This is an optimization exercise on Yosys and OpenROAD, whose aim is small area, a short achievable clock period and few clock cycles, not a production implementation.
At most, simulation tests tie the RTL to the original design; equivalence was not proved.
Not every run is shown, and edits may drop behaviour that the tests do not exercise.
No functional check of the RTL was part of runs 3, 6 and 7.

===== run.sh =====
#!/bin/bash
# synth_recipe.tcl (not shown) runs the flow's synth.tcl, then flattens the netlist and writes it again
# the make line also repeats each setting of config.mk as NAME=value (left out here)
make -C /OpenROAD-flow-scripts/flow DESIGN_CONFIG=/design/flow/config.mk WORK_HOME=/design/flow/orfs CLKGATE_MAP_FILE= SYNTH_SCRIPT=/design/flow/synth_recipe.tcl finish

===== config.mk =====
export PLATFORM = sky130hd
export DESIGN_NAME = processing_element_avalon_interface
export DESIGN_NICKNAME = processing_element_avalon_interface
export VERILOG_FILES = /design/flow/design.v
export SDC_FILE = /design/flow/constraint.sdc
export NUM_CORES = 4
export LEC_CHECK = 0
export CAP_MARGIN = 20
export CORE_MARGIN = 2
export CORE_UTILIZATION = 40
export SLEW_MARGIN = 20

===== constraint.sdc =====
create_clock -name core_clock -period 12.5 [get_ports {csi_clockreset_clk}]
set_input_delay 2.5000 -clock core_clock [delete_from_list [all_inputs] [get_ports {csi_clockreset_clk}]]
set_output_delay 2.5000 -clock core_clock [all_outputs]
set_load 0.01 [all_outputs]

===== design.v =====
module processing_element_fsm (
    input wire clk,
    input wire rst,
    input wire start,
    input signed [7:0] image_sector_0,
    input signed [7:0] image_sector_1,
    input signed [7:0] image_sector_2,
    input signed [7:0] image_sector_3,
    input signed [7:0] image_sector_4,
    input signed [7:0] image_sector_5,
    input signed [7:0] image_sector_6,
    input signed [7:0] image_sector_7,
    input signed [7:0] image_sector_8,
    input signed [7:0] filter_value_0,
    input signed [7:0] filter_value_1,
    input signed [7:0] filter_value_2,
    input signed [7:0] filter_value_3,
    input signed [7:0] filter_value_4,
    input signed [7:0] filter_value_5,
    input signed [7:0] filter_value_6,
    input signed [7:0] filter_value_7,
    input signed [7:0] filter_value_8,
    output reg signed [31:0] result,
    output reg done
);
    wire signed [15:0] p0 = image_sector_0 * filter_value_0;
    wire signed [15:0] p1 = image_sector_1 * filter_value_1;
    wire signed [15:0] p2 = image_sector_2 * filter_value_2;
    wire signed [15:0] p3 = image_sector_3 * filter_value_3;
    wire signed [15:0] p4 = image_sector_4 * filter_value_4;
    wire signed [15:0] p5 = image_sector_5 * filter_value_5;
    wire signed [15:0] p6 = image_sector_6 * filter_value_6;
    wire signed [15:0] p7 = image_sector_7 * filter_value_7;
    wire signed [15:0] p8 = image_sector_8 * filter_value_8;
    wire signed [19:0] sum1 = p0 + p1;
    wire signed [19:0] sum2 = p2 + p3;
    wire signed [19:0] sum3 = p4 + p5;
    wire signed [19:0] sum4 = p6 + p7;
    wire signed [19:0] sum5 = sum1 + sum2;
    wire signed [19:0] sum6 = sum3 + sum4;
    wire signed [31:0] final_sum = sum5 + sum6 + p8;
    reg [1:0] state;
    parameter IDLE = 2'd0, COMPUTE = 2'd1, DONE = 2'd2;
    always @(posedge clk or posedge rst) begin
        if (rst) begin
            state <= IDLE;
            result <= 0;
            done <= 0;
        end else begin
            case (state)
                IDLE: begin
                    done <= 0;
                    if (start)
                        state <= COMPUTE;
                end
                COMPUTE: begin
                    result <= final_sum;  
                    done <= 1;
                    state <= DONE;
                end
                DONE: begin
                    done <= 1;
                    state <= IDLE;
                end
            endcase
        end
    end
endmodule
module processing_element_avalon_interface (
    input csi_clockreset_clk,
    input csi_clockreset_reset_n,
    input [7:0] avs_s1_address,
    input avs_s1_read,
    input avs_s1_write,
    input [31:0] avs_s1_writedata,
    output reg [31:0] avs_s1_readdata
);
    reg signed [7:0] img_0, img_1, img_2;
    reg signed [7:0] img_3, img_4, img_5;
    reg signed [7:0] img_6, img_7, img_8;
    reg signed [7:0] filt_0, filt_1, filt_2;
    reg signed [7:0] filt_3, filt_4, filt_5;
    reg signed [7:0] filt_6, filt_7, filt_8;
    reg start;
    wire signed [31:0] result;
    wire done;
    processing_element_fsm pe_inst (
        .clk(csi_clockreset_clk),
        .rst(~csi_clockreset_reset_n),
        .start(start),
        .image_sector_0(img_0), .image_sector_1(img_1), .image_sector_2(img_2),
        .image_sector_3(img_3), .image_sector_4(img_4), .image_sector_5(img_5),
        .image_sector_6(img_6), .image_sector_7(img_7), .image_sector_8(img_8),
        .filter_value_0(filt_0), .filter_value_1(filt_1), .filter_value_2(filt_2),
        .filter_value_3(filt_3), .filter_value_4(filt_4), .filter_value_5(filt_5),
        .filter_value_6(filt_6), .filter_value_7(filt_7), .filter_value_8(filt_8),
        .result(result),
        .done(done)
    );
    always @(posedge csi_clockreset_clk) begin
        if (!csi_clockreset_reset_n) begin
            img_0 <= 0; img_1 <= 0; img_2 <= 0;
            img_3 <= 0; img_4 <= 0; img_5 <= 0;
            img_6 <= 0; img_7 <= 0; img_8 <= 0;
            filt_0 <= 0; filt_1 <= 0; filt_2 <= 0;
            filt_3 <= 0; filt_4 <= 0; filt_5 <= 0;
            filt_6 <= 0; filt_7 <= 0; filt_8 <= 0;
            start <= 0;
        end else if (avs_s1_write) begin
            case (avs_s1_address)
                8'd0:  img_0 <= avs_s1_writedata;
                8'd1:  img_1 <= avs_s1_writedata;
                8'd2:  img_2 <= avs_s1_writedata;
                8'd3:  img_3 <= avs_s1_writedata;
                8'd4:  img_4 <= avs_s1_writedata;
                8'd5:  img_5 <= avs_s1_writedata;
                8'd6:  img_6 <= avs_s1_writedata;
                8'd7:  img_7 <= avs_s1_writedata;
                8'd8:  img_8 <= avs_s1_writedata;
                8'd9:  filt_0 <= avs_s1_writedata;
                8'd10: filt_1 <= avs_s1_writedata;
                8'd11: filt_2 <= avs_s1_writedata;
                8'd12: filt_3 <= avs_s1_writedata;
                8'd13: filt_4 <= avs_s1_writedata;
                8'd14: filt_5 <= avs_s1_writedata;
                8'd15: filt_6 <= avs_s1_writedata;
                8'd16: filt_7 <= avs_s1_writedata;
                8'd17: filt_8 <= avs_s1_writedata;
                8'd18: start  <= avs_s1_writedata[0];
            endcase
        end
    end
    always @(*) begin
        case (avs_s1_address)
            8'd30: avs_s1_readdata = result;
            8'd31: avs_s1_readdata = done;
            default: avs_s1_readdata = 32'd0;
        endcase
    end
endmodule

**Run 1: metal 4**

Scale: 2 px per um.
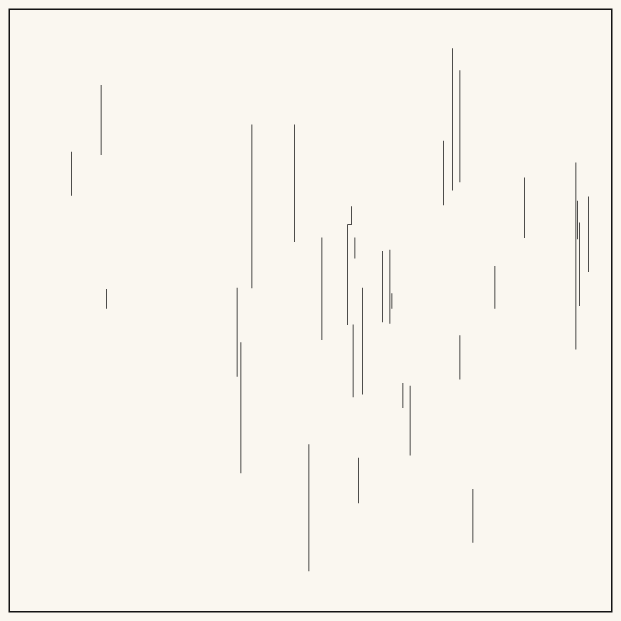
The longest straight run is 93.2 um. The layer holds 1.4% of the routed length. 20 nets have wire on it.

**Run 1: full-chip view from the flow's report step**

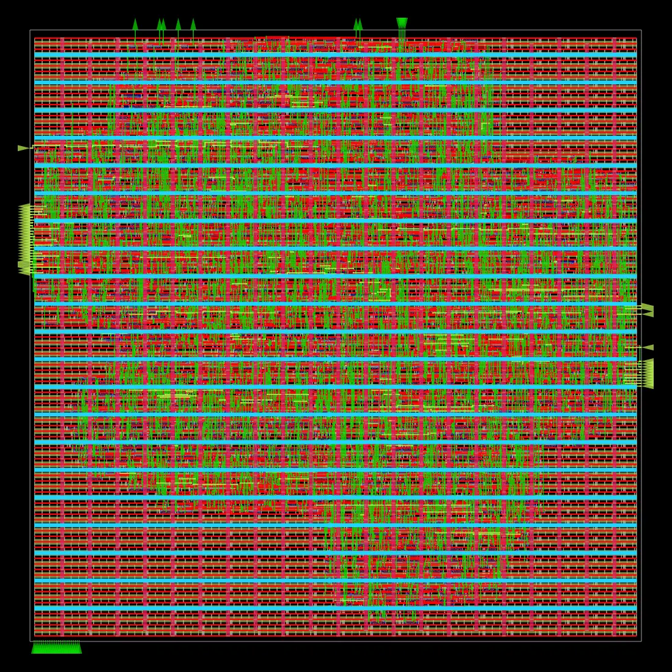
fin area: 0.0381 mm^2
Cell Rows: 108
IO Pins: 76
Die Span Y: 301 um

**Run 1: metal layers overlaid**

Scale: 1.5 px per um.
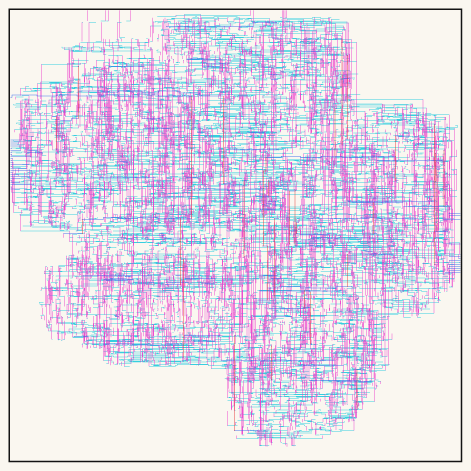
Key: red = metal 4 [wire length 1,190 um]; cyan = metal 1 [wire length 39.8 mm]; magenta = metal 2 [wire length 39.5 mm]; blue = metal 3 [wire length 2,190 um]

run 1: worst max path at each step:
stage / startpoint / to / slack [ns] / cells after the start
final: filt_6[1] / pe_inst.result[23] / 0.53 / 42
after global routing: filt_2[1] / pe_inst.result[28] / -0.03 / 46
after CTS: filt_2[1] / pe_inst.result[30] / 0.18 / 46
after detailed placement: filt_2[1] / pe_inst.result[30] / 0.28 / 46
after global placement: filt_0[1] / pe_inst.result[28] / 0.25 / 46
after floorplan: img_7[7] / pe_inst.result[23] / 0.92 / 43
run 1: cells by family (layout without fill, tap and decap cells):
family,Yosys count,count (layout)
buffers and inverters,925,962
adders and majority gates,1000,1000
xor gates and xnor gates,161,161
AOI/OAI and AO/OA,311,311
DFF,180,180
and+or+nand+nor,965,965
muxes,166,166
run 1: through the flow:
step	setup slack, ns	instance area [um^2]
floorplan	0.917	35200
global placement	0.254	37100
detailed placement	0.281	37100
CTS	0.179	37800
global route	-0.0296	38100
finish	0.528	38100
run 1: layer usage:
metal | wire length [um] | vias to the layer above | global-route usage [%]
li1 | - | 11300 | -
met1 | 39800 | 12200 | 27.9
met2 | 39500 | 297 | 32.2
met3 | 2190 | 70 | 2.32
met4 | 1190 | 0 | 3.62
met5 | 0 | - | 0
run 1: layout by cell type, fill, tap and decap left out, drive strengths merged, types with 8 or more instances in the layout:
| cell type | synthesis | layout |
|---|---|---|
| o211ai | 11 | 11 |
| o21bai | 14 | 14 |
| nand2 | 231 | 231 |
| a21o | 37 | 37 |
| nand2b | 32 | 32 |
| ha | 325 | 325 |
| clkbuf | 97 | 21 |
| inv | 819 | 825 |
| xnor2 | 117 | 117 |
| o21ai | 54 | 54 |
| and2 | 351 | 351 |
| nor2 | 134 | 134 |
| clkdlybuf4s50 | 0 | 44 |
| a21oi | 82 | 82 |
| fa | 675 | 675 |
| dfrtp | 35 | 35 |
| and3 | 8 | 8 |
| nor2b | 156 | 156 |
| mux2i | 147 | 147 |
| buf | 5 | 64 |
| nand3 | 9 | 9 |
| xor2 | 44 | 44 |
| a211oi | 15 | 15 |
| o21a | 34 | 34 |
| nor3 | 16 | 16 |
| dfxtp | 145 | 145 |
| mux2 | 19 | 19 |
run 1: critical path: cells and delay by family (launching register included):
| kind | cells | cell delay, ns |
|---|---|---|
| buffers and inverters | 5 | 0.29 |
| AND/OR/NAND/NOR | 9 | 2.34 |
| multiplexers | 1 | 0.27 |
| adder cells (fa/ha/maj) | 15 | 6.57 |
| XOR/XNOR | 2 | 0.25 |
| AO/OA/AOI/OAI | 10 | 1.76 |
| flip-flops | 1 | 0.38 |
run 1: timing repair:
action,4_1_cts,5_1_grt
gates resized for setup,0,74
setup endpoints to repair,0,14
setup buffers,0,6
run 1: layout make-up:
type	count	area (um^2)	area share, %
Multi-Input combinational cell	2603	28200	74.0
Sequential cell	180	3810	10.0
Inverter	823	3090	8.11
Tap cell	1155	1450	3.79
Timing Repair Buffer	108	908	2.38
Clock buffer	21	493	1.29
Clock inverter	10	153	0.401
run 1: state kept, by name, summed over array words and instances (netlist names):
name / cells
pe_inst.done: 1
filt_5: 8
img_1: 8
img_0: 8
pe_inst.result: 32
img_2: 8
start: 1
filt_8: 8
img_8: 8
img_4: 8
img_3: 8
img_7: 8
img_6: 8
filt_0: 8
filt_7: 8
pe_inst.state: 2
filt_3: 8
filt_6: 8
filt_1: 8
filt_2: 8
img_5: 8
filt_4: 8
==> metrics.md, run 1 <==
| Metric | Value |
|---|---|
| Register-to-Register Path Depth | `42` |
| Initial antenna violation count | `0` |
| Drt drc | `0` |
| Seq/Total Area, Yosys | `10.7%` |
| P&R area growth vs syn | `8.31%` |
| Ys async rst share | `between 10% and 20%` |
| Syn Inst Count | `~3,700` |
| DR vias/cell | `around 5` |
| Post-DP HPWL | `68.0 mm` |
| Initial drt markers | `987` |
| Grt total ovfl | `0` |
| Setup crit end kind | `flip-flop` |
| GRT Total Usage | `19.6%` |
| Die area | `0.0903 mm^2` |
| Post-synth top cells | `819 x inv_1, 675 x fa_1, 351 x and2_1` |
| Initial cell density of the core | `about two fifths` |
| Hold Path Depth | `2` |
| CP max FO | `9` |
| Compound-Gate Fraction of Synth Area | `5.99%` |
| Routed vias | `between 20,000 and 25,000` |
| Inserted Diodes | `0` |
| Final hold vios | `0` |
| Final period util | `between 90 and 100%` |
| Maximum root-to-sink buffer count | `2` |
| Worst Hold Class | `flip-flop to flip-flop` |
| Top cell by count, worst path | `fa_1` |
| Hold buffer count at CTS | `0` |
| Synth warn | `2` |
| Fin util | `between 40 and 50%` |
| Pin count of the biggest net entering global routing | `78` |
| Clock Sinks | `180` |
| GP Congestion | `0.846` |
| Clock period minus worst slack | `11.97 ns` |
| Core area | `0.0869 mm^2` |
| Synthesized Nets | `4,752` |
| Non-Filler Instances | `4,900` |
| DR pass1 iterations | `5` |
| Clock root buffer | `clkbuf_16` |
| Share of layout cells above drive strength 1 | `5.26%` |
| Distinct cells, synth | `69` |
| WL/cell | `16.9 um` |
| Most frequent cell after synthesis | `inv_1` |
| # setup viols final | `0` |
| Worst-path clk slew | `0.08 ns` |
| R2r startpoint | `filt_6[1]` |
| Hold Startpoint | `start` |
| Mapped cell area | `0.0352 mm^2` |
| # port buffers | `50` |
| Mapped Avg Cell Area | `9.48 um^2` |
| Number of synthesized flops with an enable pin | `0` |
| Hold Slack | `0.476 ns` |
| FMAX | `around 84 MHz` |
| Top cells by area, synth | `fa_1 38%, ha_1 12%, inv_1 8.7%, dfxtp_1 8.3%, and2_1 6.2%` |
| Seq cells post-synth | `180` |
| Slew at the pin closest to its max-slew limit | `1.03 ns` |
| Multiplexer area fraction after synthesis | `between 4 and 5%` |
| TritonCTS Buffers | `17` |
| Top FF cell, synth | `dfxtp_1` |
| Post-DRT Antenna Nets | `0` |
| Startpoint types | `flip-flop` |
| XOR/XNOR share of the synthesized area | `under 10%` |
| Top-area cell type share of the netlist area | `38.4%` |
| Cell taking the most area after synthesis | `fa_1` |
| TNS Setup | `0 ns` |
| Outcome | `finished clean` |
| CP peak stage delay | `approximately 0.56 ns` |
| Synth Area in Adders | `50.0%` |
| Die Wd | `301 um` |
| CP arrival | `between 10 and 15 ns` |
| CP max-delay cell | `fa_1` |
| Final-layout fill cell count | `8,552` |
| Max-cap viol count | `0` |
| First-pass GRT wire length | `between 100 and 150 mm` |
| Routed WL | `82.6 mm` |
| Rel. slew slack | `31.1%` |
| Clock Skews | `0.0152 ns` |
| Placed cell count | `between 4,000 and 5,000` |
| Worst EP required | `12.90 ns` |
| NumNets Final | `4,777` |
| Worst-skew pair later-pin latency | `about 0.51 ns` |
Testbench counts for the RTL of run 1, summed over its fixed seeds: cycles 43,200.
==> run 2: changes to the inputs <==
==> design.v (replaced) <==
module processing_element_fsm (
    input wire clk,
    input wire rst,
    input wire [8:0] delta,    
    input wire [7:0] other,    
    output wire signed [31:0] result
);
    reg signed [8:0] d_q;
    reg signed [7:0] o_q;
    reg signed [18:0] acc;
    always @(posedge clk) begin
        d_q <= delta;
        o_q <= other;
    end
    always @(posedge clk)
        if (rst) acc <= 19'sd0;
        else acc <= acc + d_q * o_q;
    assign result = {{13{acc[18]}}, acc};
endmodule
module processing_element_avalon_interface (
    input csi_clockreset_clk,
    input csi_clockreset_reset_n,
    input [7:0] avs_s1_address,
    input avs_s1_read,
    input avs_s1_write,
    input [31:0] avs_s1_writedata,
    output reg [31:0] avs_s1_readdata
);
    wire clk = csi_clockreset_clk;
    wire rst = ~csi_clockreset_reset_n;
    wire wen = avs_s1_write & ~rst;
    wire [7:0] a = avs_s1_address;
    reg [7:0] img [0:8];
    reg [7:0] filt [0:8];
    reg start;
    wire [7:0] din = rst ? 8'd0 : avs_s1_writedata[7:0];
    wire [8:0] sel_x, sel_w;
    reg  [7:0] xs, ws;
    integer k;
    genvar i;
    generate
        for (i = 0; i < 9; i = i + 1) begin : g_op
            assign sel_x[i] = wen & (a == i);
            assign sel_w[i] = wen & (a == i + 9);
            always @(posedge clk)
                if (rst | sel_x[i]) img[i] <= din;
            always @(posedge clk)
                if (rst | sel_w[i]) filt[i] <= din;
        end
    endgenerate
    always @(*) begin
        xs = 8'd0;
        ws = 8'd0;
        for (k = 0; k < 9; k = k + 1) begin
            if (sel_x[k] | sel_w[k]) begin
                xs = xs | img[k];
                ws = ws | filt[k];
            end
        end
    end
    wire is_x = |sel_x;
    wire [7:0] old_v   = is_x ? xs : ws;
    wire [7:0] other_v = is_x ? ws : xs;
    wire [8:0] delta = {din[7], din} - {old_v[7], old_v};
    always @(posedge clk)
        if (rst) start <= 1'b0;
        else if (wen & (a == 8'd18)) start <= avs_s1_writedata[0];
    wire signed [31:0] result;
    processing_element_fsm pe_inst (
        .clk(clk),
        .rst(rst),
        .delta(delta),
        .other(other_v),
        .result(result)
    );
    always @(*) begin
        case (a)
            8'd30: avs_s1_readdata = result;
            8'd31: avs_s1_readdata = {31'd0, start};
            default: avs_s1_readdata = 32'd0;
        endcase
    end
endmodule
**Run 2: full-chip view from the flow's report step**

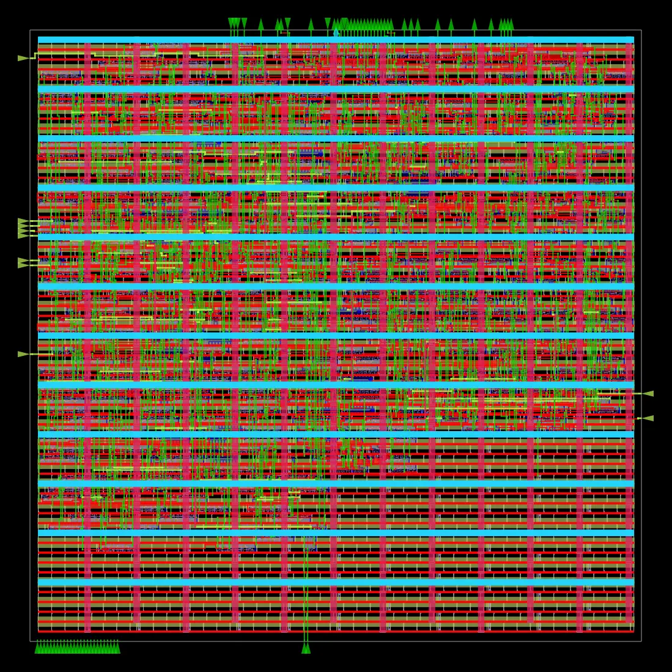
Die Wd: 169 um
die area: 0.0284 mm^2

**Run 2: I/O pins on the die edge**

Scale: 2 px per um. Pins as bars across the die edge, other pins in grey.
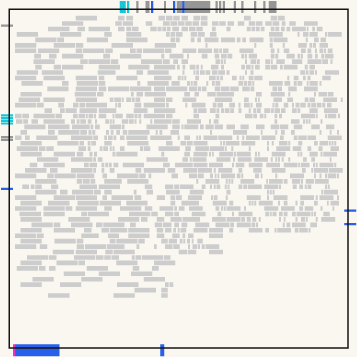
Key: cyan = `avs_s1_address` [pins 8, direction input, edge 4 left, 4 top]; magenta = `avs_s1_read` [pins 1, direction input, edge bottom]; blue = `avs_s1_writedata` [pins 32, direction input, edge 26 bottom, 3 top, 2 right, 1 left]
Die Span Y: 169 um
# port buffers: 50

==> run 2 against run 1 <==
  * Critical endpoint is now avs_s1_readdata[24]
  * Highest routed layer unchanged
  * Worst setup slack better by 4.5 ns
  * Still clean
  * Fmax up 60%
  * Clock skew up 0.0088 ns
  * Synthesized cell count down 76%
==> metrics.md, run 2 <==
| Metric | Value |
|---|---|
| Outcome | `finished clean` |
| Post-DP HPWL | `16.8 mm` |
| Compound-Gate Fraction of Synth Area | `11.5%` |
| Hold Path Depth | `2` |
| Most frequent cell after synthesis | `edfxtp_1` |
| Mapped Avg Cell Area | `12.1 um^2` |
| Post-CTS Setup Bufs | `0` |
| TNS Setup | `0 ns` |
| CP max FO | `34` |
| Post-synth top cells | `144 x edfxtp_1, 98 x inv_1, 69 x and2_1` |
| R2r startpoint | `pe_inst.o_q[2]` |
| Routed WL | `roughly 24 mm` |
| Final hold vios | `0` |
| Most common cell after layout, fill and taps aside | `edfxtp_1` |
| Met3 global-route usage | `2.24%` |
| Top-area cell type share of the netlist area | `39.9%` |
| Cell taking the most area after synthesis | `edfxtp_1` |
| Grt met1 use | `24.2%` |
| Routed vias | `6,953` |
| Worst-path clk slew | `0.07 ns` |
| Number of synthesized flops with an enable pin | `144` |
| CP arrival | `4.98 ns` |
| Most frequent cells in the layout | `144 x edfxtp_1, 98 x inv_1, 69 x and2_1, 63 x fa_1, 57 x ha_1` |
| Clock root buffer | `clkbuf_16` |
| Setup WS pre-CTS | `about 5.0 ns` |
| GRT Total Usage | `roughly 18%` |
| Core area | `0.0268 mm^2` |
| Synthesized Nets | `1,059` |
| DR pass1 iterations | `6` |
| Worst-skew pair later-pin latency | `0.43 ns` |
| Initial cell density of the core | `40.4%` |
| Post-route setup slack | `5.02 ns` |
| Clock Sinks | `181` |
| TritonCTS Buffers | `17` |
| Placed cell count | `1,270` |
| Initial drt markers | `just over 600` |
| GP Congestion | `approximately 0.82` |
| Post-CTS Resized | `0` |
| IO Pins | `76` |
| XOR/XNOR share of the synthesized area | `2.91%` |
| Worst Hold Class | `flip-flop to flip-flop` |
| Final-layout fill cell count | `2,422` |
| Seq cells post-synth | `181` |
| Max-cap viol count | `0` |
| Top flop regs | `filt (72), img (72), pe_inst.acc (19)` |
Testbench counts for the RTL of run 2, summed over its fixed seeds: cycles 36,800.
[run 2: cell types whose count changed after synthesis, moves of 56 or more]
cell and delta:
nor2_1 -92, mux2i_1 -138, fa_1 -612, nor2b_1 -153
xnor2_1 -92, dfxtp_1 -108, a21oi_1 -56, and2_1 -282
ha_1 -268, clkbuf_1 -86, edfxtp_1 +144, nand2_1 -192
inv_1 -721
[run 2: tightest hold or removal path: stages (launching register included)]
cell and delay (ns):
dfxtp_1 0.31, o21ai_0 0.06, a21oi_1 0.06
[run 2: area by class of cell]
type	instances	area, um^2	share of cell area, %
flip-flops and latches	181	5060	41.2
multi-input cells	576	5170	42.0
well taps	341	427	3.47
repair buffers	74	681	5.54
inverters	98	368	2.99
clock buffers	17	425	3.46
clock inverters	14	160	1.30
[run 2: cell families (layout without fill, tap and decap cells)]
logic type	Yosys count	in the layout
buffers and inverters	138	203
AND/OR/NAND/NOR	203	203
AO/OA/AOI/OAI	171	171
multiplexers	46	46
XOR/XNOR	36	36
adder cells (fa/ha/maj)	120	120
flip-flops	181	181
[run 2: per-layer routing]
| metal | share of wire, % | vias up |
|---|---|---|
| met2 | 48 | 151 |
| met3 | 4.1 | 22 |
| li1 | - | 3322 |
| met1 | 46 | 3458 |
| met4 | 1.5 | 0 |
| met5 | 0 | - |
[run 2: how the worst max path moves through the flow]
stage / slack [ns] / end / cells past startpoint / from
6_report: 5.02 / avs_s1_readdata[24] / 7 / avs_s1_address[2]
5_1_grt: 4.81 / avs_s1_readdata[21] / 7 / avs_s1_address[7]
4_1_cts: 5.01 / avs_s1_readdata[24] / 7 / avs_s1_address[7]
3_5_place_dp: 5.01 / avs_s1_readdata[24] / 7 / avs_s1_address[7]
3_3_place_gp: 5.05 / avs_s1_readdata[20] / 7 / avs_s1_address[2]
2_1_floorplan: 6.07 / avs_s1_readdata[19] / 5 / avs_s1_address[7]
[run 2: metrics by stage]
stage	instance area [um^2]	utilization (%)
final	12300	45.9
after global routing	12300	45.9
after CTS	12300	45.9
after detailed placement	11700	43.7
after global placement	11700	43.7
after floorplan	10800	-
==> run 3: changes to the inputs <==
--- a/design.v
+++ b/design.v
@@ -29,10 +29,18 @@
     wire clk = csi_clockreset_clk;
     wire rst = ~csi_clockreset_reset_n;
-    wire wen = avs_s1_write & ~rst;
     wire [7:0] a = avs_s1_address;
+    reg       wr_v;
+    reg [4:0] wr_a;
+    reg [7:0] wr_d;
+    always @(posedge clk) begin
+        wr_v <= ~rst & avs_s1_write & (a < 8'd18);
+        wr_a <= a[4:0];
+        wr_d <= avs_s1_writedata[7:0];
+    end
     reg [7:0] img [0:8];
     reg [7:0] filt [0:8];
     reg start;
-    wire [7:0] din = rst ? 8'd0 : avs_s1_writedata[7:0];
+    wire [7:0] din = rst ? 8'd0 : wr_d;
+    wire live = wr_v & ~rst;
     wire [8:0] sel_x, sel_w;
     reg  [7:0] xs, ws;
@@ -41,6 +49,6 @@
     generate
         for (i = 0; i < 9; i = i + 1) begin : g_op
-            assign sel_x[i] = wen & (a == i);
-            assign sel_w[i] = wen & (a == i + 9);
+            assign sel_x[i] = live & (wr_a == i);
+            assign sel_w[i] = live & (wr_a == i + 9);
             always @(posedge clk)
                 if (rst | sel_x[i]) img[i] <= din;
@@ -62,8 +70,8 @@
     wire [7:0] old_v   = is_x ? xs : ws;
     wire [7:0] other_v = is_x ? ws : xs;
-    wire [8:0] delta = {din[7], din} - {old_v[7], old_v};
+    wire [8:0] delta = {wr_d[7], wr_d} - {old_v[7], old_v};
     always @(posedge clk)
         if (rst) start <= 1'b0;
-        else if (wen & (a == 8'd18)) start <= avs_s1_writedata[0];
+        else if (avs_s1_write & (a == 8'd18)) start <= avs_s1_writedata[0];
     wire signed [31:0] result;
     processing_element_fsm pe_inst (
==> flow/run.sh (new file) <==
#!/bin/bash
# Standard ORFS layout, with repair_timing asked to leave extra setup slack so
# that the fixed input/output paths are built fast. The SDC is the standard flow's own.
set -euo pipefail
bash standard.sh SETUP_SLACK_MARGIN=7 MATCH_CELL_FOOTPRINT=0 \
  "BUFFER_PORTS_ARGS=-buffer_cell sky130_fd_sc_hd__buf_2" finish > standard_flow.log 2>&1
==> standard.sh (new file) <==
#!/bin/bash
# synth_recipe.tcl (not shown) runs the flow's synth.tcl, then flattens the netlist and writes it again
# the make line also repeats each setting of config.mk as NAME=value (left out here)
make -C /OpenROAD-flow-scripts/flow DESIGN_CONFIG=/design/flow/config.mk WORK_HOME=/design/flow/orfs CLKGATE_MAP_FILE= SYNTH_SCRIPT=/design/flow/synth_recipe.tcl "${@:-finish}"
removed: run.sh
**Run 3: I/O pins on the die edge**

Scale: 2 px per um. Pins as bars across the die edge, other pins in grey.
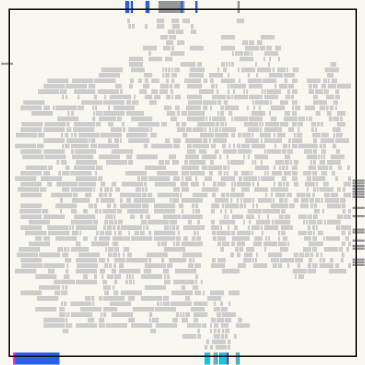
Key: cyan = `avs_s1_address` [pins 8, direction input, edge bottom]; magenta = `avs_s1_read` [pins 1, direction input, edge bottom]; blue = `avs_s1_writedata` [pins 32, direction input, edge 25 bottom, 7 top]
Die Span Y: 173 um
Die Wd: 173 um

**Run 3: full-chip view from the flow's report step**

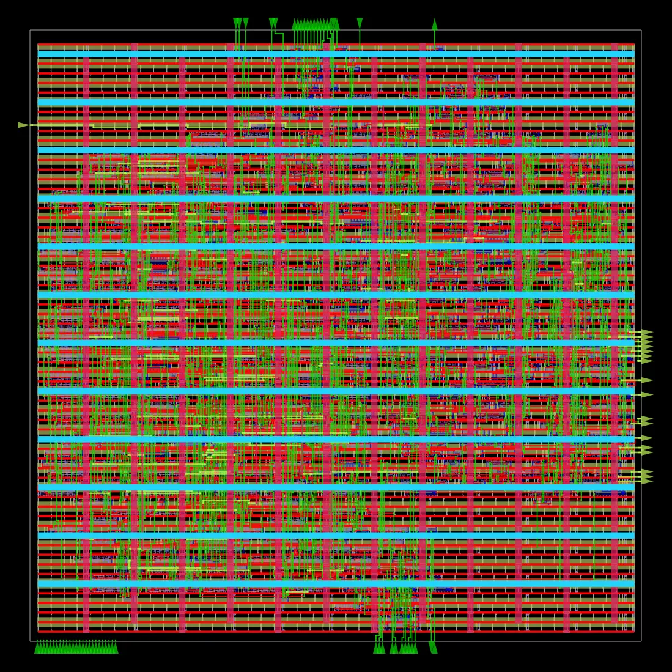
Routed WL: 27.1 mm
fin area: 0.0134 mm^2
fin util: 48.1%

==> run 3 against run 2 <==
  * Utilization grew 2.2 points
  * Critical path depth is the same
  * Clock-buffer cell count grew 1
  * Register-to-register slack gained 0.63 ns
  * Critical endpoint is now avs_s1_readdata[25]
==> metrics.md, run 3 <==
| Metric | Value |
|---|---|
| WL/cell | `18.5 um` |
| Post-synth top cells | `144 x edfxtp_1, 98 x inv_1, 73 x and2_1` |
| Post-route setup slack | `6.30 ns` |
| GP Congestion | `0.795` |
| Die area | `roughly 0.030 mm^2` |
| Distinct cells, synth | `62` |
| Top cells by area, synth | `edfxtp_1 38%, fa_1 11%, dfxtp_1 9.0%, ha_1 6.3%, and2_1 4.0%` |
| Clock root buffer | `clkbuf_16` |
| DR vias/cell | `5.28` |
| Number of synthesized flops with an enable pin | `144` |
| Multiplexer area fraction after synthesis | `3.35%` |
| CP max FO | `7` |
| Mapped Avg Cell Area | `about 11 um^2` |
| Cell taking the most area after synthesis | `edfxtp_1` |
| Initial antenna violation count | `0` |
| XOR/XNOR share of the synthesized area | `2.76%` |
| Buf/Inv on CP | `3` |
| Most frequent cells in the layout | `144 x edfxtp_1, 96 x inv_1, 67 x and2_1, 60 x nand2_1, 60 x fa_1` |
| Setup WS pre-CTS | `about 5.7 ns` |
| IO Pins | `76` |
| Clock Skews | `~0.023 ns` |
| TNS Setup | `0 ns` |
| Share of layout cells above drive strength 1 | `20.4%` |
| Non-Filler Instances | `1,464` |
| Synth warn | `4` |
| Post-DP HPWL | `18.4 mm` |
| Clock period minus worst slack | `6.20 ns` |
| Syn Inst Count | `around 990` |
| First-pass GRT wire length | `42.3 mm` |
| Inserted Diodes | `0` |
| Rel. slew slack | `a little under two fifths` |
| Cell Rows | `61` |
| Placed cell count | `roughly 1,400` |
| # port buffers | `50` |
| Pin count of the biggest net entering global routing | `50` |
| CP peak stage delay | `roughly 0.24 ns` |
| Worst-skew pair later-pin latency | `0.44 ns` |
| NumNets Final | `1,237` |
| Initial drt markers | `580` |
| TritonCTS Buffers | `17` |
| Mapped cell area | `0.0114 mm^2` |
| DR pass1 iterations | `6` |
| Initial cell density of the core | `40.8%` |
| CP arrival | `3.70 ns` |
| Most common cell after layout, fill and taps aside | `edfxtp_1` |
| Final period util | `49.6%` |
| Synth Area in Adders | `17.3%` |
| Setup crit end kind | `output port` |
| # setup viols final | `0` |
| Worst-path clk slew | `0.08 ns` |
| Seq cells post-synth | `around 200` |
| Top flop regs | `filt (72), img (72), pe_inst.acc (19)` |
| Worst Hold Class | `flip-flop to flip-flop` |
| Core area | `0.0279 mm^2` |
| Clock Sinks | `195` |
| FMAX | `161 MHz` |
| Startpoint types | `input port` |
| Seq/Total Area, Yosys | `46.9%` |
| Top-area cell type share of the netlist area | `38.0%` |
| Hold buffer count at CTS | `0` |
| Routed vias | `approximately 7,700` |
| Post-DRT Antenna Nets | `0` |
| Max-cap viol count | `0` |
| P&R area growth vs syn | `18.0%` |
| Grt total ovfl | `0` |
| GRT Total Usage | `18.2%` |
| Crit-path leading delay family | `simple AND/OR/NAND/NOR gates` |
| Outcome | `finished clean` |
## run 3: worst paths after layout
path,from,end,slack [ns],cells past startpoint
worst min register to register,start,start,0.51,2
worst max register to register,pe_inst.o_q[2],pe_inst.acc[18],7.02,23
worst min-delay path,start,start,0.51,2
worst max-delay path,avs_s1_address[7],avs_s1_readdata[25],6.30,7
## run 3: per-layer routing
metal  track usage [%]  vias to the layer above  part of all wire [%]
met5                 0                        -                     0
met1              22.2                     3832                    41
met2              32.8                      194                    53
li1                  -                     3680                     -
met3              3.23                       29                   4.1
met4              5.37                        0                   1.8
## run 3: cells by family after synthesis
group / Yosys count
adders and majority gates: 120
xor gates and xnor gates: 35
and+or+nand+nor: 253
DFF: 195
muxes: 37
buffers and inverters: 148
AOI/OAI and AO/OA: 205
## run 3: cell type report
class | instances | area, um^2
Multi-Input combinational cell | 651 | 5700
Sequential cell | 195 | 5380
Timing Repair Buffer | 110 | 890
Clock inverter | 14 | 195
Tap cell | 378 | 473
Inverter | 98 | 368
Clock buffer | 18 | 429
Fill cell | 2573 | 14500
## run 3: per-stage QoR
step                cell area, um^2  util (%)  hold WS (ns)
CTS                           13000      46.5         0.524
global placement              12100      43.2         0.480
floorplan                     11400         -         0.463
global route                  13400      48.1         0.555
detailed placement            12100      43.2         0.504
finish                        13400      48.1         0.510
## run 3: timing repair
item,CTS,global route
pin swaps,6,28
setup buffers,15,17
resized for setup,37,75
cloned,2,0
endpoints found under the setup margin,45,42
## run 3: tightest hold or removal path, cell delays in order, from the launching register on
cell and delay [ns]:
dfxtp_1 0.34, mux2i_1 0.07, nor2_1 0.07
==> run 4: changes to the inputs <==
--- a/design.v
+++ b/design.v
@@ -6,14 +6,29 @@
     output wire signed [31:0] result
 );
-    reg signed [8:0] d_q;
-    reg signed [7:0] o_q;
-    reg signed [18:0] acc;
+    reg [8:0] d_q;
+    reg [7:0] o_q;
+    reg [18:0] acc;
     always @(posedge clk) begin
         d_q <= delta;
         o_q <= other;
     end
+    reg [18:0] row;
+    reg [18:0] sum;
+    integer i, j;
+    always @(*) begin
+        sum = acc;
+        for (j = 0; j < 8; j = j + 1) begin
+            row = 19'd0;
+            for (i = 0; i < 9; i = i + 1) begin
+                if ((i == 8) ^ (j == 7)) row[i+j] = ~(d_q[i] & o_q[j]);
+                else row[i+j] = d_q[i] & o_q[j];
+            end
+            sum = sum + row;
+        end
+    end
+    localparam [18:0] K = 19'd459136;
     always @(posedge clk)
-        if (rst) acc <= 19'sd0;
-        else acc <= acc + d_q * o_q;
+        if (rst) acc <= 19'd0;
+        else acc <= sum + K;
     assign result = {{13{acc[18]}}, acc};
 endmodule
@@ -42,5 +57,5 @@
     reg start;
     wire [7:0] din = rst ? 8'd0 : wr_d;
-    wire live = wr_v & ~rst;
+    wire live = wr_v;
     wire [8:0] sel_x, sel_w;
     reg  [7:0] xs, ws;
@@ -79,5 +94,5 @@
         .rst(rst),
         .delta(delta),
-        .other(other_v),
+        .other(other_v & {8{~rst}}),
         .result(result)
     );
==> flow/run.sh (replaced) <==
#!/bin/bash
# Standard ORFS layout, with repair_timing asked to leave extra setup slack so
# that the fixed input/output paths are built fast. The SDC is the standard flow's own.
set -euo pipefail
bash standard.sh SETUP_SLACK_MARGIN=8 MATCH_CELL_FOOTPRINT=0 \
  "BUFFER_PORTS_ARGS=-buffer_cell sky130_fd_sc_hd__buf_2" finish > standard_flow.log 2>&1
**Run 4: metal 2**

Scale: 3 px per um.
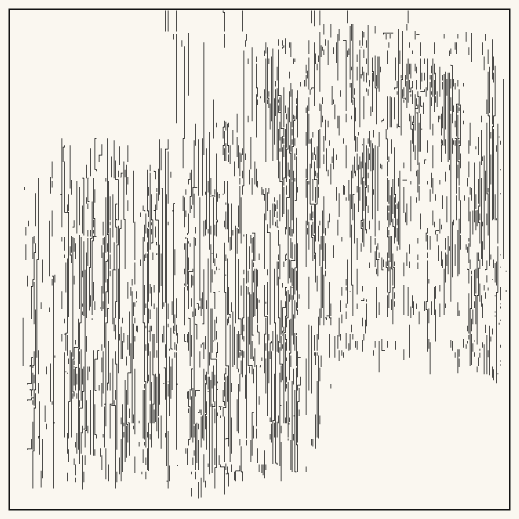
The layer carries 12,000 um of wire. The layer holds 49% of the routed length. 865 nets have wire on it.
routed vias: 6,712
Global Route met2 Usage: 29.1%
Routed WL: 24.6 mm

**Run 4: metal layers overlaid**

Scale: 3 px per um.
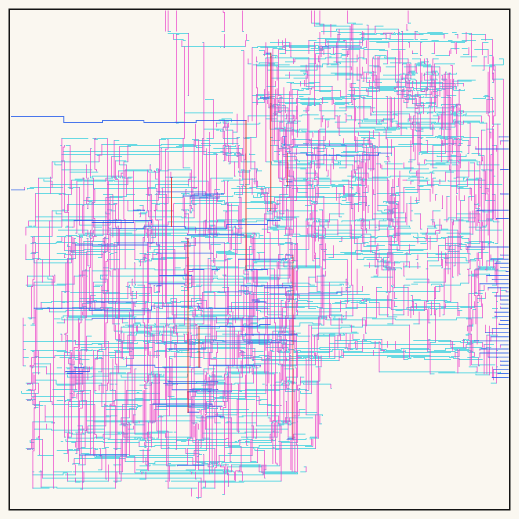
Key: blue = metal 3 [wire length 1,220 um]; magenta = metal 2 [wire length 12,000 um]; cyan = metal 1 [wire length 11,100 um]; red = metal 4 [wire length 262 um]

==> run 4 against run 3 <==
  * Area after synthesis decreased by 7.4%
  * Hold slack got worse by 0.0031 ns
  * Register-to-register slack gained 1.1 ns
  * Utilization shrank 0.23 points
  * Critical endpoint is now avs_s1_readdata[14]
  * Largest cell class is now sequential cells
==> metrics.md, run 4 <==
| Metric | Value |
|---|---|
| Inserted Diodes | `0` |
| Clock Skews | `roughly 0.017 ns` |
| CP max-delay cell | `nor3_4` |
| Most common cell after layout, fill and taps aside | `edfxtp_1` |
| Top cells by area, synth | `edfxtp_1 41%, fa_1 11%, dfxtp_1 9.7%, ha_1 7.5%, and2_1 3.6%` |
| Slew at the pin closest to its max-slew limit | `1.09 ns` |
| Maximum root-to-sink buffer count | `2` |
| Worst-path clk slew | `approximately 0.080 ns` |
| DR vias/cell | `roughly 5.4` |
| Final Slew Violations | `0` |
| CP peak stage delay | `0.21 ns` |
| Clock root buffer | `clkbuf_16` |
| Die area | `between 0.02 and 0.03 mm^2` |
| R2r startpoint | `pe_inst.d_q[5]` |
| CP arrival | `3.57 ns` |
| Top FF cell, synth | `edfxtp_1` |
| Grt total ovfl | `0` |
| Clock period minus worst slack | `6.07 ns` |
| Worst-skew pair later-pin latency | `0.44 ns` |
| Mapped cell area | `0.0105 mm^2` |
| NumNets Final | `1,056` |
| WL/cell | `19.8 um` |
| Share of layout cells above drive strength 1 | `23.2%` |
| Cell taking the most area after synthesis | `edfxtp_1` |
| TNS Setup | `0 ns` |
| Fin area | `0.0124 mm^2` |
| Clock Sinks | `a little under 200` |
| Distinct cells, synth | `60` |
| Top flop regs | `filt (72), img (72), pe_inst.acc (19)` |
| First-pass GRT wire length | `roughly 38 mm` |
| Outcome | `finished clean` |
| Crit-path leading delay family | `simple AND/OR/NAND/NOR gates` |
| Hold Path End | `start` |
| Die Span Y | `166 um` |
| Rel. slew slack | `27.0%` |
| Hold Path Depth | `2` |
| Hold Startpoint | `start` |
| R2R Setup Slk | `approximately 8.1 ns` |
| # H-tree levels | `4` |
| Compound-Gate Fraction of Synth Area | `11.1%` |
| Critical path type | `input port to output port` |
| # port buffers | `50` |
| Synth warn | `4` |
| # setup viols final | `0` |
| GRT Total Usage | `17.7%` |
| Hold buffer count at CTS | `0` |
| Synthesized Nets | `988` |
| FMAX | `165 MHz` |
| Pin count of the biggest net entering global routing | `41` |
| Worst r2r dst | `pe_inst.acc[16]` |
| Worst EP required | `10.00 ns` |
| IO Pins | `76` |
| Post-DP HPWL | `~16 mm` |
| Cell Rows | `59` |
| Initial cell density of the core | `between 40 and 50%` |
| Final period util | `48.6%` |
| CTS tree | `done` |
| Top cell by count, worst path | `buf_6` |
| Buf/Inv on CP | `4` |
| Startpoint types | `input port` |
| Number of synthesized flops with an enable pin | `144` |
| Syn Inst Count | `just over 800` |
| Setup crit end kind | `output port` |
| Post-synth top cells | `144 x edfxtp_1, 63 x ha_1, 60 x and2_1, 60 x inv_1, 58 x fa_1` |
| P&R area growth vs syn | `18.0%` |
| Synth Area in Adders | `between 10% and 20%` |
| Max-cap viol count | `0` |
| Vias in the first global route | `~6,600` |
| Top-area cell type share of the netlist area | `41.0%` |
| TritonCTS Buffers | `17` |
| Unrepaired setup endpoints after global routing | `yes` |
| Post-DRT Antenna Nets | `0` |
| Seq/Total Area, Yosys | `around half` |
| Fin util | `47.9%` |
| Final hold vios | `0` |
| Core area | `0.0260 mm^2` |
| Placed cell area | `0.0112 mm^2` |
| Ys async rst share | `0%` |
| Multiplexer area fraction after synthesis | `1.07%` |
| Drt drc | `0` |
| Largest family of logic cells by synthesized area | `adder cells` |
| CP max FO | `6` |
| DR pass1 iterations | `7` |
| Seq cells post-synth | `about 200` |
| Initial antenna violation count | `0` |
| XOR/XNOR share of the synthesized area | `1.74%` |
| Crit-path cells | `buf_6, nor3_4, nand3_4, nor3_4, buf_6, buf_12, and2_4, buf_6` |
| Most frequent cells in the layout | `144 x edfxtp_1, 58 x inv_1, 57 x ha_1, 56 x fa_1, 55 x nand2_1` |
| Mapped Avg Cell Area | `12.8 um^2` |
| GP Congestion | `0.755` |
| Post-Synth Simple-Gate Area | `12.3%` |
| Most frequent cell after synthesis | `edfxtp_1` |
| Register-to-Register Path Depth | `14` |
| Worst Hold Class | `flip-flop to flip-flop` |
| Initial drt markers | `497` |
| Die Wd | `166 um` |
Testbench counts for the RTL of run 4, summed over its fixed seeds: cycles 36,800.
==> run 4: cell types whose count changed after synthesis, moves of 18 or more <==
cell | before | now
and4_1 | 0 | 18
nor2_1 | 59 | 17
a21oi_1 | 33 | 9
o211a_1 | 0 | 30
mux2i_1 | 28 | 3
nand3_1 | 24 | 6
inv_1 | 98 | 60
==> run 4: final cells by class <==
cell class	count	area, um^2
fill	2343	13500
sequential	195	5400
multi-input combinational	519	5000
timing repair buffer	98	751
clock buffer	17	425
tap	335	419
inverter	60	225
clock inverter	15	218
==> run 4: worst max path at each step <==
stage                     cells after the start  slack (ns)                  end         startpoint
after floorplan                               5        6.58  avs_s1_readdata[19]  avs_s1_address[5]
after global placement                        6        6.09  avs_s1_readdata[20]  avs_s1_address[5]
after detailed placement                      6        6.06  avs_s1_readdata[25]  avs_s1_address[5]
after CTS                                     8        6.37  avs_s1_readdata[14]  avs_s1_address[6]
after global routing                          8        6.38  avs_s1_readdata[14]  avs_s1_address[7]
final                                         8        6.43  avs_s1_readdata[14]  avs_s1_address[7]
==> run 4: repair_timing <==
action	4_1_cts	5_1_grt
cloned	1	0
resized for setup	45	56
buffers inserted	8	14
setup endpoints to repair	41	42
pin swaps	17	30
==> run 4: stage by stage <==
stage | hold WS (ns) | worst slack [ns] | std cells
CTS | 0.515 | 6.37 | 1225
finish | 0.507 | 6.43 | 1239
global route | 0.573 | 6.38 | 1239
detailed placement | 0.494 | 6.06 | 1184
global placement | 0.478 | 6.09 | 1184
floorplan | 0.463 | 6.58 | 823
==> run 4: worst register-to-register path, stage by stage (launching register included) <==
cell	delay (ns)
dfxtp_4	0.36
and2_4	0.16
fa_1	0.55
inv_2	0.04
fa_1	0.51
inv_2	0.04
fa_1	0.46
fa_1	0.51
fa_1	0.54
ha_4	0.33
nand3_4	0.09
o2111ai_4	0.27
nand3_2	0.11
and3_1	0.19
o21a_1	0.16
==> run 4: logic make-up (layout without fill, tap and decap cells) <==
family,Yosys count,after routing
adder cells (fa/ha/maj),121,121
flip-flops,195,195
XOR/XNOR,21,21
AO/OA/AOI/OAI,148,148
multiplexers,10,10
buffers and inverters,109,190
AND/OR/NAND/NOR,219,219
==> run 4: metal layers <==
metal	global-route usage, %	part of all wire [%]
met1	24.4	45
met2	29.1	49
met3	3.34	5.0
met4	4.01	1.1
met5	0	0
==> run 5: changes to the inputs <==
==> flow/run.sh (replaced) <==
#!/bin/bash
# Standard ORFS layout, with repair_timing asked to leave extra setup slack so
# that the fixed input/output paths are built fast. The SDC is the standard flow's own.
set -euo pipefail
bash standard.sh SETUP_SLACK_MARGIN=7 MATCH_CELL_FOOTPRINT=0 \
  "BUFFER_PORTS_ARGS=-buffer_cell sky130_fd_sc_hd__buf_2" finish > standard_flow.log 2>&1
**Run 5: sequential cells grouped by signal name**

Scale: 2 px per um. Other sequential cells in the stronger grey, the rest of the logic in the fainter grey.
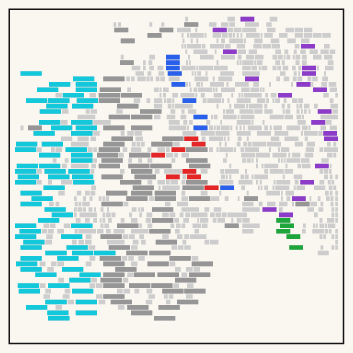
Key: cyan = `img` [placed flops 72]; blue = `pe_inst.d_q` [placed flops 9, where top middle]; purple = `pe_inst.acc` [placed flops 19]; red = `pe_inst.o_q` [placed flops 8, where middle]; green = `wr_a` [placed flops 5]
fin util: 46.1%
Seq. cell area: 0.00535 mm^2
Seq/total area: 44.6%

**Run 5: metal 2**

Scale: 3 px per um.
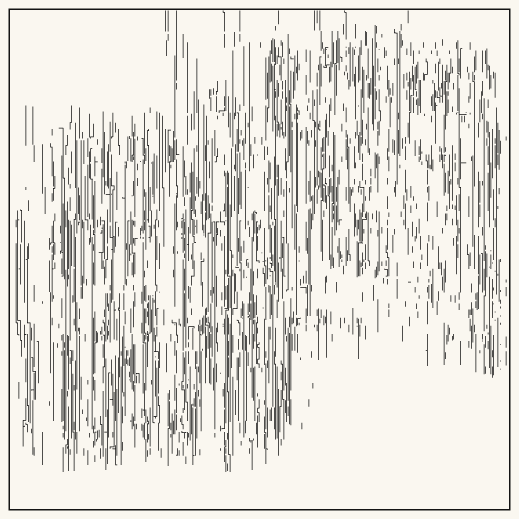
The wires run mostly vertical. The layer holds 48% of the routed length. 840 nets have wire on it. The layer carries 11,400 um of wire. The longest straight run is 69.0 um.

==> run 5 against run 4 <==
  * Still clean
  * Hold slack better by 0.0030 ns
  * Clock-buffer cell count stayed put
  * Non-clock buffer count is 19 lower
  * Critical path type unchanged
==> metrics.md, run 5 <==
| Metric | Value |
|---|---|
| Outcome | `finished clean` |
| Max-cap viol count | `0` |
| XOR/XNOR share of the synthesized area | `between 1.5 and 2%` |
| # H-tree levels | `4` |
| Die Wd | `166 um` |
| TNS Setup | `0 ns` |
| Worst-path clk slew | `0.07 ns` |
| Most frequent cell after synthesis | `edfxtp_1` |
| Post-DRT Antenna Nets | `0` |
| Top cell by count, worst path | `buf_6` |
| Clock Sinks | `195` |
| Post-Synth Simple-Gate Area | `12.3%` |
| Routed vias | `about 6,700` |
| Die area | `~0.028 mm^2` |
| Critical path type | `input port to output port` |
| Mapped Avg Cell Area | `12.8 um^2` |
| P&R area growth vs syn | `13.7%` |
| Post-synth top cells | `144 x edfxtp_1, 63 x ha_1, 60 x and2_1, 60 x inv_1, 58 x fa_1` |
| Top FF cell, synth | `edfxtp_1` |
| Compound-Gate Fraction of Synth Area | `11.1%` |
| Crit-path cells | `buf_6, nor3_4, nand3_4, nor3_4, buf_6, clkbuf_16, and2_4, buf_6` |
| Top flop regs | `filt (72), img (72), pe_inst.acc (19)` |
| CP peak stage delay | `approximately 0.22 ns` |
| FMAX | `165 MHz` |
| TritonCTS Buffers | `17` |
| Synthesized Nets | `slightly below 1,000` |
| Clock period minus worst slack | `around 6 ns` |
| Ys async rst share | `0%` |
| Initial cell density of the core | `between 40% and 50%` |
| Final period util | `48.5%` |
| Seq/Total Area, Yosys | `between 50% and 60%` |
| Final hold vios | `0` |
| Initial antenna violation count | `0` |
| Cell taking the most area after synthesis | `edfxtp_1` |
| GP Congestion | `0.770` |
| DR pass1 iterations | `5` |
| Grt total ovfl | `0` |
| Most frequent cells in the layout | `144 x edfxtp_1, 63 x ha_1, 60 x inv_1, 58 x fa_1, 56 x nand2_1` |
| Synth warn | `4` |
| Die Span Y | `approximately 170 um` |
| GRT Total Usage | `17.8%` |
| Number of synthesized flops with an enable pin | `144` |
| Inserted Diodes | `0` |
| CP max-delay cell | `nor3_4` |
| Startpoint types | `input port` |
| Final Slew Violations | `0` |
| Rel. slew slack | `between 20% and 30%` |
| Slew at the pin closest to its max-slew limit | `1.10 ns` |
| Mapped cell area | `0.0105 mm^2` |
| Fin area | `0.0120 mm^2` |
| Clock root buffer | `clkbuf_16` |
| CP max FO | `5` |
| Most common cell after layout, fill and taps aside | `edfxtp_1` |
| Cell Rows | `59` |
| Distinct cells, synth | `60` |
| Clock Skews | `0.0208 ns` |
| Hold Slack | `0.510 ns` |
| Worst EP required | `about 10 ns` |
| Pin count of the biggest net entering global routing | `41` |
| IO Pins | `76` |
| Multiplexer area fraction after synthesis | `about 1.1%` |
| Largest family of logic cells by synthesized area | `adder cells` |
| Final-layout fill cell count | `2,347` |
| Top cells by area, synth | `edfxtp_1 41%, fa_1 11%, dfxtp_1 9.7%, ha_1 7.5%, and2_1 3.6%` |
| Non-Filler Instances | `1,220` |
| CTS tree | `done` |
| Top-area cell type share of the netlist area | `41.0%` |
| Share of layout cells above drive strength 1 | `16.2%` |
| Vias in the first global route | `6,715` |
| Hold buffer count at CTS | `0` |
| Setup crit end kind | `output port` |
| Core area | `approximately 0.026 mm^2` |
| Worst-skew pair later-pin latency | `0.45 ns` |
| Initial drt markers | `514` |
| Placed cell count | `between 1,000 and 1,500` |
| Synth Area in Adders | `~18%` |
| CP arrival | `3.56 ns` |
| Unrepaired setup endpoints after global routing | `yes` |
| Post-DP HPWL | `~16 mm` |
| Worst Hold Class | `flip-flop to flip-flop` |
| Drt drc | `0` |
| # port buffers | `50` |
| WL/cell | `19.6 um` |
| Seq cells post-synth | `195` |
| NumNets Final | `slightly above 1,000` |
| Routed WL | `23.9 mm` |
| First-pass GRT wire length | `between 30 and 40 mm` |
| Placed cell area | `~0.011 mm^2` |
| DR vias/cell | `roughly 5.5` |
| Maximum root-to-sink buffer count | `2` |
| # setup viols final | `0` |
## run 5: cell count changes in the layout (fill, tap and decap cells not counted), sizes merged
cell,before,now
clkbuf,19,18
clkinv,3,5
inv,72,70
buf,96,78
## run 5: path summary, 6_finish.rpt
path                        end               from  cells past startpoint  slack [ns]
min                       start              start                      2        0.51
min reg2reg               start              start                      2        0.51
max reg2reg     pe_inst.acc[15]     pe_inst.o_q[6]                     13        7.54
max          avs_s1_readdata[7]  avs_s1_address[7]                      8        6.44
## run 5: routing by layer
metal | share of wire [%] | track usage [%] | wire [um] | vias up
met5 | 0 | 0 | 0 | -
met2 | 48 | 28.8 | 11400 | 188
met4 | 2.3 | 4.95 | 548 | 0
met3 | 4.4 | 2.88 | 1050 | 37
li1 | - | - | - | 3113
met1 | 46 | 24.9 | 10900 | 3321
## run 5: cell type report
cell class | instances | area [um^2] | share of cell area [%]
clock inverter | 15 | 219 | 1.83
sequential | 195 | 5350 | 44.6
timing repair buffer | 79 | 571 | 4.76
tap | 335 | 419 | 3.50
clock buffer | 17 | 425 | 3.55
multi-input combinational | 519 | 4780 | 39.9
inverter | 60 | 225 | 1.88
## run 5: stage by stage
| stage | utilization [%] | worst slack, ns |
|---|---|---|
| floorplan | - | 6.58 |
| global placement | 43.0 | 6.10 |
| detailed placement | 43.0 | 6.05 |
| CTS | 46.0 | 6.36 |
| global route | 46.1 | 6.36 |
| finish | 46.1 | 6.44 |
## run 5: repair_timing
action | in CTS | in global routing
endpoints found under the setup margin | 32 | 32
gates resized for setup | 14 | 6
buffers inserted | 5 | 0
cloned | 1 | 0
pin swaps | 6 | 3
## run 5: cell families after synthesis
group                    after synthesis
AO/OA/AOI/OAI                        148
XOR/XNOR                              21
adder cells (fa/ha/maj)              121
buffers and inverters                109
flip-flops                           195
multiplexers                          10
AND/OR/NAND/NOR                      219
## run 5: worst max-delay path: cells and delay by family
family | cells | cell delay (ns)
buffers and inverters | 4 | 0.47
AND/OR/NAND/NOR | 4 | 0.59
==> run 6: changes to the inputs <==
--- a/design.v
+++ b/design.v
@@ -44,18 +44,10 @@
     wire clk = csi_clockreset_clk;
     wire rst = ~csi_clockreset_reset_n;
+    wire wen = avs_s1_write & ~rst;
     wire [7:0] a = avs_s1_address;
-    reg       wr_v;
-    reg [4:0] wr_a;
-    reg [7:0] wr_d;
-    always @(posedge clk) begin
-        wr_v <= ~rst & avs_s1_write & (a < 8'd18);
-        wr_a <= a[4:0];
-        wr_d <= avs_s1_writedata[7:0];
-    end
     reg [7:0] img [0:8];
     reg [7:0] filt [0:8];
     reg start;
-    wire [7:0] din = rst ? 8'd0 : wr_d;
-    wire live = wr_v;
+    wire [7:0] din = rst ? 8'd0 : avs_s1_writedata[7:0];
     wire [8:0] sel_x, sel_w;
     reg  [7:0] xs, ws;
@@ -64,6 +56,6 @@
     generate
         for (i = 0; i < 9; i = i + 1) begin : g_op
-            assign sel_x[i] = live & (wr_a == i);
-            assign sel_w[i] = live & (wr_a == i + 9);
+            assign sel_x[i] = wen & (a == i);
+            assign sel_w[i] = wen & (a == i + 9);
             always @(posedge clk)
                 if (rst | sel_x[i]) img[i] <= din;
@@ -85,8 +77,8 @@
     wire [7:0] old_v   = is_x ? xs : ws;
     wire [7:0] other_v = is_x ? ws : xs;
-    wire [8:0] delta = {wr_d[7], wr_d} - {old_v[7], old_v};
+    wire [8:0] delta = {din[7], din} - {old_v[7], old_v};
     always @(posedge clk)
         if (rst) start <= 1'b0;
-        else if (avs_s1_write & (a == 8'd18)) start <= avs_s1_writedata[0];
+        else if (wen & (a == 8'd18)) start <= avs_s1_writedata[0];
     wire signed [31:0] result;
     processing_element_fsm pe_inst (
@@ -94,5 +86,5 @@
         .rst(rst),
         .delta(delta),
-        .other(other_v & {8{~rst}}),
+        .other(other_v),
         .result(result)
     );
**Run 6: full-chip view from the flow's report step**

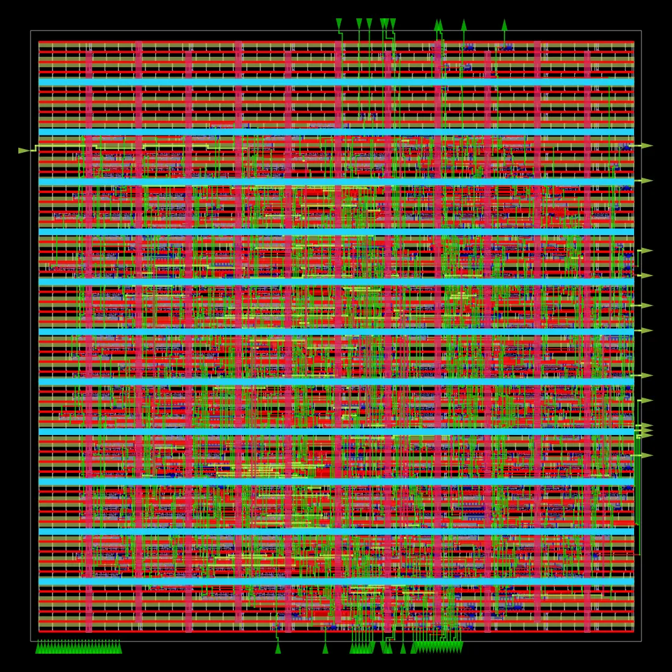
Die Wd: 166 um
Routed WL: 24.3 mm

**Run 6: routing congestion**

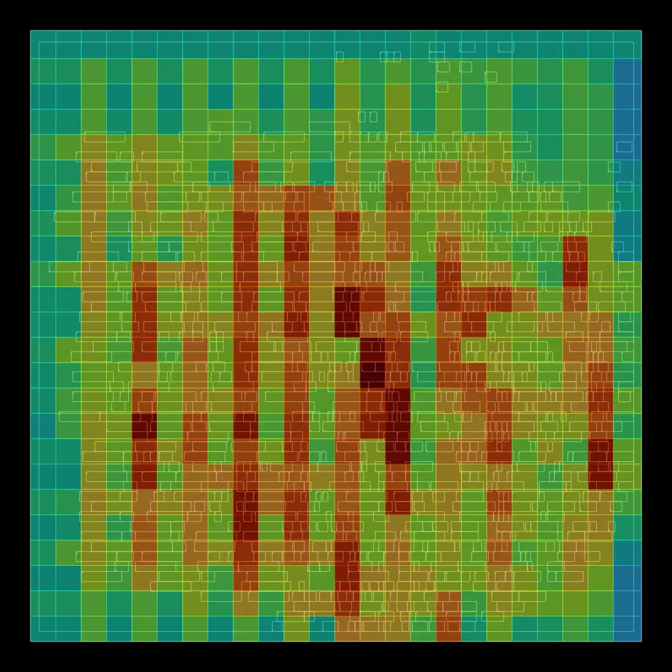
Global Route met2 Usage: 30.9%
fin util: 47.4%

==> run 6 against run 5 <==
  * Register-to-register slack worse by 0.20 ns
  * Critical path type unchanged
  * Clock-buffer cell count stayed put
  * Via count is 0.77% higher
  * Area after synthesis hardly changed
  * First-iteration DRC count is 17% lower
  * Die area hardly changed
==> metrics.md, run 6 <==
| Metric | Value |
|---|---|
| DR pass1 iterations | `5` |
| Clock period minus worst slack | `between 6 and 7 ns` |
| Cell taking the most area after synthesis | `edfxtp_1` |
| Top FF cell, synth | `edfxtp_1` |
| Mapped cell area | `0.0105 mm^2` |
| Synth warn | `4` |
| Synthesized Nets | `1,022` |
| Drt drc | `0` |
| Initial antenna violation count | `0` |
| Most common cell after layout, fill and taps aside | `edfxtp_1` |
| FMAX | `160 MHz` |
| Initial drt markers | `around 430` |
| Most frequent cell after synthesis | `edfxtp_1` |
| Setup crit end kind | `output port` |
| Share of layout cells above drive strength 1 | `21.3%` |
| Most frequent cells in the layout | `144 x edfxtp_1, 86 x nand2_1, 63 x ha_1, 59 x inv_1, 57 x fa_1` |
| IO Pins | `76` |
| Initial cell density of the core | `40.6%` |
| Crit-path leading delay family | `buffers and inverters` |
| Ys async rst share | `0%` |
| Worst-path clk slew | `0.08 ns` |
| Seq cells post-synth | `181` |
| Startpoint types | `input port` |
| # H-tree levels | `4` |
| Buf/Inv on CP | `5` |
| M1 WL | `approximately 10 mm` |
| Inserted Diodes | `0` |
| Syn Inst Count | `857` |
| Worst-skew pair later-pin latency | `roughly 0.44 ns` |
| NumNets Final | `1,080` |
| Grt total ovfl | `0` |
| Worst Hold Class | `flip-flop to flip-flop` |
| Core area | `0.0260 mm^2` |
| Top cells by area, synth | `edfxtp_1 41%, fa_1 11%, ha_1 7.5%, dfxtp_1 7.0%, mux2i_1 4.0%` |
| Distinct cells, synth | `55` |
| Post-synth top cells | `144 x edfxtp_1, 86 x nand2_1, 63 x and2_1, 63 x ha_1, 59 x inv_1` |
| Clock Skews | `0.0117 ns` |
| Hold Slack | `about 0.54 ns` |
| Mapped Avg Cell Area | `12.3 um^2` |
| Top cell by count, worst path | `buf_6` |
| Post-DRT Antenna Nets | `0` |
| Post-route setup slack | `between 6 and 7 ns` |
| CP max-delay cell | `nor3_4` |
| Clock root buffer | `clkbuf_16` |
| Wire length on met3 | `985 um` |
| Seq/Total Area, Yosys | `48.1%` |
| Post-DP HPWL | `16.5 mm` |
| Final period util | `between 50% and 60%` |
| CP max FO | `6` |
| Unrepaired setup endpoints after global routing | `yes` |
| GP Congestion | `between 0.7 and 0.8` |
| TNS Setup | `0 ns` |
| Die area | `0.0277 mm^2` |
| Clock Sinks | `181` |
| GRT Total Usage | `about 18%` |
| Critical path type | `input port to output port` |
| Cell Rows | `59` |
| Crit-path cells | `buf_6, nor3_4, nand4_1, buf_6, nor3_4, buf_12, clkbuf_16, and2_4, buf_6` |
| Top flop regs | `filt (72), img (72), pe_inst.acc (19)` |
| Routed vias | `6,710` |
| CP arrival | `3.76 ns` |
| Maximum root-to-sink buffer count | `2` |
| Number of synthesized flops with an enable pin | `144` |
| TritonCTS Buffers | `17` |
| Vias in the first global route | `6,879` |
| Outcome | `finished clean` |
| # setup viols final | `0` |
| Final hold vios | `0` |
| # port buffers | `50` |
| First-pass GRT wire length | `38.4 mm` |
| Worst EP required | `approximately 10 ns` |
| Slew at the pin closest to its max-slew limit | `0.920 ns` |
| Metal2 WL | `12.0 mm` |
| Setup WS pre-CTS | `4.80 ns` |
| Max Used Layer | `met4` |
| Pin count of the biggest net entering global routing | `slightly below 50` |
| Final Slew Violations | `0` |
| CP peak stage delay | `0.18 ns` |
| WL/cell | `~19 um` |
| CTS tree | `done` |
| P&R area growth vs syn | `16.9%` |
| DR vias/cell | `5.31` |
| Top-area cell type share of the netlist area | `41.0%` |
| Max-cap viol count | `0` |
| Rel. slew slack | `38.6%` |
-- run 6: final timing paths --
| check | slack, ns | startpoint | cells after the start | end |
|---|---|---|---|---|
| worst max-delay path | 6.24 | avs_s1_address[6] | 9 | avs_s1_readdata[7] |
| worst min-delay path | 0.54 | start | 2 | start |
| worst max register to register | 7.34 | pe_inst.o_q[7] | 17 | pe_inst.acc[18] |
| worst min register to register | 0.54 | start | 2 | start |
-- run 6: layout make-up --
type	instances	area, um^2
fillers	2325	13700
multi-input cells	562	5110
flip-flops and latches	181	5060
repair buffers	93	890
clock buffers	17	425
well taps	335	419
inverters	60	225
clock inverters	15	183
-- run 6: repair_timing --
item	4_1_cts	5_1_grt
resized for setup	60	14
setup endpoints to repair	40	37
hold buffers	0	0
pin swaps	8	2
buffers inserted	15	3
cloned	4	1
-- run 6: worst reg2reg max path, stage by stage, from the launching register on --
cell and delay [ns]:
dfxtp_1 0.42, and2_1 0.23, fa_1 0.53, inv_1 0.06, fa_1 0.52, inv_1 0.06, fa_1 0.52, inv_1 0.05
fa_1 0.49, fa_1 0.41, ha_1 0.35, o21ai_0 0.14, o21ai_0 0.34, a31oi_1 0.22, a21oi_1 0.30, nand3_1 0.14
a21oi_1 0.13, and3b_1 0.18
-- run 6: metrics by stage --
step	cell area, um^2	cells
after floorplan	10600	857
after global placement	11100	1208
after detailed placement	11100	1208
after CTS	12200	1259
after global routing	12300	1263
final	12300	1263
-- run 6: logic make-up (layout without fill, tap and decap cells) --
group                      count (synthesis)  in the layout  share of synthesized area, %
and+or+nand+nor                          216            217                          10.7
DFF                                      181            181                          48.1
AOI/OAI and AO/OA                        153            153                          11.1
adders and majority gates                121            121                          18.5
buffers and inverters                    115            185                          5.03
muxes                                     51             51                          4.95
xor gates and xnor gates                  20             20                          1.66
-- run 6: layer usage --
metal / track usage [%] / vias to the layer above
li1: - / 3183
met2: 30.9 / 160
met1: 22.7 / 3325
met5: 0 / -
met4: 7.27 / 0
met3: 2.91 / 42
--- run 7 (changed files replaced; the others as in run 6) ---
==> design.v <==
module processing_element_fsm (
    input wire clk,
    input wire rst,
    input wire [8:0] delta,    
    input wire [7:0] other,    
    output wire signed [31:0] result
);
    reg [8:0] d_q;
    reg [7:0] o_q;
    reg [18:0] acc;
    always @(posedge clk) begin
        d_q <= delta;
        o_q <= other;
    end
    wire [18:0] sum;
    pe_mac_tree mac (
        .d(d_q),
        .o(o_q),
        .acc(acc),
        .sum(sum)
    );
    always @(posedge clk)
        if (rst) acc <= 19'd0;
        else acc <= sum;
    assign result = {{13{acc[18]}}, acc};
endmodule
module pe_mac_tree (
    input  wire [8:0]  d,
    input  wire [7:0]  o,
    input  wire [18:0] acc,
    output wire [18:0] sum
);
    wire pp_0_0 = d[0] & o[0];
    wire pp_0_1 = d[0] & o[1];
    wire pp_0_2 = d[0] & o[2];
    wire pp_0_3 = d[0] & o[3];
    wire pp_0_4 = d[0] & o[4];
    wire pp_0_5 = d[0] & o[5];
    wire pp_0_6 = d[0] & o[6];
    wire pp_0_7 = ~(d[0] & o[7]);
    wire pp_1_0 = d[1] & o[0];
    wire pp_1_1 = d[1] & o[1];
    wire pp_1_2 = d[1] & o[2];
    wire pp_1_3 = d[1] & o[3];
    wire pp_1_4 = d[1] & o[4];
    wire pp_1_5 = d[1] & o[5];
    wire pp_1_6 = d[1] & o[6];
    wire pp_1_7 = ~(d[1] & o[7]);
    wire pp_2_0 = d[2] & o[0];
    wire pp_2_1 = d[2] & o[1];
    wire pp_2_2 = d[2] & o[2];
    wire pp_2_3 = d[2] & o[3];
    wire pp_2_4 = d[2] & o[4];
    wire pp_2_5 = d[2] & o[5];
    wire pp_2_6 = d[2] & o[6];
    wire pp_2_7 = ~(d[2] & o[7]);
    wire pp_3_0 = d[3] & o[0];
    wire pp_3_1 = d[3] & o[1];
    wire pp_3_2 = d[3] & o[2];
    wire pp_3_3 = d[3] & o[3];
    wire pp_3_4 = d[3] & o[4];
    wire pp_3_5 = d[3] & o[5];
    wire pp_3_6 = d[3] & o[6];
    wire pp_3_7 = ~(d[3] & o[7]);
    wire pp_4_0 = d[4] & o[0];
    wire pp_4_1 = d[4] & o[1];
    wire pp_4_2 = d[4] & o[2];
    wire pp_4_3 = d[4] & o[3];
    wire pp_4_4 = d[4] & o[4];
    wire pp_4_5 = d[4] & o[5];
    wire pp_4_6 = d[4] & o[6];
    wire pp_4_7 = ~(d[4] & o[7]);
    wire pp_5_0 = d[5] & o[0];
    wire pp_5_1 = d[5] & o[1];
    wire pp_5_2 = d[5] & o[2];
    wire pp_5_3 = d[5] & o[3];
    wire pp_5_4 = d[5] & o[4];
    wire pp_5_5 = d[5] & o[5];
    wire pp_5_6 = d[5] & o[6];
    wire pp_5_7 = ~(d[5] & o[7]);
    wire pp_6_0 = d[6] & o[0];
    wire pp_6_1 = d[6] & o[1];
    wire pp_6_2 = d[6] & o[2];
    wire pp_6_3 = d[6] & o[3];
    wire pp_6_4 = d[6] & o[4];
    wire pp_6_5 = d[6] & o[5];
    wire pp_6_6 = d[6] & o[6];
    wire pp_6_7 = ~(d[6] & o[7]);
    wire pp_7_0 = d[7] & o[0];
    wire pp_7_1 = d[7] & o[1];
    wire pp_7_2 = d[7] & o[2];
    wire pp_7_3 = d[7] & o[3];
    wire pp_7_4 = d[7] & o[4];
    wire pp_7_5 = d[7] & o[5];
    wire pp_7_6 = d[7] & o[6];
    wire pp_7_7 = ~(d[7] & o[7]);
    wire pp_8_0 = ~(d[8] & o[0]);
    wire pp_8_1 = ~(d[8] & o[1]);
    wire pp_8_2 = ~(d[8] & o[2]);
    wire pp_8_3 = ~(d[8] & o[3]);
    wire pp_8_4 = ~(d[8] & o[4]);
    wire pp_8_5 = ~(d[8] & o[5]);
    wire pp_8_6 = ~(d[8] & o[6]);
    wire pp_8_7 = d[8] & o[7];
    wire k1 = ~acc[7];
    wire k2 = ~acc[7];
    wire k3 = ~acc[16];
    wire k4 = ~acc[16];
    wire k5 = ~acc[16];
    wire s6, c7;
    assign {c7, s6} = pp_1_7 + pp_2_6;
    wire s8, c9;
    assign {c9, s8} = pp_2_7 + pp_3_6;
    wire s10, c11;
    assign {c11, s10} = pp_0_5 + pp_1_4;
    wire s12, c13;
    assign {c13, s12} = pp_0_6 + pp_1_5 + pp_2_4;
    wire s14, c15;
    assign {c15, s14} = pp_3_3 + pp_4_2;
    wire s16, c17;
    assign {c17, s16} = pp_0_7 + pp_1_6 + pp_2_5;
    wire s18, c19;
    assign {c19, s18} = pp_3_4 + pp_4_3 + pp_5_2;
    wire s20, c21;
    assign {c21, s20} = pp_6_1 + pp_7_0;
    wire s22, c23;
    assign {c23, s22} = s6 + pp_3_5 + pp_4_4;
    wire s24, c25;
    assign {c25, s24} = pp_5_3 + pp_6_2 + pp_7_1;
    wire s26, c27;
    assign {c27, s26} = pp_8_0 + acc[8] + k2;
    wire s28, c29;
    assign {c29, s28} = s8 + pp_4_5 + pp_5_4;
    wire s30, c31;
    assign {c31, s30} = pp_6_3 + pp_7_2 + pp_8_1;
    wire s32, c33;
    assign {c33, s32} = acc[9] + acc[7] + c7;
    wire s34, c35;
    assign {c35, s34} = pp_3_7 + pp_4_6 + pp_5_5;
    wire s36, c37;
    assign {c37, s36} = pp_6_4 + pp_7_3 + pp_8_2;
    wire s38, c39;
    assign {c39, s38} = acc[10] + c9;
    wire s40, c41;
    assign {c41, s40} = pp_4_7 + pp_5_6 + pp_6_5;
    wire s42, c43;
    assign {c43, s42} = pp_7_4 + pp_8_3;
    wire s44, c45;
    assign {c45, s44} = pp_5_7 + pp_6_6;
    wire s46, c47;
    assign {c47, s46} = pp_0_3 + pp_1_2;
    wire s48, c49;
    assign {c49, s48} = pp_0_4 + pp_1_3 + pp_2_2;
    wire s50, c51;
    assign {c51, s50} = pp_3_1 + pp_4_0;
    wire s52, c53;
    assign {c53, s52} = s10 + pp_2_3 + pp_3_2;
    wire s54, c55;
    assign {c55, s54} = pp_4_1 + pp_5_0 + acc[5];
    wire s56, c57;
    assign {c57, s56} = s12 + s14 + pp_5_1;
    wire s58, c59;
    assign {c59, s58} = pp_6_0 + acc[6] + c11;
    wire s60, c61;
    assign {c61, s60} = s16 + s18 + s20;
    wire s62, c63;
    assign {c63, s62} = k1 + c13 + c15;
    wire s64, c65;
    assign {c65, s64} = s22 + s24 + s26;
    wire s66, c67;
    assign {c67, s66} = c17 + c19 + c21;
    wire s68, c69;
    assign {c69, s68} = s28 + s30 + s32;
    wire s70, c71;
    assign {c71, s70} = c23 + c25 + c27;
    wire s72, c73;
    assign {c73, s72} = s34 + s36 + s38;
    wire s74, c75;
    assign {c75, s74} = c29 + c31 + c33;
    wire s76, c77;
    assign {c77, s76} = s40 + s42 + acc[11];
    wire s78, c79;
    assign {c79, s78} = c35 + c37 + c39;
    wire s80, c81;
    assign {c81, s80} = s44 + pp_7_5 + pp_8_4;
    wire s82, c83;
    assign {c83, s82} = acc[12] + c41 + c43;
    wire s84, c85;
    assign {c85, s84} = pp_6_7 + pp_7_6 + pp_8_5;
    wire s86, c87;
    assign {c87, s86} = acc[13] + c45;
    wire s88, c89;
    assign {c89, s88} = pp_7_7 + pp_8_6;
    wire s90, c91;
    assign {c91, s90} = pp_0_2 + pp_1_1;
    wire s92, c93;
    assign {c93, s92} = s46 + pp_2_1 + pp_3_0;
    wire s94, c95;
    assign {c95, s94} = s48 + s50 + acc[4];
    wire s96, c97;
    assign {c97, s96} = s52 + s54 + c49;
    wire s98, c99;
    assign {c99, s98} = s56 + s58 + c53;
    wire s100, c101;
    assign {c101, s100} = s60 + s62 + c57;
    wire s102, c103;
    assign {c103, s102} = s64 + s66 + c61;
    wire s104, c105;
    assign {c105, s104} = s68 + s70 + c65;
    wire s106, c107;
    assign {c107, s106} = s72 + s74 + c69;
    wire s108, c109;
    assign {c109, s108} = s76 + s78 + c73;
    wire s110, c111;
    assign {c111, s110} = s80 + s82 + c77;
    wire s112, c113;
    assign {c113, s112} = s84 + s86 + c81;
    wire s114, c115;
    assign {c115, s114} = s88 + acc[14] + c85;
    wire s116, c117;
    assign {c117, s116} = pp_8_7 + acc[15];
    wire s118, c119;
    assign {c119, s118} = pp_0_1 + pp_1_0;
    wire s120, c121;
    assign {c121, s120} = s90 + pp_2_0 + acc[2];
    wire s122, c123;
    assign {c123, s122} = s92 + acc[3] + c91;
    wire s124, c125;
    assign {c125, s124} = s94 + c47 + c93;
    wire s126, c127;
    assign {c127, s126} = s96 + c51 + c95;
    wire s128, c129;
    assign {c129, s128} = s98 + c55 + c97;
    wire s130, c131;
    assign {c131, s130} = s100 + c59 + c99;
    wire s132, c133;
    assign {c133, s132} = s102 + c63 + c101;
    wire s134, c135;
    assign {c135, s134} = s104 + c67 + c103;
    wire s136, c137;
    assign {c137, s136} = s106 + c71 + c105;
    wire s138, c139;
    assign {c139, s138} = s108 + c75 + c107;
    wire s140, c141;
    assign {c141, s140} = s110 + c79 + c109;
    wire s142, c143;
    assign {c143, s142} = s112 + c83 + c111;
    wire s144, c145;
    assign {c145, s144} = s114 + c87 + c113;
    wire s146, c147;
    assign {c147, s146} = s116 + c89 + c115;
    wire s148, c149;
    assign {c149, s148} = k3 + c117;
    wire s150, c151;
    assign {c151, s150} = acc[17] + k4;
    wire s152, c153;
    assign {c153, s152} = acc[18] + k5;
    wire [18:0] ra = {s152, s150, s148, s146, s144, s142, s140, s138, s136, s134, s132, s130, s128, s126, s124, s122, s120, s118, pp_0_0};
    wire [18:0] rb = {c151, c149, c147, c145, c143, c141, c139, c137, c135, c133, c131, c129, c127, c125, c123, c121, c119, acc[1], acc[0]};
    wire [4:0] rc;
    assign rc[0] = 1'b0;
    assign {rc[1], sum[0]} = ra[0] + rb[0] + rc[0];
    assign {rc[2], sum[1]} = ra[1] + rb[1] + rc[1];
    assign {rc[3], sum[2]} = ra[2] + rb[2] + rc[2];
    assign {rc[4], sum[3]} = ra[3] + rb[3] + rc[3];
    assign sum[18:4] = ra[18:4] + rb[18:4] + rc[4];
endmodule
module processing_element_avalon_interface (
    input csi_clockreset_clk,
    input csi_clockreset_reset_n,
    input [7:0] avs_s1_address,
    input avs_s1_read,
    input avs_s1_write,
    input [31:0] avs_s1_writedata,
    output reg [31:0] avs_s1_readdata
);
    wire clk = csi_clockreset_clk;
    wire rst = ~csi_clockreset_reset_n;
    wire [7:0] a = avs_s1_address;
    reg       wr_v;
    reg [4:0] wr_a;
    reg [7:0] wr_d;
    always @(posedge clk) begin
        wr_v <= ~rst & avs_s1_write & (a < 8'd18);
        wr_a <= a[4:0];
        wr_d <= avs_s1_writedata[7:0];
    end
    reg [7:0] img [0:8];
    reg [7:0] filt [0:8];
    reg start;
    wire [7:0] din = rst ? 8'd0 : wr_d;
    wire live = wr_v;
    wire [8:0] sel_x, sel_w;
    reg  [7:0] xs, ws;
    integer k;
    genvar i;
    generate
        for (i = 0; i < 9; i = i + 1) begin : g_op
            assign sel_x[i] = live & (wr_a == i);
            assign sel_w[i] = live & (wr_a == i + 9);
            always @(posedge clk)
                if (rst | sel_x[i]) img[i] <= din;
            always @(posedge clk)
                if (rst | sel_w[i]) filt[i] <= din;
        end
    endgenerate
    always @(*) begin
        xs = 8'd0;
        ws = 8'd0;
        for (k = 0; k < 9; k = k + 1) begin
            if (sel_x[k] | sel_w[k]) begin
                xs = xs | img[k];
                ws = ws | filt[k];
            end
        end
    end
    wire is_x = |sel_x;
    wire [7:0] old_v   = is_x ? xs : ws;
    wire [7:0] other_v = is_x ? ws : xs;
    wire [8:0] delta = {wr_d[7], wr_d} - {old_v[7], old_v};
    always @(posedge clk)
        if (rst) start <= 1'b0;
        else if (avs_s1_write & (a == 8'd18)) start <= avs_s1_writedata[0];
    wire signed [31:0] result;
    processing_element_fsm pe_inst (
        .clk(clk),
        .rst(rst),
        .delta(delta),
        .other(other_v & {8{~rst}}),
        .result(result)
    );
    always @(*) begin
        case (a)
            8'd30: avs_s1_readdata = result;
            8'd31: avs_s1_readdata = {31'd0, start};
            default: avs_s1_readdata = 32'd0;
        endcase
    end
endmodule
**Run 7: routing congestion**

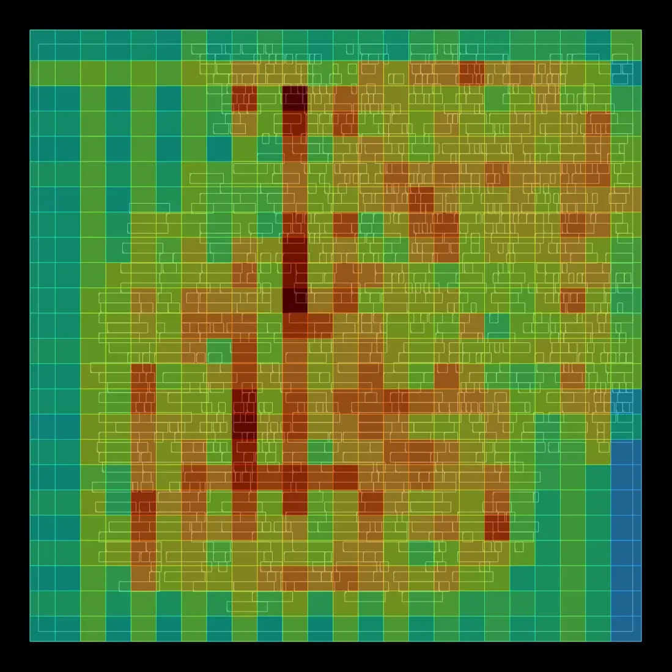
fin util: 46.3%
met3 global-route usage: 3.45%
WL/cell: 19.7 um
GRT Total Usage: 18.6%

**Run 7: full-chip view from the flow's report step**

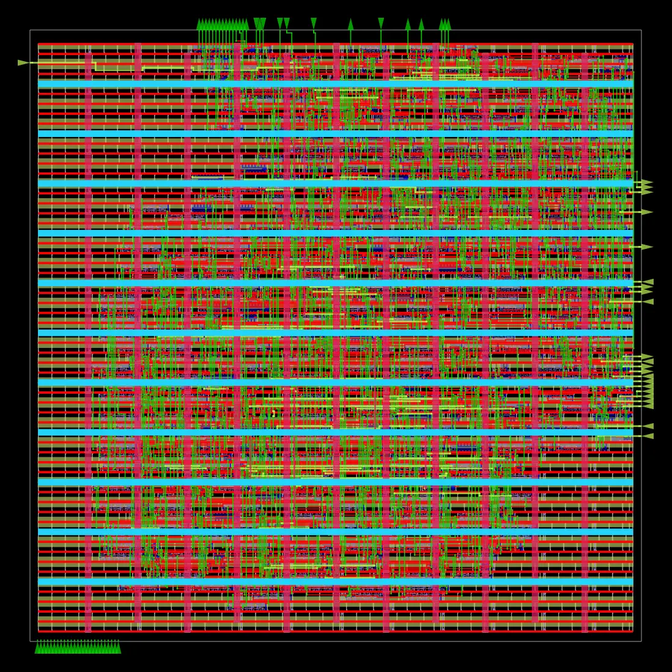
Non-Filler Instances: 1,270
Die Wd: 167 um
Die Span Y: 167 um
fin area: 0.0121 mm^2

==> run 7 against run 6 <==
  * Cell count grew 0.55%
  * Final area shrank 2.1%
  * Non-clock buffer count shrank 15
  * Global-route usage grew 0.59 points
  * Via count grew 3.4%
  * Register-to-register slack gained 0.28 ns
  * Critical endpoint is now avs_s1_readdata[28]
  * Still clean on timing, DRC and antenna
==> metrics.md, run 7 <==
| Metric | Value |
|---|---|
| IO Pins | `76` |
| Seq/Total Area, Yosys | `roughly half` |
| TNS Setup | `0 ns` |
| R2r startpoint | `pe_inst.o_q[6]` |
| First-pass GRT wire length | `39.6 mm` |
| # port buffers | `50` |
| Worst r2r dst | `pe_inst.acc[17]` |
| Inserted Diodes | `0` |
| Worst Hold Class | `flip-flop to flip-flop` |
| Routed vias | `about 6,900` |
| Max-cap viol count | `0` |
| Distinct cells, synth | `slightly above 60` |
| Final hold vios | `0` |
| Initial antenna violation count | `0` |
| Top-area cell type share of the netlist area | `approximately 41%` |
| Post-DP HPWL | `roughly 17 mm` |
| Synthesized Nets | `1,027` |
| Ys async rst share | `0%` |
| Cell taking the most area after synthesis | `edfxtp_1` |
| Initial drt markers | `543` |
| Top cells by area, synth | `edfxtp_1 41%, fa_1 12%, dfxtp_1 9.6%, ha_1 4.6%, and2_1 4.0%` |
| Mapped cell area | `roughly 0.011 mm^2` |
| Seq cells post-synth | `195` |
| DR pass1 iterations | `5` |
| Most frequent cell after synthesis | `edfxtp_1` |
| Post-synth top cells | `144 x edfxtp_1, 95 x inv_1, 68 x and2_1` |
| Pin count of the biggest net entering global routing | `50` |
| # H-tree levels | `4` |
| GP Congestion | `0.803` |
| FMAX | `163 MHz` |
| Global Route met2 Usage | `30.2%` |
| Outcome | `finished clean` |
| Critical Path End | `avs_s1_readdata[28]` |
| Share of layout cells above drive strength 1 | `15.1%` |
| Number of synthesized flops with an enable pin | `144` |
| Worst EP required | `10.00 ns` |
| Synth warn | `4` |
| P&R area growth vs syn | `13.5%` |
| DR vias/cell | `roughly 5.5` |
| Drt drc | `0` |
| Post-DRT Antenna Nets | `0` |
| NumNets Final | `1,067` |
| CTS tree | `done` |
| Cell Rows | `59` |
| Slew at the pin closest to its max-slew limit | `1.05 ns` |
| Setup crit end kind | `output port` |
| Top flop regs | `filt (72), img (72), pe_inst.acc (19)` |
| Most common cell after layout, fill and taps aside | `edfxtp_1` |
| Startpoint types | `input port` |
| R2R Setup Slk | `7.62 ns` |
| Final period util | `between 40% and 50%` |
| Critical path startpoint | `avs_s1_address[6]` |
| # setup viols final | `0` |
| TritonCTS Buffers | `17` |
| Clock period minus worst slack | `between 6 and 7 ns` |
| Syn Inst Count | `around 880` |
| Unrepaired setup endpoints after global routing | `yes` |
run 7: worst min-delay path by stage:
stage,startpoint,endpoint,slack [ns],cells after the start
4_1_cts,start,start,0.51,2
6_report,start,start,0.50,2
3_3_place_gp,start,start,0.48,2
2_1_floorplan,start,start,0.46,2
3_5_place_dp,start,start,0.49,2
5_1_grt,start,start,0.54,2
run 7: final cells by class:
class / instances / area, um^2
clock inverters: 15 / 193
multi-input cells: 535 / 4710
fillers: 2368 / 14000
well taps: 335 / 419
repair buffers: 78 / 616
inverters: 95 / 357
flip-flops and latches: 195 / 5350
clock buffers: 17 / 425
run 7: stage by stage:
step	hold slack, ns	instance area [um^2]	cells	setup slack, ns	utilization (%)
detailed placement	0.488	11200	1230	5.80	42.9
floorplan	0.463	10700	882	6.51	-
global route	0.544	12100	1270	6.30	46.3
finish	0.502	12100	1270	6.38	46.3
global placement	0.477	11200	1230	5.86	42.9
CTS	0.508	11900	1268	6.32	45.8
run 7: what timing repair did:
item,4_1_cts,5_1_grt
pin swaps,4,4
endpoints found under the hold margin,0,0
endpoints found under the setup margin,32,32
buffers inserted,5,2
hold buffers,0,0
gates resized for setup,19,21
cloned,1,0
run 7: cells by family (layout without fill, tap and decap cells):
family | after synthesis | in the layout | share of synthesized area (%)
muxes | 6 | 6 | 0.565
xor gates and xnor gates | 14 | 14 | 1.15
DFF | 195 | 195 | 50.3
adders and majority gates | 101 | 101 | 16.3
buffers and inverters | 153 | 205 | 6.47
AOI/OAI and AO/OA | 149 | 149 | 10.7
and+or+nand+nor | 264 | 265 | 14.6
run 7: worst max-delay path, cell delays in order:
cell	delay, ns
buf_6	0.10
nor3_4	0.22
nand3_4	0.14
nor3_4	0.16
buf_6	0.16
and2_4	0.22
buf_6	0.12
run 7: per-layer routing:
metal / vias up / share of wire, %
met3: 21 / 5.3
met5: - / 0
met2: 170 / 48
li1: 3248 / -
met1: 3501 / 45
met4: 0 / 1.2
--- run 8 (changed files replaced; the others as in run 7) ---
==> design.v <==
module processing_element_fsm (
    input wire clk,
    input wire rst,
    input wire [8:0] delta,    
    input wire [7:0] other,    
    output wire signed [31:0] result
);
    reg [8:0] d_q;
    reg [7:0] o_q;
    reg [18:0] acc;
    always @(posedge clk) begin
        d_q <= delta;
        o_q <= other;
    end
    wire [18:0] sum;
    pe_mac_tree mac (
        .d(d_q),
        .o(o_q),
        .acc(acc),
        .sum(sum)
    );
    always @(posedge clk)
        if (rst) acc <= 19'd0;
        else acc <= sum;
    assign result = {{13{acc[18]}}, acc};
endmodule
module pe_mac_tree (
    input  wire [8:0]  d,
    input  wire [7:0]  o,
    input  wire [18:0] acc,
    output wire [18:0] sum
);
    wire pp_0_0 = d[0] & o[0];
    wire pp_0_1 = d[0] & o[1];
    wire pp_0_2 = d[0] & o[2];
    wire pp_0_3 = d[0] & o[3];
    wire pp_0_4 = d[0] & o[4];
    wire pp_0_5 = d[0] & o[5];
    wire pp_0_6 = d[0] & o[6];
    wire pp_1_0 = d[1] & o[0];
    wire pp_1_1 = d[1] & o[1];
    wire pp_1_2 = d[1] & o[2];
    wire pp_1_3 = d[1] & o[3];
    wire pp_1_4 = d[1] & o[4];
    wire pp_1_5 = d[1] & o[5];
    wire pp_1_6 = d[1] & o[6];
    wire pp_2_0 = d[2] & o[0];
    wire pp_2_1 = d[2] & o[1];
    wire pp_2_2 = d[2] & o[2];
    wire pp_2_3 = d[2] & o[3];
    wire pp_2_4 = d[2] & o[4];
    wire pp_2_5 = d[2] & o[5];
    wire pp_2_6 = d[2] & o[6];
    wire pp_3_0 = d[3] & o[0];
    wire pp_3_1 = d[3] & o[1];
    wire pp_3_2 = d[3] & o[2];
    wire pp_3_3 = d[3] & o[3];
    wire pp_3_4 = d[3] & o[4];
    wire pp_3_5 = d[3] & o[5];
    wire pp_3_6 = d[3] & o[6];
    wire pp_4_0 = d[4] & o[0];
    wire pp_4_1 = d[4] & o[1];
    wire pp_4_2 = d[4] & o[2];
    wire pp_4_3 = d[4] & o[3];
    wire pp_4_4 = d[4] & o[4];
    wire pp_4_5 = d[4] & o[5];
    wire pp_4_6 = d[4] & o[6];
    wire pp_5_0 = d[5] & o[0];
    wire pp_5_1 = d[5] & o[1];
    wire pp_5_2 = d[5] & o[2];
    wire pp_5_3 = d[5] & o[3];
    wire pp_5_4 = d[5] & o[4];
    wire pp_5_5 = d[5] & o[5];
    wire pp_5_6 = d[5] & o[6];
    wire pp_6_0 = d[6] & o[0];
    wire pp_6_1 = d[6] & o[1];
    wire pp_6_2 = d[6] & o[2];
    wire pp_6_3 = d[6] & o[3];
    wire pp_6_4 = d[6] & o[4];
    wire pp_6_5 = d[6] & o[5];
    wire pp_6_6 = d[6] & o[6];
    wire pp_7_0 = d[7] & o[0];
    wire pp_7_1 = d[7] & o[1];
    wire pp_7_2 = d[7] & o[2];
    wire pp_7_3 = d[7] & o[3];
    wire pp_7_4 = d[7] & o[4];
    wire pp_7_5 = d[7] & o[5];
    wire pp_7_6 = d[7] & o[6];
    wire pn_0 = o[7] & ~d[0];
    wire pn_1 = o[7] & ~d[1];
    wire pn_2 = o[7] & ~d[2];
    wire pn_3 = o[7] & ~d[3];
    wire pn_4 = o[7] & ~d[4];
    wire pn_5 = o[7] & ~d[5];
    wire pn_6 = o[7] & ~d[6];
    wire pn_7 = o[7] & ~d[7];
    wire qn_0 = d[8] & ~o[0];
    wire qn_1 = d[8] & ~o[1];
    wire qn_2 = d[8] & ~o[2];
    wire qn_3 = d[8] & ~o[3];
    wire qn_4 = d[8] & ~o[4];
    wire qn_5 = d[8] & ~o[5];
    wire qn_6 = d[8] & ~o[6];
    wire sgn = ~(o[7] | d[8]);
    wire s1, c2;
    assign {c2, s1} = pp_1_6 + pp_2_5;
    wire s3, c4;
    assign {c4, s3} = pp_2_6 + pp_3_5 + pp_4_4;
    wire s5, c6;
    assign {c6, s5} = pp_0_5 + pp_1_4;
    wire s7, c8;
    assign {c8, s7} = pp_0_6 + pp_1_5 + pp_2_4;
    wire s9, c10;
    assign {c10, s9} = pp_3_3 + pp_4_2;
    wire s11, c12;
    assign {c12, s11} = s1 + pp_3_4 + pp_4_3;
    wire s13, c14;
    assign {c14, s13} = pp_5_2 + pp_6_1 + pp_7_0;
    wire s15, c16;
    assign {c16, s15} = pn_0 + o[7];
    wire s17, c18;
    assign {c18, s17} = s3 + pp_5_3 + pp_6_2;
    wire s19, c20;
    assign {c20, s19} = pp_7_1 + pn_1 + qn_0;
    wire s21, c22;
    assign {c22, s21} = d[8] + acc[8] + c2;
    wire s23, c24;
    assign {c24, s23} = pp_3_6 + pp_4_5 + pp_5_4;
    wire s25, c26;
    assign {c26, s25} = pp_6_3 + pp_7_2 + pn_2;
    wire s27, c28;
    assign {c28, s27} = qn_1 + acc[9] + c4;
    wire s29, c30;
    assign {c30, s29} = pp_4_6 + pp_5_5 + pp_6_4;
    wire s31, c32;
    assign {c32, s31} = pp_7_3 + pn_3 + qn_2;
    wire s33, c34;
    assign {c34, s33} = pp_5_6 + pp_6_5 + pp_7_4;
    wire s35, c36;
    assign {c36, s35} = pp_0_3 + pp_1_2;
    wire s37, c38;
    assign {c38, s37} = pp_0_4 + pp_1_3 + pp_2_2;
    wire s39, c40;
    assign {c40, s39} = pp_3_1 + pp_4_0;
    wire s41, c42;
    assign {c42, s41} = s5 + pp_2_3 + pp_3_2;
    wire s43, c44;
    assign {c44, s43} = pp_4_1 + pp_5_0 + acc[5];
    wire s45, c46;
    assign {c46, s45} = s7 + s9 + pp_5_1;
    wire s47, c48;
    assign {c48, s47} = pp_6_0 + acc[6] + c6;
    wire s49, c50;
    assign {c50, s49} = s11 + s13 + s15;
    wire s51, c52;
    assign {c52, s51} = acc[7] + c8 + c10;
    wire s53, c54;
    assign {c54, s53} = s17 + s19 + s21;
    wire s55, c56;
    assign {c56, s55} = c12 + c14 + c16;
    wire s57, c58;
    assign {c58, s57} = s23 + s25 + s27;
    wire s59, c60;
    assign {c60, s59} = c18 + c20 + c22;
    wire s61, c62;
    assign {c62, s61} = s29 + s31 + acc[10];
    wire s63, c64;
    assign {c64, s63} = c24 + c26 + c28;
    wire s65, c66;
    assign {c66, s65} = s33 + pn_4 + qn_3;
    wire s67, c68;
    assign {c68, s67} = acc[11] + c30 + c32;
    wire s69, c70;
    assign {c70, s69} = pp_6_6 + pp_7_5 + pn_5;
    wire s71, c72;
    assign {c72, s71} = qn_4 + acc[12] + c34;
    wire s73, c74;
    assign {c74, s73} = pp_7_6 + pn_6 + qn_5;
    wire s75, c76;
    assign {c76, s75} = pp_0_2 + pp_1_1;
    wire s77, c78;
    assign {c78, s77} = s35 + pp_2_1 + pp_3_0;
    wire s79, c80;
    assign {c80, s79} = s37 + s39 + acc[4];
    wire s81, c82;
    assign {c82, s81} = s41 + s43 + c38;
    wire s83, c84;
    assign {c84, s83} = s45 + s47 + c42;
    wire s85, c86;
    assign {c86, s85} = s49 + s51 + c46;
    wire s87, c88;
    assign {c88, s87} = s53 + s55 + c50;
    wire s89, c90;
    assign {c90, s89} = s57 + s59 + c54;
    wire s91, c92;
    assign {c92, s91} = s61 + s63 + c58;
    wire s93, c94;
    assign {c94, s93} = s65 + s67 + c62;
    wire s95, c96;
    assign {c96, s95} = s69 + s71 + c66;
    wire s97, c98;
    assign {c98, s97} = s73 + acc[13] + c70;
    wire s99, c100;
    assign {c100, s99} = pn_7 + qn_6 + acc[14];
    wire s101, c102;
    assign {c102, s101} = sgn + acc[15];
    wire s103, c104;
    assign {c104, s103} = pp_0_1 + pp_1_0;
    wire s105, c106;
    assign {c106, s105} = s75 + pp_2_0 + acc[2];
    wire s107, c108;
    assign {c108, s107} = s77 + acc[3] + c76;
    wire s109, c110;
    assign {c110, s109} = s79 + c36 + c78;
    wire s111, c112;
    assign {c112, s111} = s81 + c40 + c80;
    wire s113, c114;
    assign {c114, s113} = s83 + c44 + c82;
    wire s115, c116;
    assign {c116, s115} = s85 + c48 + c84;
    wire s117, c118;
    assign {c118, s117} = s87 + c52 + c86;
    wire s119, c120;
    assign {c120, s119} = s89 + c56 + c88;
    wire s121, c122;
    assign {c122, s121} = s91 + c60 + c90;
    wire s123, c124;
    assign {c124, s123} = s93 + c64 + c92;
    wire s125, c126;
    assign {c126, s125} = s95 + c68 + c94;
    wire s127, c128;
    assign {c128, s127} = s97 + c72 + c96;
    wire s129, c130;
    assign {c130, s129} = s99 + c74 + c98;
    wire s131, c132;
    assign {c132, s131} = s101 + 1'b1 + c100;
    wire s133, c134;
    assign {c134, s133} = acc[16] + 1'b1 + c102;
    wire s135, c136;
    assign {c136, s135} = acc[17] + 1'b1;
    wire s137, c138;
    assign {c138, s137} = acc[18] + 1'b1;
    wire [18:0] ra = {s137, s135, s133, s131, s129, s127, s125, s123, s121, s119, s117, s115, s113, s111, s109, s107, s105, s103, pp_0_0};
    wire [18:0] rb = {c136, c134, c132, c130, c128, c126, c124, c122, c120, c118, c116, c114, c112, c110, c108, c106, c104, acc[1], acc[0]};
    wire [4:0] rc;
    assign rc[0] = 1'b0;
    assign {rc[1], sum[0]} = ra[0] + rb[0] + rc[0];
    assign {rc[2], sum[1]} = ra[1] + rb[1] + rc[1];
    assign {rc[3], sum[2]} = ra[2] + rb[2] + rc[2];
    assign {rc[4], sum[3]} = ra[3] + rb[3] + rc[3];
    wire [14:0] g0, p0;
    assign p0 = ra[18:4] ^ rb[18:4];
    assign g0 = (ra[18:4] & rb[18:4]) | {14'd0, p0[0] & rc[4]};
    wire bg1 = g0[1] | (p0[1] & g0[0]);
    wire bp1 = p0[1] & p0[0];
    wire bg2 = g0[3] | (p0[3] & g0[2]);
    wire bp2 = p0[3] & p0[2];
    wire bg3 = g0[5] | (p0[5] & g0[4]);
    wire bp3 = p0[5] & p0[4];
    wire bg4 = g0[7] | (p0[7] & g0[6]);
    wire bp4 = p0[7] & p0[6];
    wire bg5 = g0[9] | (p0[9] & g0[8]);
    wire bp5 = p0[9] & p0[8];
    wire bg6 = g0[11] | (p0[11] & g0[10]);
    wire bp6 = p0[11] & p0[10];
    wire bg7 = g0[13] | (p0[13] & g0[12]);
    wire bp7 = p0[13] & p0[12];
    wire bg8 = bg2 | (bp2 & bg1);
    wire bp8 = bp2 & bp1;
    wire bg9 = bg4 | (bp4 & bg3);
    wire bp9 = bp4 & bp3;
    wire bg10 = bg6 | (bp6 & bg5);
    wire bp10 = bp6 & bp5;
    wire bg11 = bg9 | (bp9 & bg8);
    wire bp11 = bp9 & bp8;
    wire bg12 = bg10 | (bp10 & bg11);
    wire bp12 = bp10 & bp11;
    wire bg13 = bg3 | (bp3 & bg8);
    wire bp13 = bp3 & bp8;
    wire bg14 = bg5 | (bp5 & bg11);
    wire bp14 = bp5 & bp11;
    wire bg15 = bg7 | (bp7 & bg12);
    wire bp15 = bp7 & bp12;
    wire bg16 = g0[2] | (p0[2] & bg1);
    wire bp16 = p0[2] & bp1;
    wire bg17 = g0[4] | (p0[4] & bg8);
    wire bp17 = p0[4] & bp8;
    wire bg18 = g0[6] | (p0[6] & bg13);
    wire bp18 = p0[6] & bp13;
    wire bg19 = g0[8] | (p0[8] & bg11);
    wire bp19 = p0[8] & bp11;
    wire bg20 = g0[10] | (p0[10] & bg14);
    wire bp20 = p0[10] & bp14;
    wire bg21 = g0[12] | (p0[12] & bg12);
    wire bp21 = p0[12] & bp12;
    wire bg22 = g0[14] | (p0[14] & bg15);
    wire bp22 = p0[14] & bp15;
    assign sum[4] = p0[0] ^ rc[4];
    assign sum[5] = p0[1] ^ g0[0];
    assign sum[6] = p0[2] ^ bg1;
    assign sum[7] = p0[3] ^ bg16;
    assign sum[8] = p0[4] ^ bg8;
    assign sum[9] = p0[5] ^ bg17;
    assign sum[10] = p0[6] ^ bg13;
    assign sum[11] = p0[7] ^ bg18;
    assign sum[12] = p0[8] ^ bg11;
    assign sum[13] = p0[9] ^ bg19;
    assign sum[14] = p0[10] ^ bg14;
    assign sum[15] = p0[11] ^ bg20;
    assign sum[16] = p0[12] ^ bg12;
    assign sum[17] = p0[13] ^ bg21;
    assign sum[18] = p0[14] ^ bg15;
endmodule
module processing_element_avalon_interface (
    input csi_clockreset_clk,
    input csi_clockreset_reset_n,
    input [7:0] avs_s1_address,
    input avs_s1_read,
    input avs_s1_write,
    input [31:0] avs_s1_writedata,
    output reg [31:0] avs_s1_readdata
);
    wire clk = csi_clockreset_clk;
    wire rst = ~csi_clockreset_reset_n;
    wire [7:0] a = avs_s1_address;
    reg       wr_v;
    reg [4:0] wr_a;
    reg [7:0] wr_d;
    always @(posedge clk) begin
        wr_v <= ~rst & avs_s1_write & (a < 8'd18);
        wr_a <= a[4:0];
        wr_d <= avs_s1_writedata[7:0];
    end
    reg [7:0] img [0:8];
    reg [7:0] filt [0:8];
    reg start;
    wire [7:0] din = rst ? 8'd0 : wr_d;
    wire live = wr_v;
    wire [8:0] sel_x, sel_w;
    reg  [7:0] xs, ws;
    integer k;
    genvar i;
    generate
        for (i = 0; i < 9; i = i + 1) begin : g_op
            assign sel_x[i] = live & (wr_a == i);
            assign sel_w[i] = live & (wr_a == i + 9);
            always @(posedge clk)
                if (rst | sel_x[i]) img[i] <= din;
            always @(posedge clk)
                if (rst | sel_w[i]) filt[i] <= din;
        end
    endgenerate
    always @(*) begin
        xs = 8'd0;
        ws = 8'd0;
        for (k = 0; k < 9; k = k + 1) begin
            if (sel_x[k] | sel_w[k]) begin
                xs = xs | img[k];
                ws = ws | filt[k];
            end
        end
    end
    wire is_x = |sel_x;
    wire [7:0] old_v   = is_x ? xs : ws;
    wire [7:0] other_v = is_x ? ws : xs;
    wire [8:0] delta = {wr_d[7], wr_d} - {old_v[7], old_v};
    always @(posedge clk)
        if (rst) start <= 1'b0;
        else if (avs_s1_write & (a == 8'd18)) start <= avs_s1_writedata[0];
    wire signed [31:0] result;
    processing_element_fsm pe_inst (
        .clk(clk),
        .rst(rst),
        .delta(delta),
        .other(other_v & {8{~rst}}),
        .result(result)
    );
    always @(*) begin
        case (a)
            8'd30: avs_s1_readdata = result;
            8'd31: avs_s1_readdata = {31'd0, start};
            default: avs_s1_readdata = 32'd0;
        endcase
    end
endmodule
==> flow/run.sh <==
#!/bin/bash
# Standard ORFS layout, with repair_timing asked to leave extra setup slack so
# that the fixed input/output paths are built fast, and a timing-driven
# resynthesis of the slowest logic cones after floorplan. The SDC is the standard flow's own.
set -euo pipefail
here=$(pwd)
bash standard.sh SETUP_SLACK_MARGIN=7 MATCH_CELL_FOOTPRINT=0 \
  "BUFFER_PORTS_ARGS=-buffer_cell sky130_fd_sc_hd__buf_2" \
  POST_FLOORPLAN_TCL=$here/flow/restructure.tcl finish > standard_flow.log 2>&1
==> flow/restructure.tcl <==
# Timing-driven resynthesis of the logic cones on the slowest paths
set lib [lindex $::env(LIB_FILES) 0]
file mkdir $::env(OBJECTS_DIR)/rmp
restructure -liberty_file $lib -target timing -slack_threshold 6.9 -depth_threshold 2 \
  -tielo_port sky130_fd_sc_hd__conb_1/LO -tiehi_port sky130_fd_sc_hd__conb_1/HI \
  -work_dir $::env(OBJECTS_DIR)/rmp -abc_logfile $::env(OBJECTS_DIR)/rmp/abc.log
**Run 8: I/O pins on the die edge**

Scale: 2 px per um. Pins as bars across the die edge, other pins in grey.
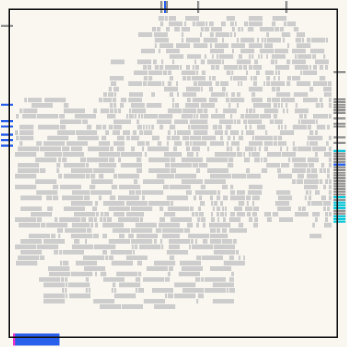
Key: blue = `avs_s1_writedata` [pins 32, direction input, edge 24 bottom, 6 left, 1 right, 1 top]; cyan = `avs_s1_address` [pins 8, direction input, edge right]; magenta = `avs_s1_read` [pins 1, direction input, edge bottom]
All pins by edge: 39 right, 25 bottom, 7 left, 5 top.

**Run 8: routing congestion**

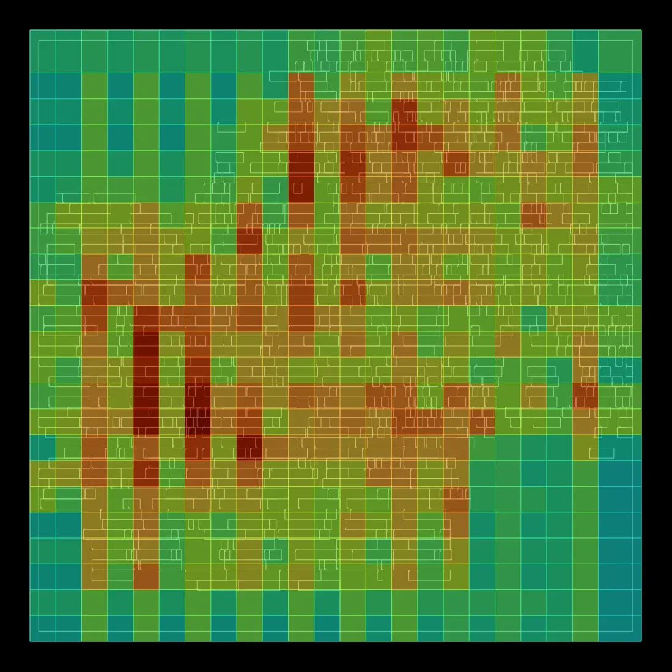
GRT Total Usage: 17.9%
Global Route met2 Usage: 28.3%

==> run 8 against run 7 <==
  * Wire length is 10% lower
  * Register-to-register slack worse by 0.33 ns
  * Area after synthesis is 4.5% lower
  * Largest cell class unchanged
  * Sequential share of layout area is 1.6 points higher
  * Worst setup slack better by 0.069 ns
  * Hold slack better by 0.029 ns
==> metrics.md, run 8 <==
| Metric | Value |
|---|---|
| Post-DP HPWL | `between 15 and 20 mm` |
| Max-cap viol count | `0` |
| Core area | `roughly 0.025 mm^2` |
| Grt total ovfl | `0` |
| Worst Hold Class | `flip-flop to flip-flop` |
| Seq cells post-synth | `195` |
| FMAX | `around 170 MHz` |
| Final-layout fill cell count | `2,282` |
| R2r startpoint | `pe_inst.d_q[3]` |
| Synth warn | `4` |
| Most frequent cell after synthesis | `edfxtp_1` |
| Vias in the first global route | `6,213` |
| Critical path startpoint | `avs_s1_address[6]` |
| Final period util | `48.4%` |
| P&R area growth vs syn | `14.8%` |
| Pin count of the biggest net entering global routing | `50` |
| Buf/Inv on CP | `3` |
| Most common cell after layout, fill and taps aside | `edfxtp_1` |
| Multiplexer area fraction after synthesis | `1.17%` |
| NumNets Final | `1,007` |
| Mapped cell area | `0.0102 mm^2` |
| Die Span Y | `between 150 and 200 um` |
| CP max FO | `8` |
| CTS tree | `done` |
| Crit-path leading delay family | `simple AND/OR/NAND/NOR gates` |
| Outcome | `finished clean` |
| Top flop regs | `filt (72), img (72), pe_inst.acc (19)` |
| Cell taking the most area after synthesis | `edfxtp_1` |
| Crit-path cells | `buf_6, nor3_4, nand3_4, nor3_4, buf_12, and2_1, buf_2` |
| Worst-path clk slew | `0.08 ns` |
| Syn Inst Count | `about 800` |
| # setup viols final | `0` |
| Clock root buffer | `clkbuf_16` |
| Setup crit end kind | `output port` |
| DR pass1 iterations | `5` |
| CP max-delay cell | `nor3_4` |
| Final hold vios | `0` |
| Initial cell density of the core | `around two fifths` |
| XOR/XNOR share of the synthesized area | `1.12%` |
| Startpoint types | `input port` |
| TNS Setup | `0 ns` |
| Mapped Avg Cell Area | `12.6 um^2` |
| Number of synthesized flops with an enable pin | `144` |
| Compound-Gate Fraction of Synth Area | `about a tenth` |
| Synthesized Nets | `949` |
| Hold Startpoint | `start` |
| # port buffers | `50` |
| Distinct cells, synth | `52` |
Testbench counts for the RTL of run 8, summed over its fixed seeds: cycles 36,800.
## run 8: area by class of cell
type                    count  area [um^2]  share of cell area (%)
clock buffers              17          425                    3.65
well taps                 330          413                    3.54
repair buffers             75          494                    4.24
inverters                 106          398                    3.41
flip-flops and latches    195         5350                    45.9
multi-input cells         469         4350                    37.3
clock inverters            15          224                    1.92
## run 8: per-layer routing
metal,global-route usage [%],vias up,wire (um)
met5,0,-,0
met2,28.3,183,10400
met3,3.02,19,1130
li1,-,2914,-
met4,3.50,0,211
met1,26.1,3099,10700
## run 8: cell families (layout without fill, tap and decap cells)
| family | after synthesis | count (layout) |
|---|---|---|
| DFF | 195 | 195 |
| buffers and inverters | 142 | 213 |
| and+or+nand+nor | 205 | 205 |
| adders and majority gates | 99 | 99 |
| xor gates and xnor gates | 13 | 13 |
| muxes | 11 | 11 |
| AOI/OAI and AO/OA | 141 | 141 |
## run 8: through the flow
step / cell area [um^2] / util (%) / cells / setup WS, ns / hold slack, ns
floorplan: 10300 / - / 806 / 6.54 / 0.485
global placement: 10900 / 43.4 / 1171 / 5.80 / 0.504
detailed placement: 10900 / 43.4 / 1171 / 5.78 / 0.520
CTS: 11600 / 46.5 / 1206 / 6.47 / 0.539
global route: 11700 / 46.5 / 1207 / 6.36 / 0.576
finish: 11700 / 46.5 / 1207 / 6.45 / 0.530
## run 8: worst register-to-register path, cell delays in order, from the launching register on
cell      delay [ns]
dfxtp_1         0.53
and2_1          0.22
fa_1            0.42
inv_1           0.10
fa_1            0.44
fa_1            0.57
fa_1            0.44
fa_1            0.51
inv_1           0.07
ha_1            0.29
o21ai_0         0.13
o21ai_1         0.14
a41oi_2         0.26
nand2b_1        0.09
a21o_1          0.20
fa_1            0.37
xor2_1          0.17
and2_1          0.16
## run 8: final timing paths
check                         to  slack, ns  cells past startpoint
max          avs_s1_readdata[14]       6.45                      7
min                        start       0.53                      2
max reg2reg      pe_inst.acc[15]       7.29                     17
min reg2reg                start       0.53                      2
## run 8: repair_timing
item	4_1_cts	5_1_grt
endpoints found under the setup margin	33	36
hold buffers	0	0
pin swaps	10	1
resized for setup	12	5
setup buffers	3	1
==> run 9: changes to the inputs <==
==> flow/run.sh (replaced) <==
#!/bin/bash
# Standard ORFS layout, with repair_timing asked to leave extra setup slack so
# that the fixed input/output paths are built fast. The SDC is the standard flow's own.
set -euo pipefail
bash standard.sh SETUP_SLACK_MARGIN=7 MATCH_CELL_FOOTPRINT=0 \
  "BUFFER_PORTS_ARGS=-buffer_cell sky130_fd_sc_hd__buf_2" finish > standard_flow.log 2>&1
--- a/config.mk
+++ b/config.mk
@@ -8,4 +8,4 @@
 export CAP_MARGIN = 20
 export CORE_MARGIN = 2
-export CORE_UTILIZATION = 40
+export CORE_UTILIZATION = 65
 export SLEW_MARGIN = 20
removed: flow/restructure.tcl
**Run 9: routing congestion**

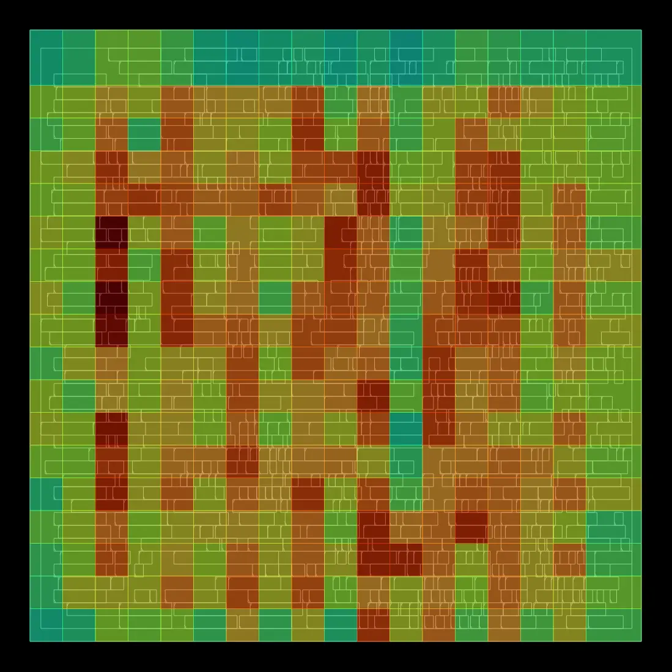
Global Route met2 Usage: 50.2%
gr busiest metal: met2
fin util: 74.7%

**Run 9: full-chip view from the flow's report step**

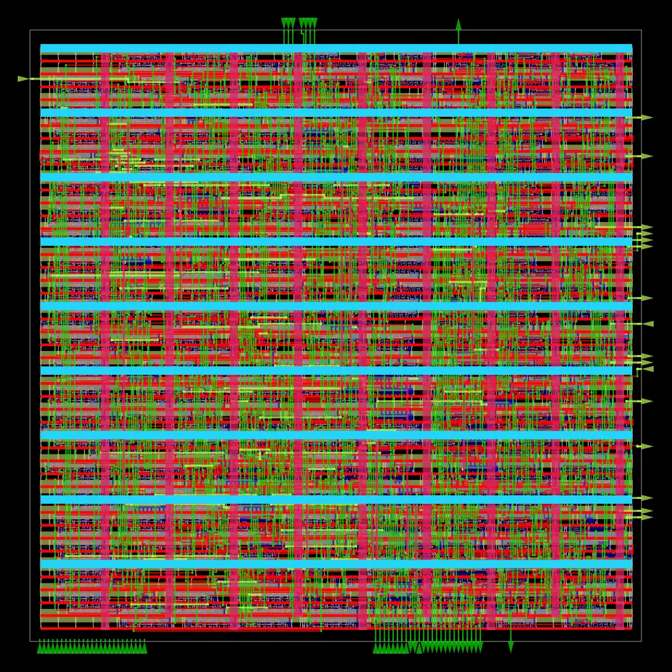
Die Wd: 129 um
Routed WL: 21.5 mm
die area: 0.0166 mm^2
Cell Rows: 45
fin area: 0.0114 mm^2

==> run 9 against run 8 <==
  * Die area shrank 38%
  * Wire length shrank 4.5%
  * Highest routed layer unchanged
  * Still clean
  * Hold slack gained 0.013 ns
  * Fmax shrank 0.55%
  * Via count grew 0.50%
  * Non-clock buffer count shrank 4
  * Critical path depth shrank 1
  * Critical path type unchanged
==> metrics.md, run 9 <==
| Metric | Value |
|---|---|
| Initial antenna violation count | `0` |
| P&R area growth vs syn | `12.4%` |
| Setup WS pre-CTS | `5.68 ns` |
| Unrepaired setup endpoints after global routing | `yes` |
| Inserted Diodes | `0` |
| DR pass1 iterations | `5` |
| Final period util | `between 40% and 50%` |
| Hold Startpoint | `start` |
| WL/cell | `19.8 um` |
| Routed vias | `~6,200` |
| Grt total ovfl | `0` |
| Vias in the first global route | `~6,500` |
| Cell taking the most area after synthesis | `edfxtp_1` |
| Mapped Avg Cell Area | `roughly 13 um^2` |
| Number of synthesized flops with an enable pin | `144` |
| TritonCTS Buffers | `17` |
| Pin count of the biggest net entering global routing | `50` |
| Worst-path clk slew | `0.07 ns` |
| IO Pins | `76` |
| CP arrival | `between 3 and 4 ns` |
| Top FF cell, synth | `edfxtp_1` |
| First-pass GRT wire length | `33.8 mm` |
| Outcome | `finished clean` |
| Startpoint types | `input port` |
| FMAX | `164 MHz` |
| Final-layout fill cell count | `1,030` |
| Final hold vios | `0` |
| NumNets Final | `1,004` |
| Non-Filler Instances | `1,085` |
| Syn Inst Count | `slightly above 800` |
| Post-DRT Antenna Nets | `0` |
| Maximum root-to-sink buffer count | `2` |
| Clock root buffer | `clkbuf_16` |
| Top cells by area, synth | `edfxtp_1 43%, fa_1 13%, dfxtp_1 10%, and2_1 4.8%, inv_1 3.8%` |
| Clock Skews | `0.0149 ns` |
| # H-tree levels | `4` |
| Most frequent cells in the layout | `144 x edfxtp_1, 104 x inv_1, 76 x and2_1, 68 x fa_1, 50 x dfxtp_1` |
| Post-DP HPWL | `15.1 mm` |
| Seq cells post-synth | `195` |
| Top-area cell type share of the netlist area | `42.6%` |
| Most common cell after layout, fill and taps aside | `edfxtp_1` |
| Initial cell density of the core | `between 60 and 70%` |
| GP Congestion | `0.882` |
| Clock Sinks | `195` |
| Most frequent cell after synthesis | `edfxtp_1` |
| # port buffers | `50` |
| Post-route setup slack | `6.41 ns` |
| Distinct cells, synth | `52` |
| Ys async rst share | `0%` |
| Placed cell area | `0.0107 mm^2` |
| Critical path type | `input port to output port` |
| TNS Setup | `0 ns` |
| Worst EP required | `10.00 ns` |
| Critical path startpoint | `avs_s1_address[6]` |
| Rel. slew slack | `28.2%` |
| R2r startpoint | `pe_inst.d_q[3]` |
| GRT Total Usage | `27.5%` |
| Synth warn | `4` |
| Worst-skew pair later-pin latency | `0.43 ns` |
| Mapped cell area | `about 0.010 mm^2` |
| # setup viols final | `0` |
| Max-cap viol count | `0` |
| Drt drc | `0` |
==> run 9: cell counts after synthesis <==
Identical to the previous run, type by type.
==> run 9: cells by family after synthesis <==
| logic type | Yosys count | synth area share, % |
|---|---|---|
| XOR/XNOR | 13 | 1.12 |
| AND/OR/NAND/NOR | 205 | 11.8 |
| adder cells (fa/ha/maj) | 99 | 17.2 |
| buffers and inverters | 142 | 6.05 |
| AO/OA/AOI/OAI | 141 | 10.0 |
| flip-flops | 195 | 52.7 |
| multiplexers | 11 | 1.17 |
==> run 9: repair_timing <==
action | 4_1_cts | 5_1_grt
resized for setup | 10 | 6
pin swaps | 9 | 1
buffers inserted | 4 | 3
setup endpoints to repair | 32 | 36
gates cloned | 0 | 1
==> run 9: layout make-up <==
type	instances	area, um^2	area share (%)
well taps	211	264	2.31
repair buffers	71	440	3.86
inverters	106	398	3.49
clock inverters	14	159	1.39
clock buffers	18	429	3.76
flip-flops and latches	195	5350	46.9
multi-input cells	470	4370	38.3
==> run 9: routing by layer <==
layer | routed length, um | track usage, %
met5 | 0 | 0
met4 | 412 | 8.70
met3 | 877 | 3.78
met2 | 11400 | 50.2
met1 | 8750 | 34.1
==> run 9: metrics by stage <==
stage | util [%] | hold WS, ns
4_1_cts | 74.4 | 0.544
3_3_place_gp | 70.1 | 0.509
3_5_place_dp | 70.1 | 0.530
6_report | 74.7 | 0.544
2_1_floorplan | - | 0.485
5_1_grt | 74.7 | 0.561
==> run 9: worst paths after layout <==
path,end,slack [ns],cells after the start
setup / recovery,avs_s1_readdata[12],6.41,6
hold / removal,start,0.54,2
setup reg to reg,pe_inst.acc[15],7.35,17
hold reg to reg,start,0.54,2
==> run 9: worst max-delay path: stages <==
cell	delay, ns
buf_6	0.10
nor3_4	0.23
nand3_4	0.15
buf_6	0.20
nor4_4	0.24
buf_2	0.17
==> run 10: changes to the inputs <==
--- a/config.mk
+++ b/config.mk
@@ -8,4 +8,4 @@
 export CAP_MARGIN = 20
 export CORE_MARGIN = 2
-export CORE_UTILIZATION = 65
+export CORE_UTILIZATION = 40
 export SLEW_MARGIN = 20
**Run 10: sequential cells grouped by signal name**

Scale: 2 px per um. Other sequential cells in the stronger grey, the rest of the logic in the fainter grey.
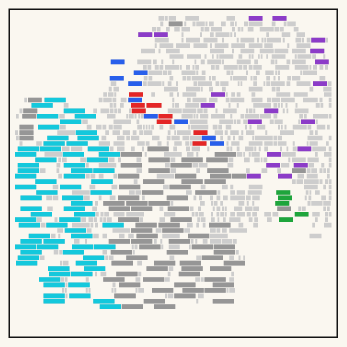
Key: cyan = `img` [placed flops 72]; green = `wr_a` [placed flops 5, where right middle]; purple = `pe_inst.acc` [placed flops 19]; blue = `pe_inst.d_q` [placed flops 9]; red = `pe_inst.o_q` [placed flops 8]

**Run 10: metal 2**

Scale: 3 px per um.
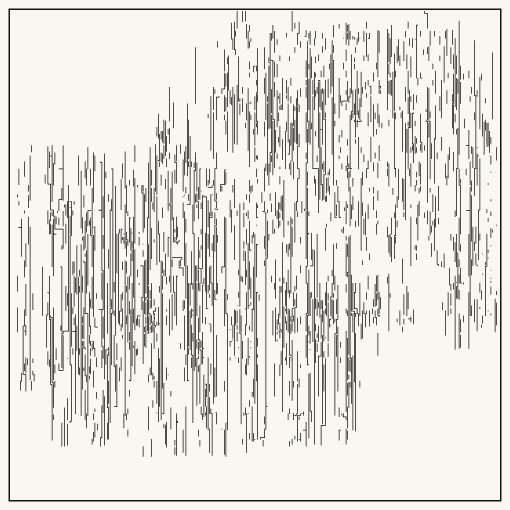
The longest straight run is 75.1 um. The layer holds 46% of the routed length. The wires run mostly vertical. 805 nets have wire on it.

==> run 10 against run 9 <==
  * Register-to-register slack worse by 0.06 ns
  * Fmax grew 0.55%
  * Wire length increased by 4.7%
  * Synthesized cell count stayed put
  * Flip-flop and latch count did not move
  * Non-clock buffer count is 4 higher
  * Final area rose by 2.2%
  * First-iteration DRC count is 11% lower
  * Highest routed layer unchanged
==> metrics.md, run 10 <==
| Metric | Value |
|---|---|
| Fin area | `between 0.01 and 0.015 mm^2` |
| Setup crit end kind | `output port` |
| Inserted Diodes | `0` |
| Placed cell area | `roughly 0.011 mm^2` |
| Top FF cell, synth | `edfxtp_1` |
| Startpoint types | `input port` |
| Seq/Total Area, Yosys | `a little over half` |
| Slew at the pin closest to its max-slew limit | `0.982 ns` |
| Compound-Gate Fraction of Synth Area | `10.0%` |
| Top-area cell type share of the netlist area | `42.6%` |
| Final-layout fill cell count | `~2,300` |
| TNS Setup | `0 ns` |
| IO Pins | `76` |
| GRT Total Usage | `about 18%` |
| Share of layout cells above drive strength 1 | `16.9%` |
| Most frequent cells in the layout | `144 x edfxtp_1, 104 x inv_1, 74 x and2_1, 68 x fa_1, 49 x dfxtp_1` |
| Rel. slew slack | `between 30% and 40%` |
| Mapped cell area | `0.0102 mm^2` |
| Worst-path clk slew | `0.08 ns` |
| Worst-skew pair later-pin latency | `0.45 ns` |
| Post-DRT Antenna Nets | `0` |
| Worst EP required | `roughly 10 ns` |
| # H-tree levels | `4` |
| First-pass GRT wire length | `35.5 mm` |
| Initial antenna violation count | `0` |
| Post-DP HPWL | `15.4 mm` |
| # port buffers | `50` |
| Unrepaired setup endpoints after global routing | `yes` |
| Syn Inst Count | `806` |
| Vias in the first global route | `6,213` |
| Maximum root-to-sink buffer count | `2` |
| Seq cells post-synth | `195` |
| Multiplexer area fraction after synthesis | `1.17%` |
| Outcome | `finished clean` |
| Top cells by area, synth | `edfxtp_1 43%, fa_1 13%, dfxtp_1 10%, and2_1 4.8%, inv_1 3.8%` |
| Clock Sinks | `195` |
| Most frequent cell after synthesis | `edfxtp_1` |
| Synth Area in Adders | `roughly 17%` |
| Most common cell after layout, fill and taps aside | `edfxtp_1` |
| CP max FO | `8` |
| GP Congestion | `0.799` |
| Clock root buffer | `clkbuf_16` |
| TritonCTS Buffers | `17` |
| Final Slew Violations | `0` |
| Core area | `0.0250 mm^2` |
| Number of synthesized flops with an enable pin | `about 140` |
==> run 10: cell counts after synthesis <==
Identical to the previous run, type by type.
==> run 10: worst max-delay path, cell delays in order <==
cell and delay (ns):
buf_6 0.10, nor3_4 0.23, nand3_4 0.14, nor3_4 0.19, buf_12 0.16, and2_1 0.11
buf_2 0.13
==> run 10: per-layer routing <==
metal / share of wire (%) / routed length (um) / global-route usage (%)
met1: 48 / 10700 / 26.1
met2: 46 / 10400 / 28.3
met3: 5.0 / 1130 / 3.02
met4: 0.94 / 211 / 3.50
met5: 0 / 0 / 0
==> run 10: final cells by class <==
type	instances	share of cell area (%)
Inverter	106	3.41
Clock buffer	17	3.65
Timing Repair Buffer	75	4.24
Multi-Input combinational cell	469	37.3
Sequential cell	195	45.9
Clock inverter	15	1.92
Tap cell	330	3.54
==> run 10: stage by stage <==
| step | hold slack [ns] | worst slack [ns] | cells | utilization (%) |
|---|---|---|---|---|
| floorplan | 0.485 | 6.54 | 806 | - |
| global placement | 0.504 | 5.80 | 1171 | 43.4 |
| detailed placement | 0.520 | 5.78 | 1171 | 43.4 |
| CTS | 0.539 | 6.47 | 1206 | 46.5 |
| global route | 0.576 | 6.36 | 1207 | 46.5 |
| finish | 0.530 | 6.45 | 1207 | 46.5 |
==> run 10: what timing repair did <==
item,in CTS,in global routing
resized for setup,12,5
pin swaps,10,1
buffers inserted,3,1
hold endpoints to repair,0,0
setup endpoints to repair,33,36
==> run 10: cell families after synthesis <==
logic type / count (synthesis)
xor gates and xnor gates: 13
buffers and inverters: 142
DFF: 195
muxes: 11
and+or+nand+nor: 205
AOI/OAI and AO/OA: 141
adders and majority gates: 99
==> run 10: path summary, 6_finish.rpt <==
path / from / end / slack, ns / depth (start not counted)
worst max-delay path: avs_s1_address[6] / avs_s1_readdata[14] / 6.45 / 7
worst min-delay path: start / start / 0.53 / 2
worst max register to register: pe_inst.d_q[3] / pe_inst.acc[15] / 7.29 / 17
worst min register to register: start / start / 0.53 / 2

[re-timing with driven ports]
The results above use ideal ports. As a check the final layouts listed here were re-extracted and re-timed, cells and wires unchanged.
Step 1 assumes that a clkbuf_16 drives the clock port and a buf_2 every other input.
Step 2 moves the port delays by t, midway between the first and last clock arrival at a register: inputs arrive t later, outputs are due t later. That takes back most of the time a late clock gives input paths.
a / b / c = ideal / step 1 / step 2; a / b = the first two.
| run | shift t [ns] | slack for setup (ns) | slew at the worst register clock pin (ns) | worst slew at a driven data input, ns | pins driven straight from the clock port |
|---|---|---|---|---|---|
| run 1 | 0.559 | 0.528 / 0.528 / 0.528 | 0.08 / 0.08 | 0.04 | 1 |
| run 2 | 0.471 | 5.023 / 5.001 / 5.001 | 0.09 / 0.09 | 0.04 | 1 |
| run 3 | 0.478 | 6.302 / 6.265 / 6.265 | 0.09 / 0.09 | 0.06 | 1 |
| run 4 | 0.477 | 6.429 / 6.396 / 6.396 | 0.09 / 0.09 | 0.04 | 1 |
| run 5 | 0.479 | 6.436 / 6.403 / 6.403 | 0.09 / 0.09 | 0.04 | 1 |
| run 6 | 0.481 | 6.243 / 6.212 / 6.212 | 0.08 / 0.08 | 0.05 | 1 |
| run 7 | 0.482 | 6.379 / 6.348 / 6.348 | 0.08 / 0.08 | 0.05 | 1 |
| run 8 | 0.481 | 6.448 / 6.415 / 6.415 | 0.09 / 0.09 | 0.05 | 1 |
| run 9 | 0.470 | 6.415 / 6.375 / 6.375 | 0.08 / 0.08 | 0.05 | 1 |
| run 10 | 0.481 | 6.448 / 6.415 / 6.415 | 0.09 / 0.09 | 0.05 | 1 |
After both steps setup and hold are still met in every run listed. For run 9, which loses most, drivers alone change the setup slack by -0.040 ns; drivers and shift together by -0.040 ns.
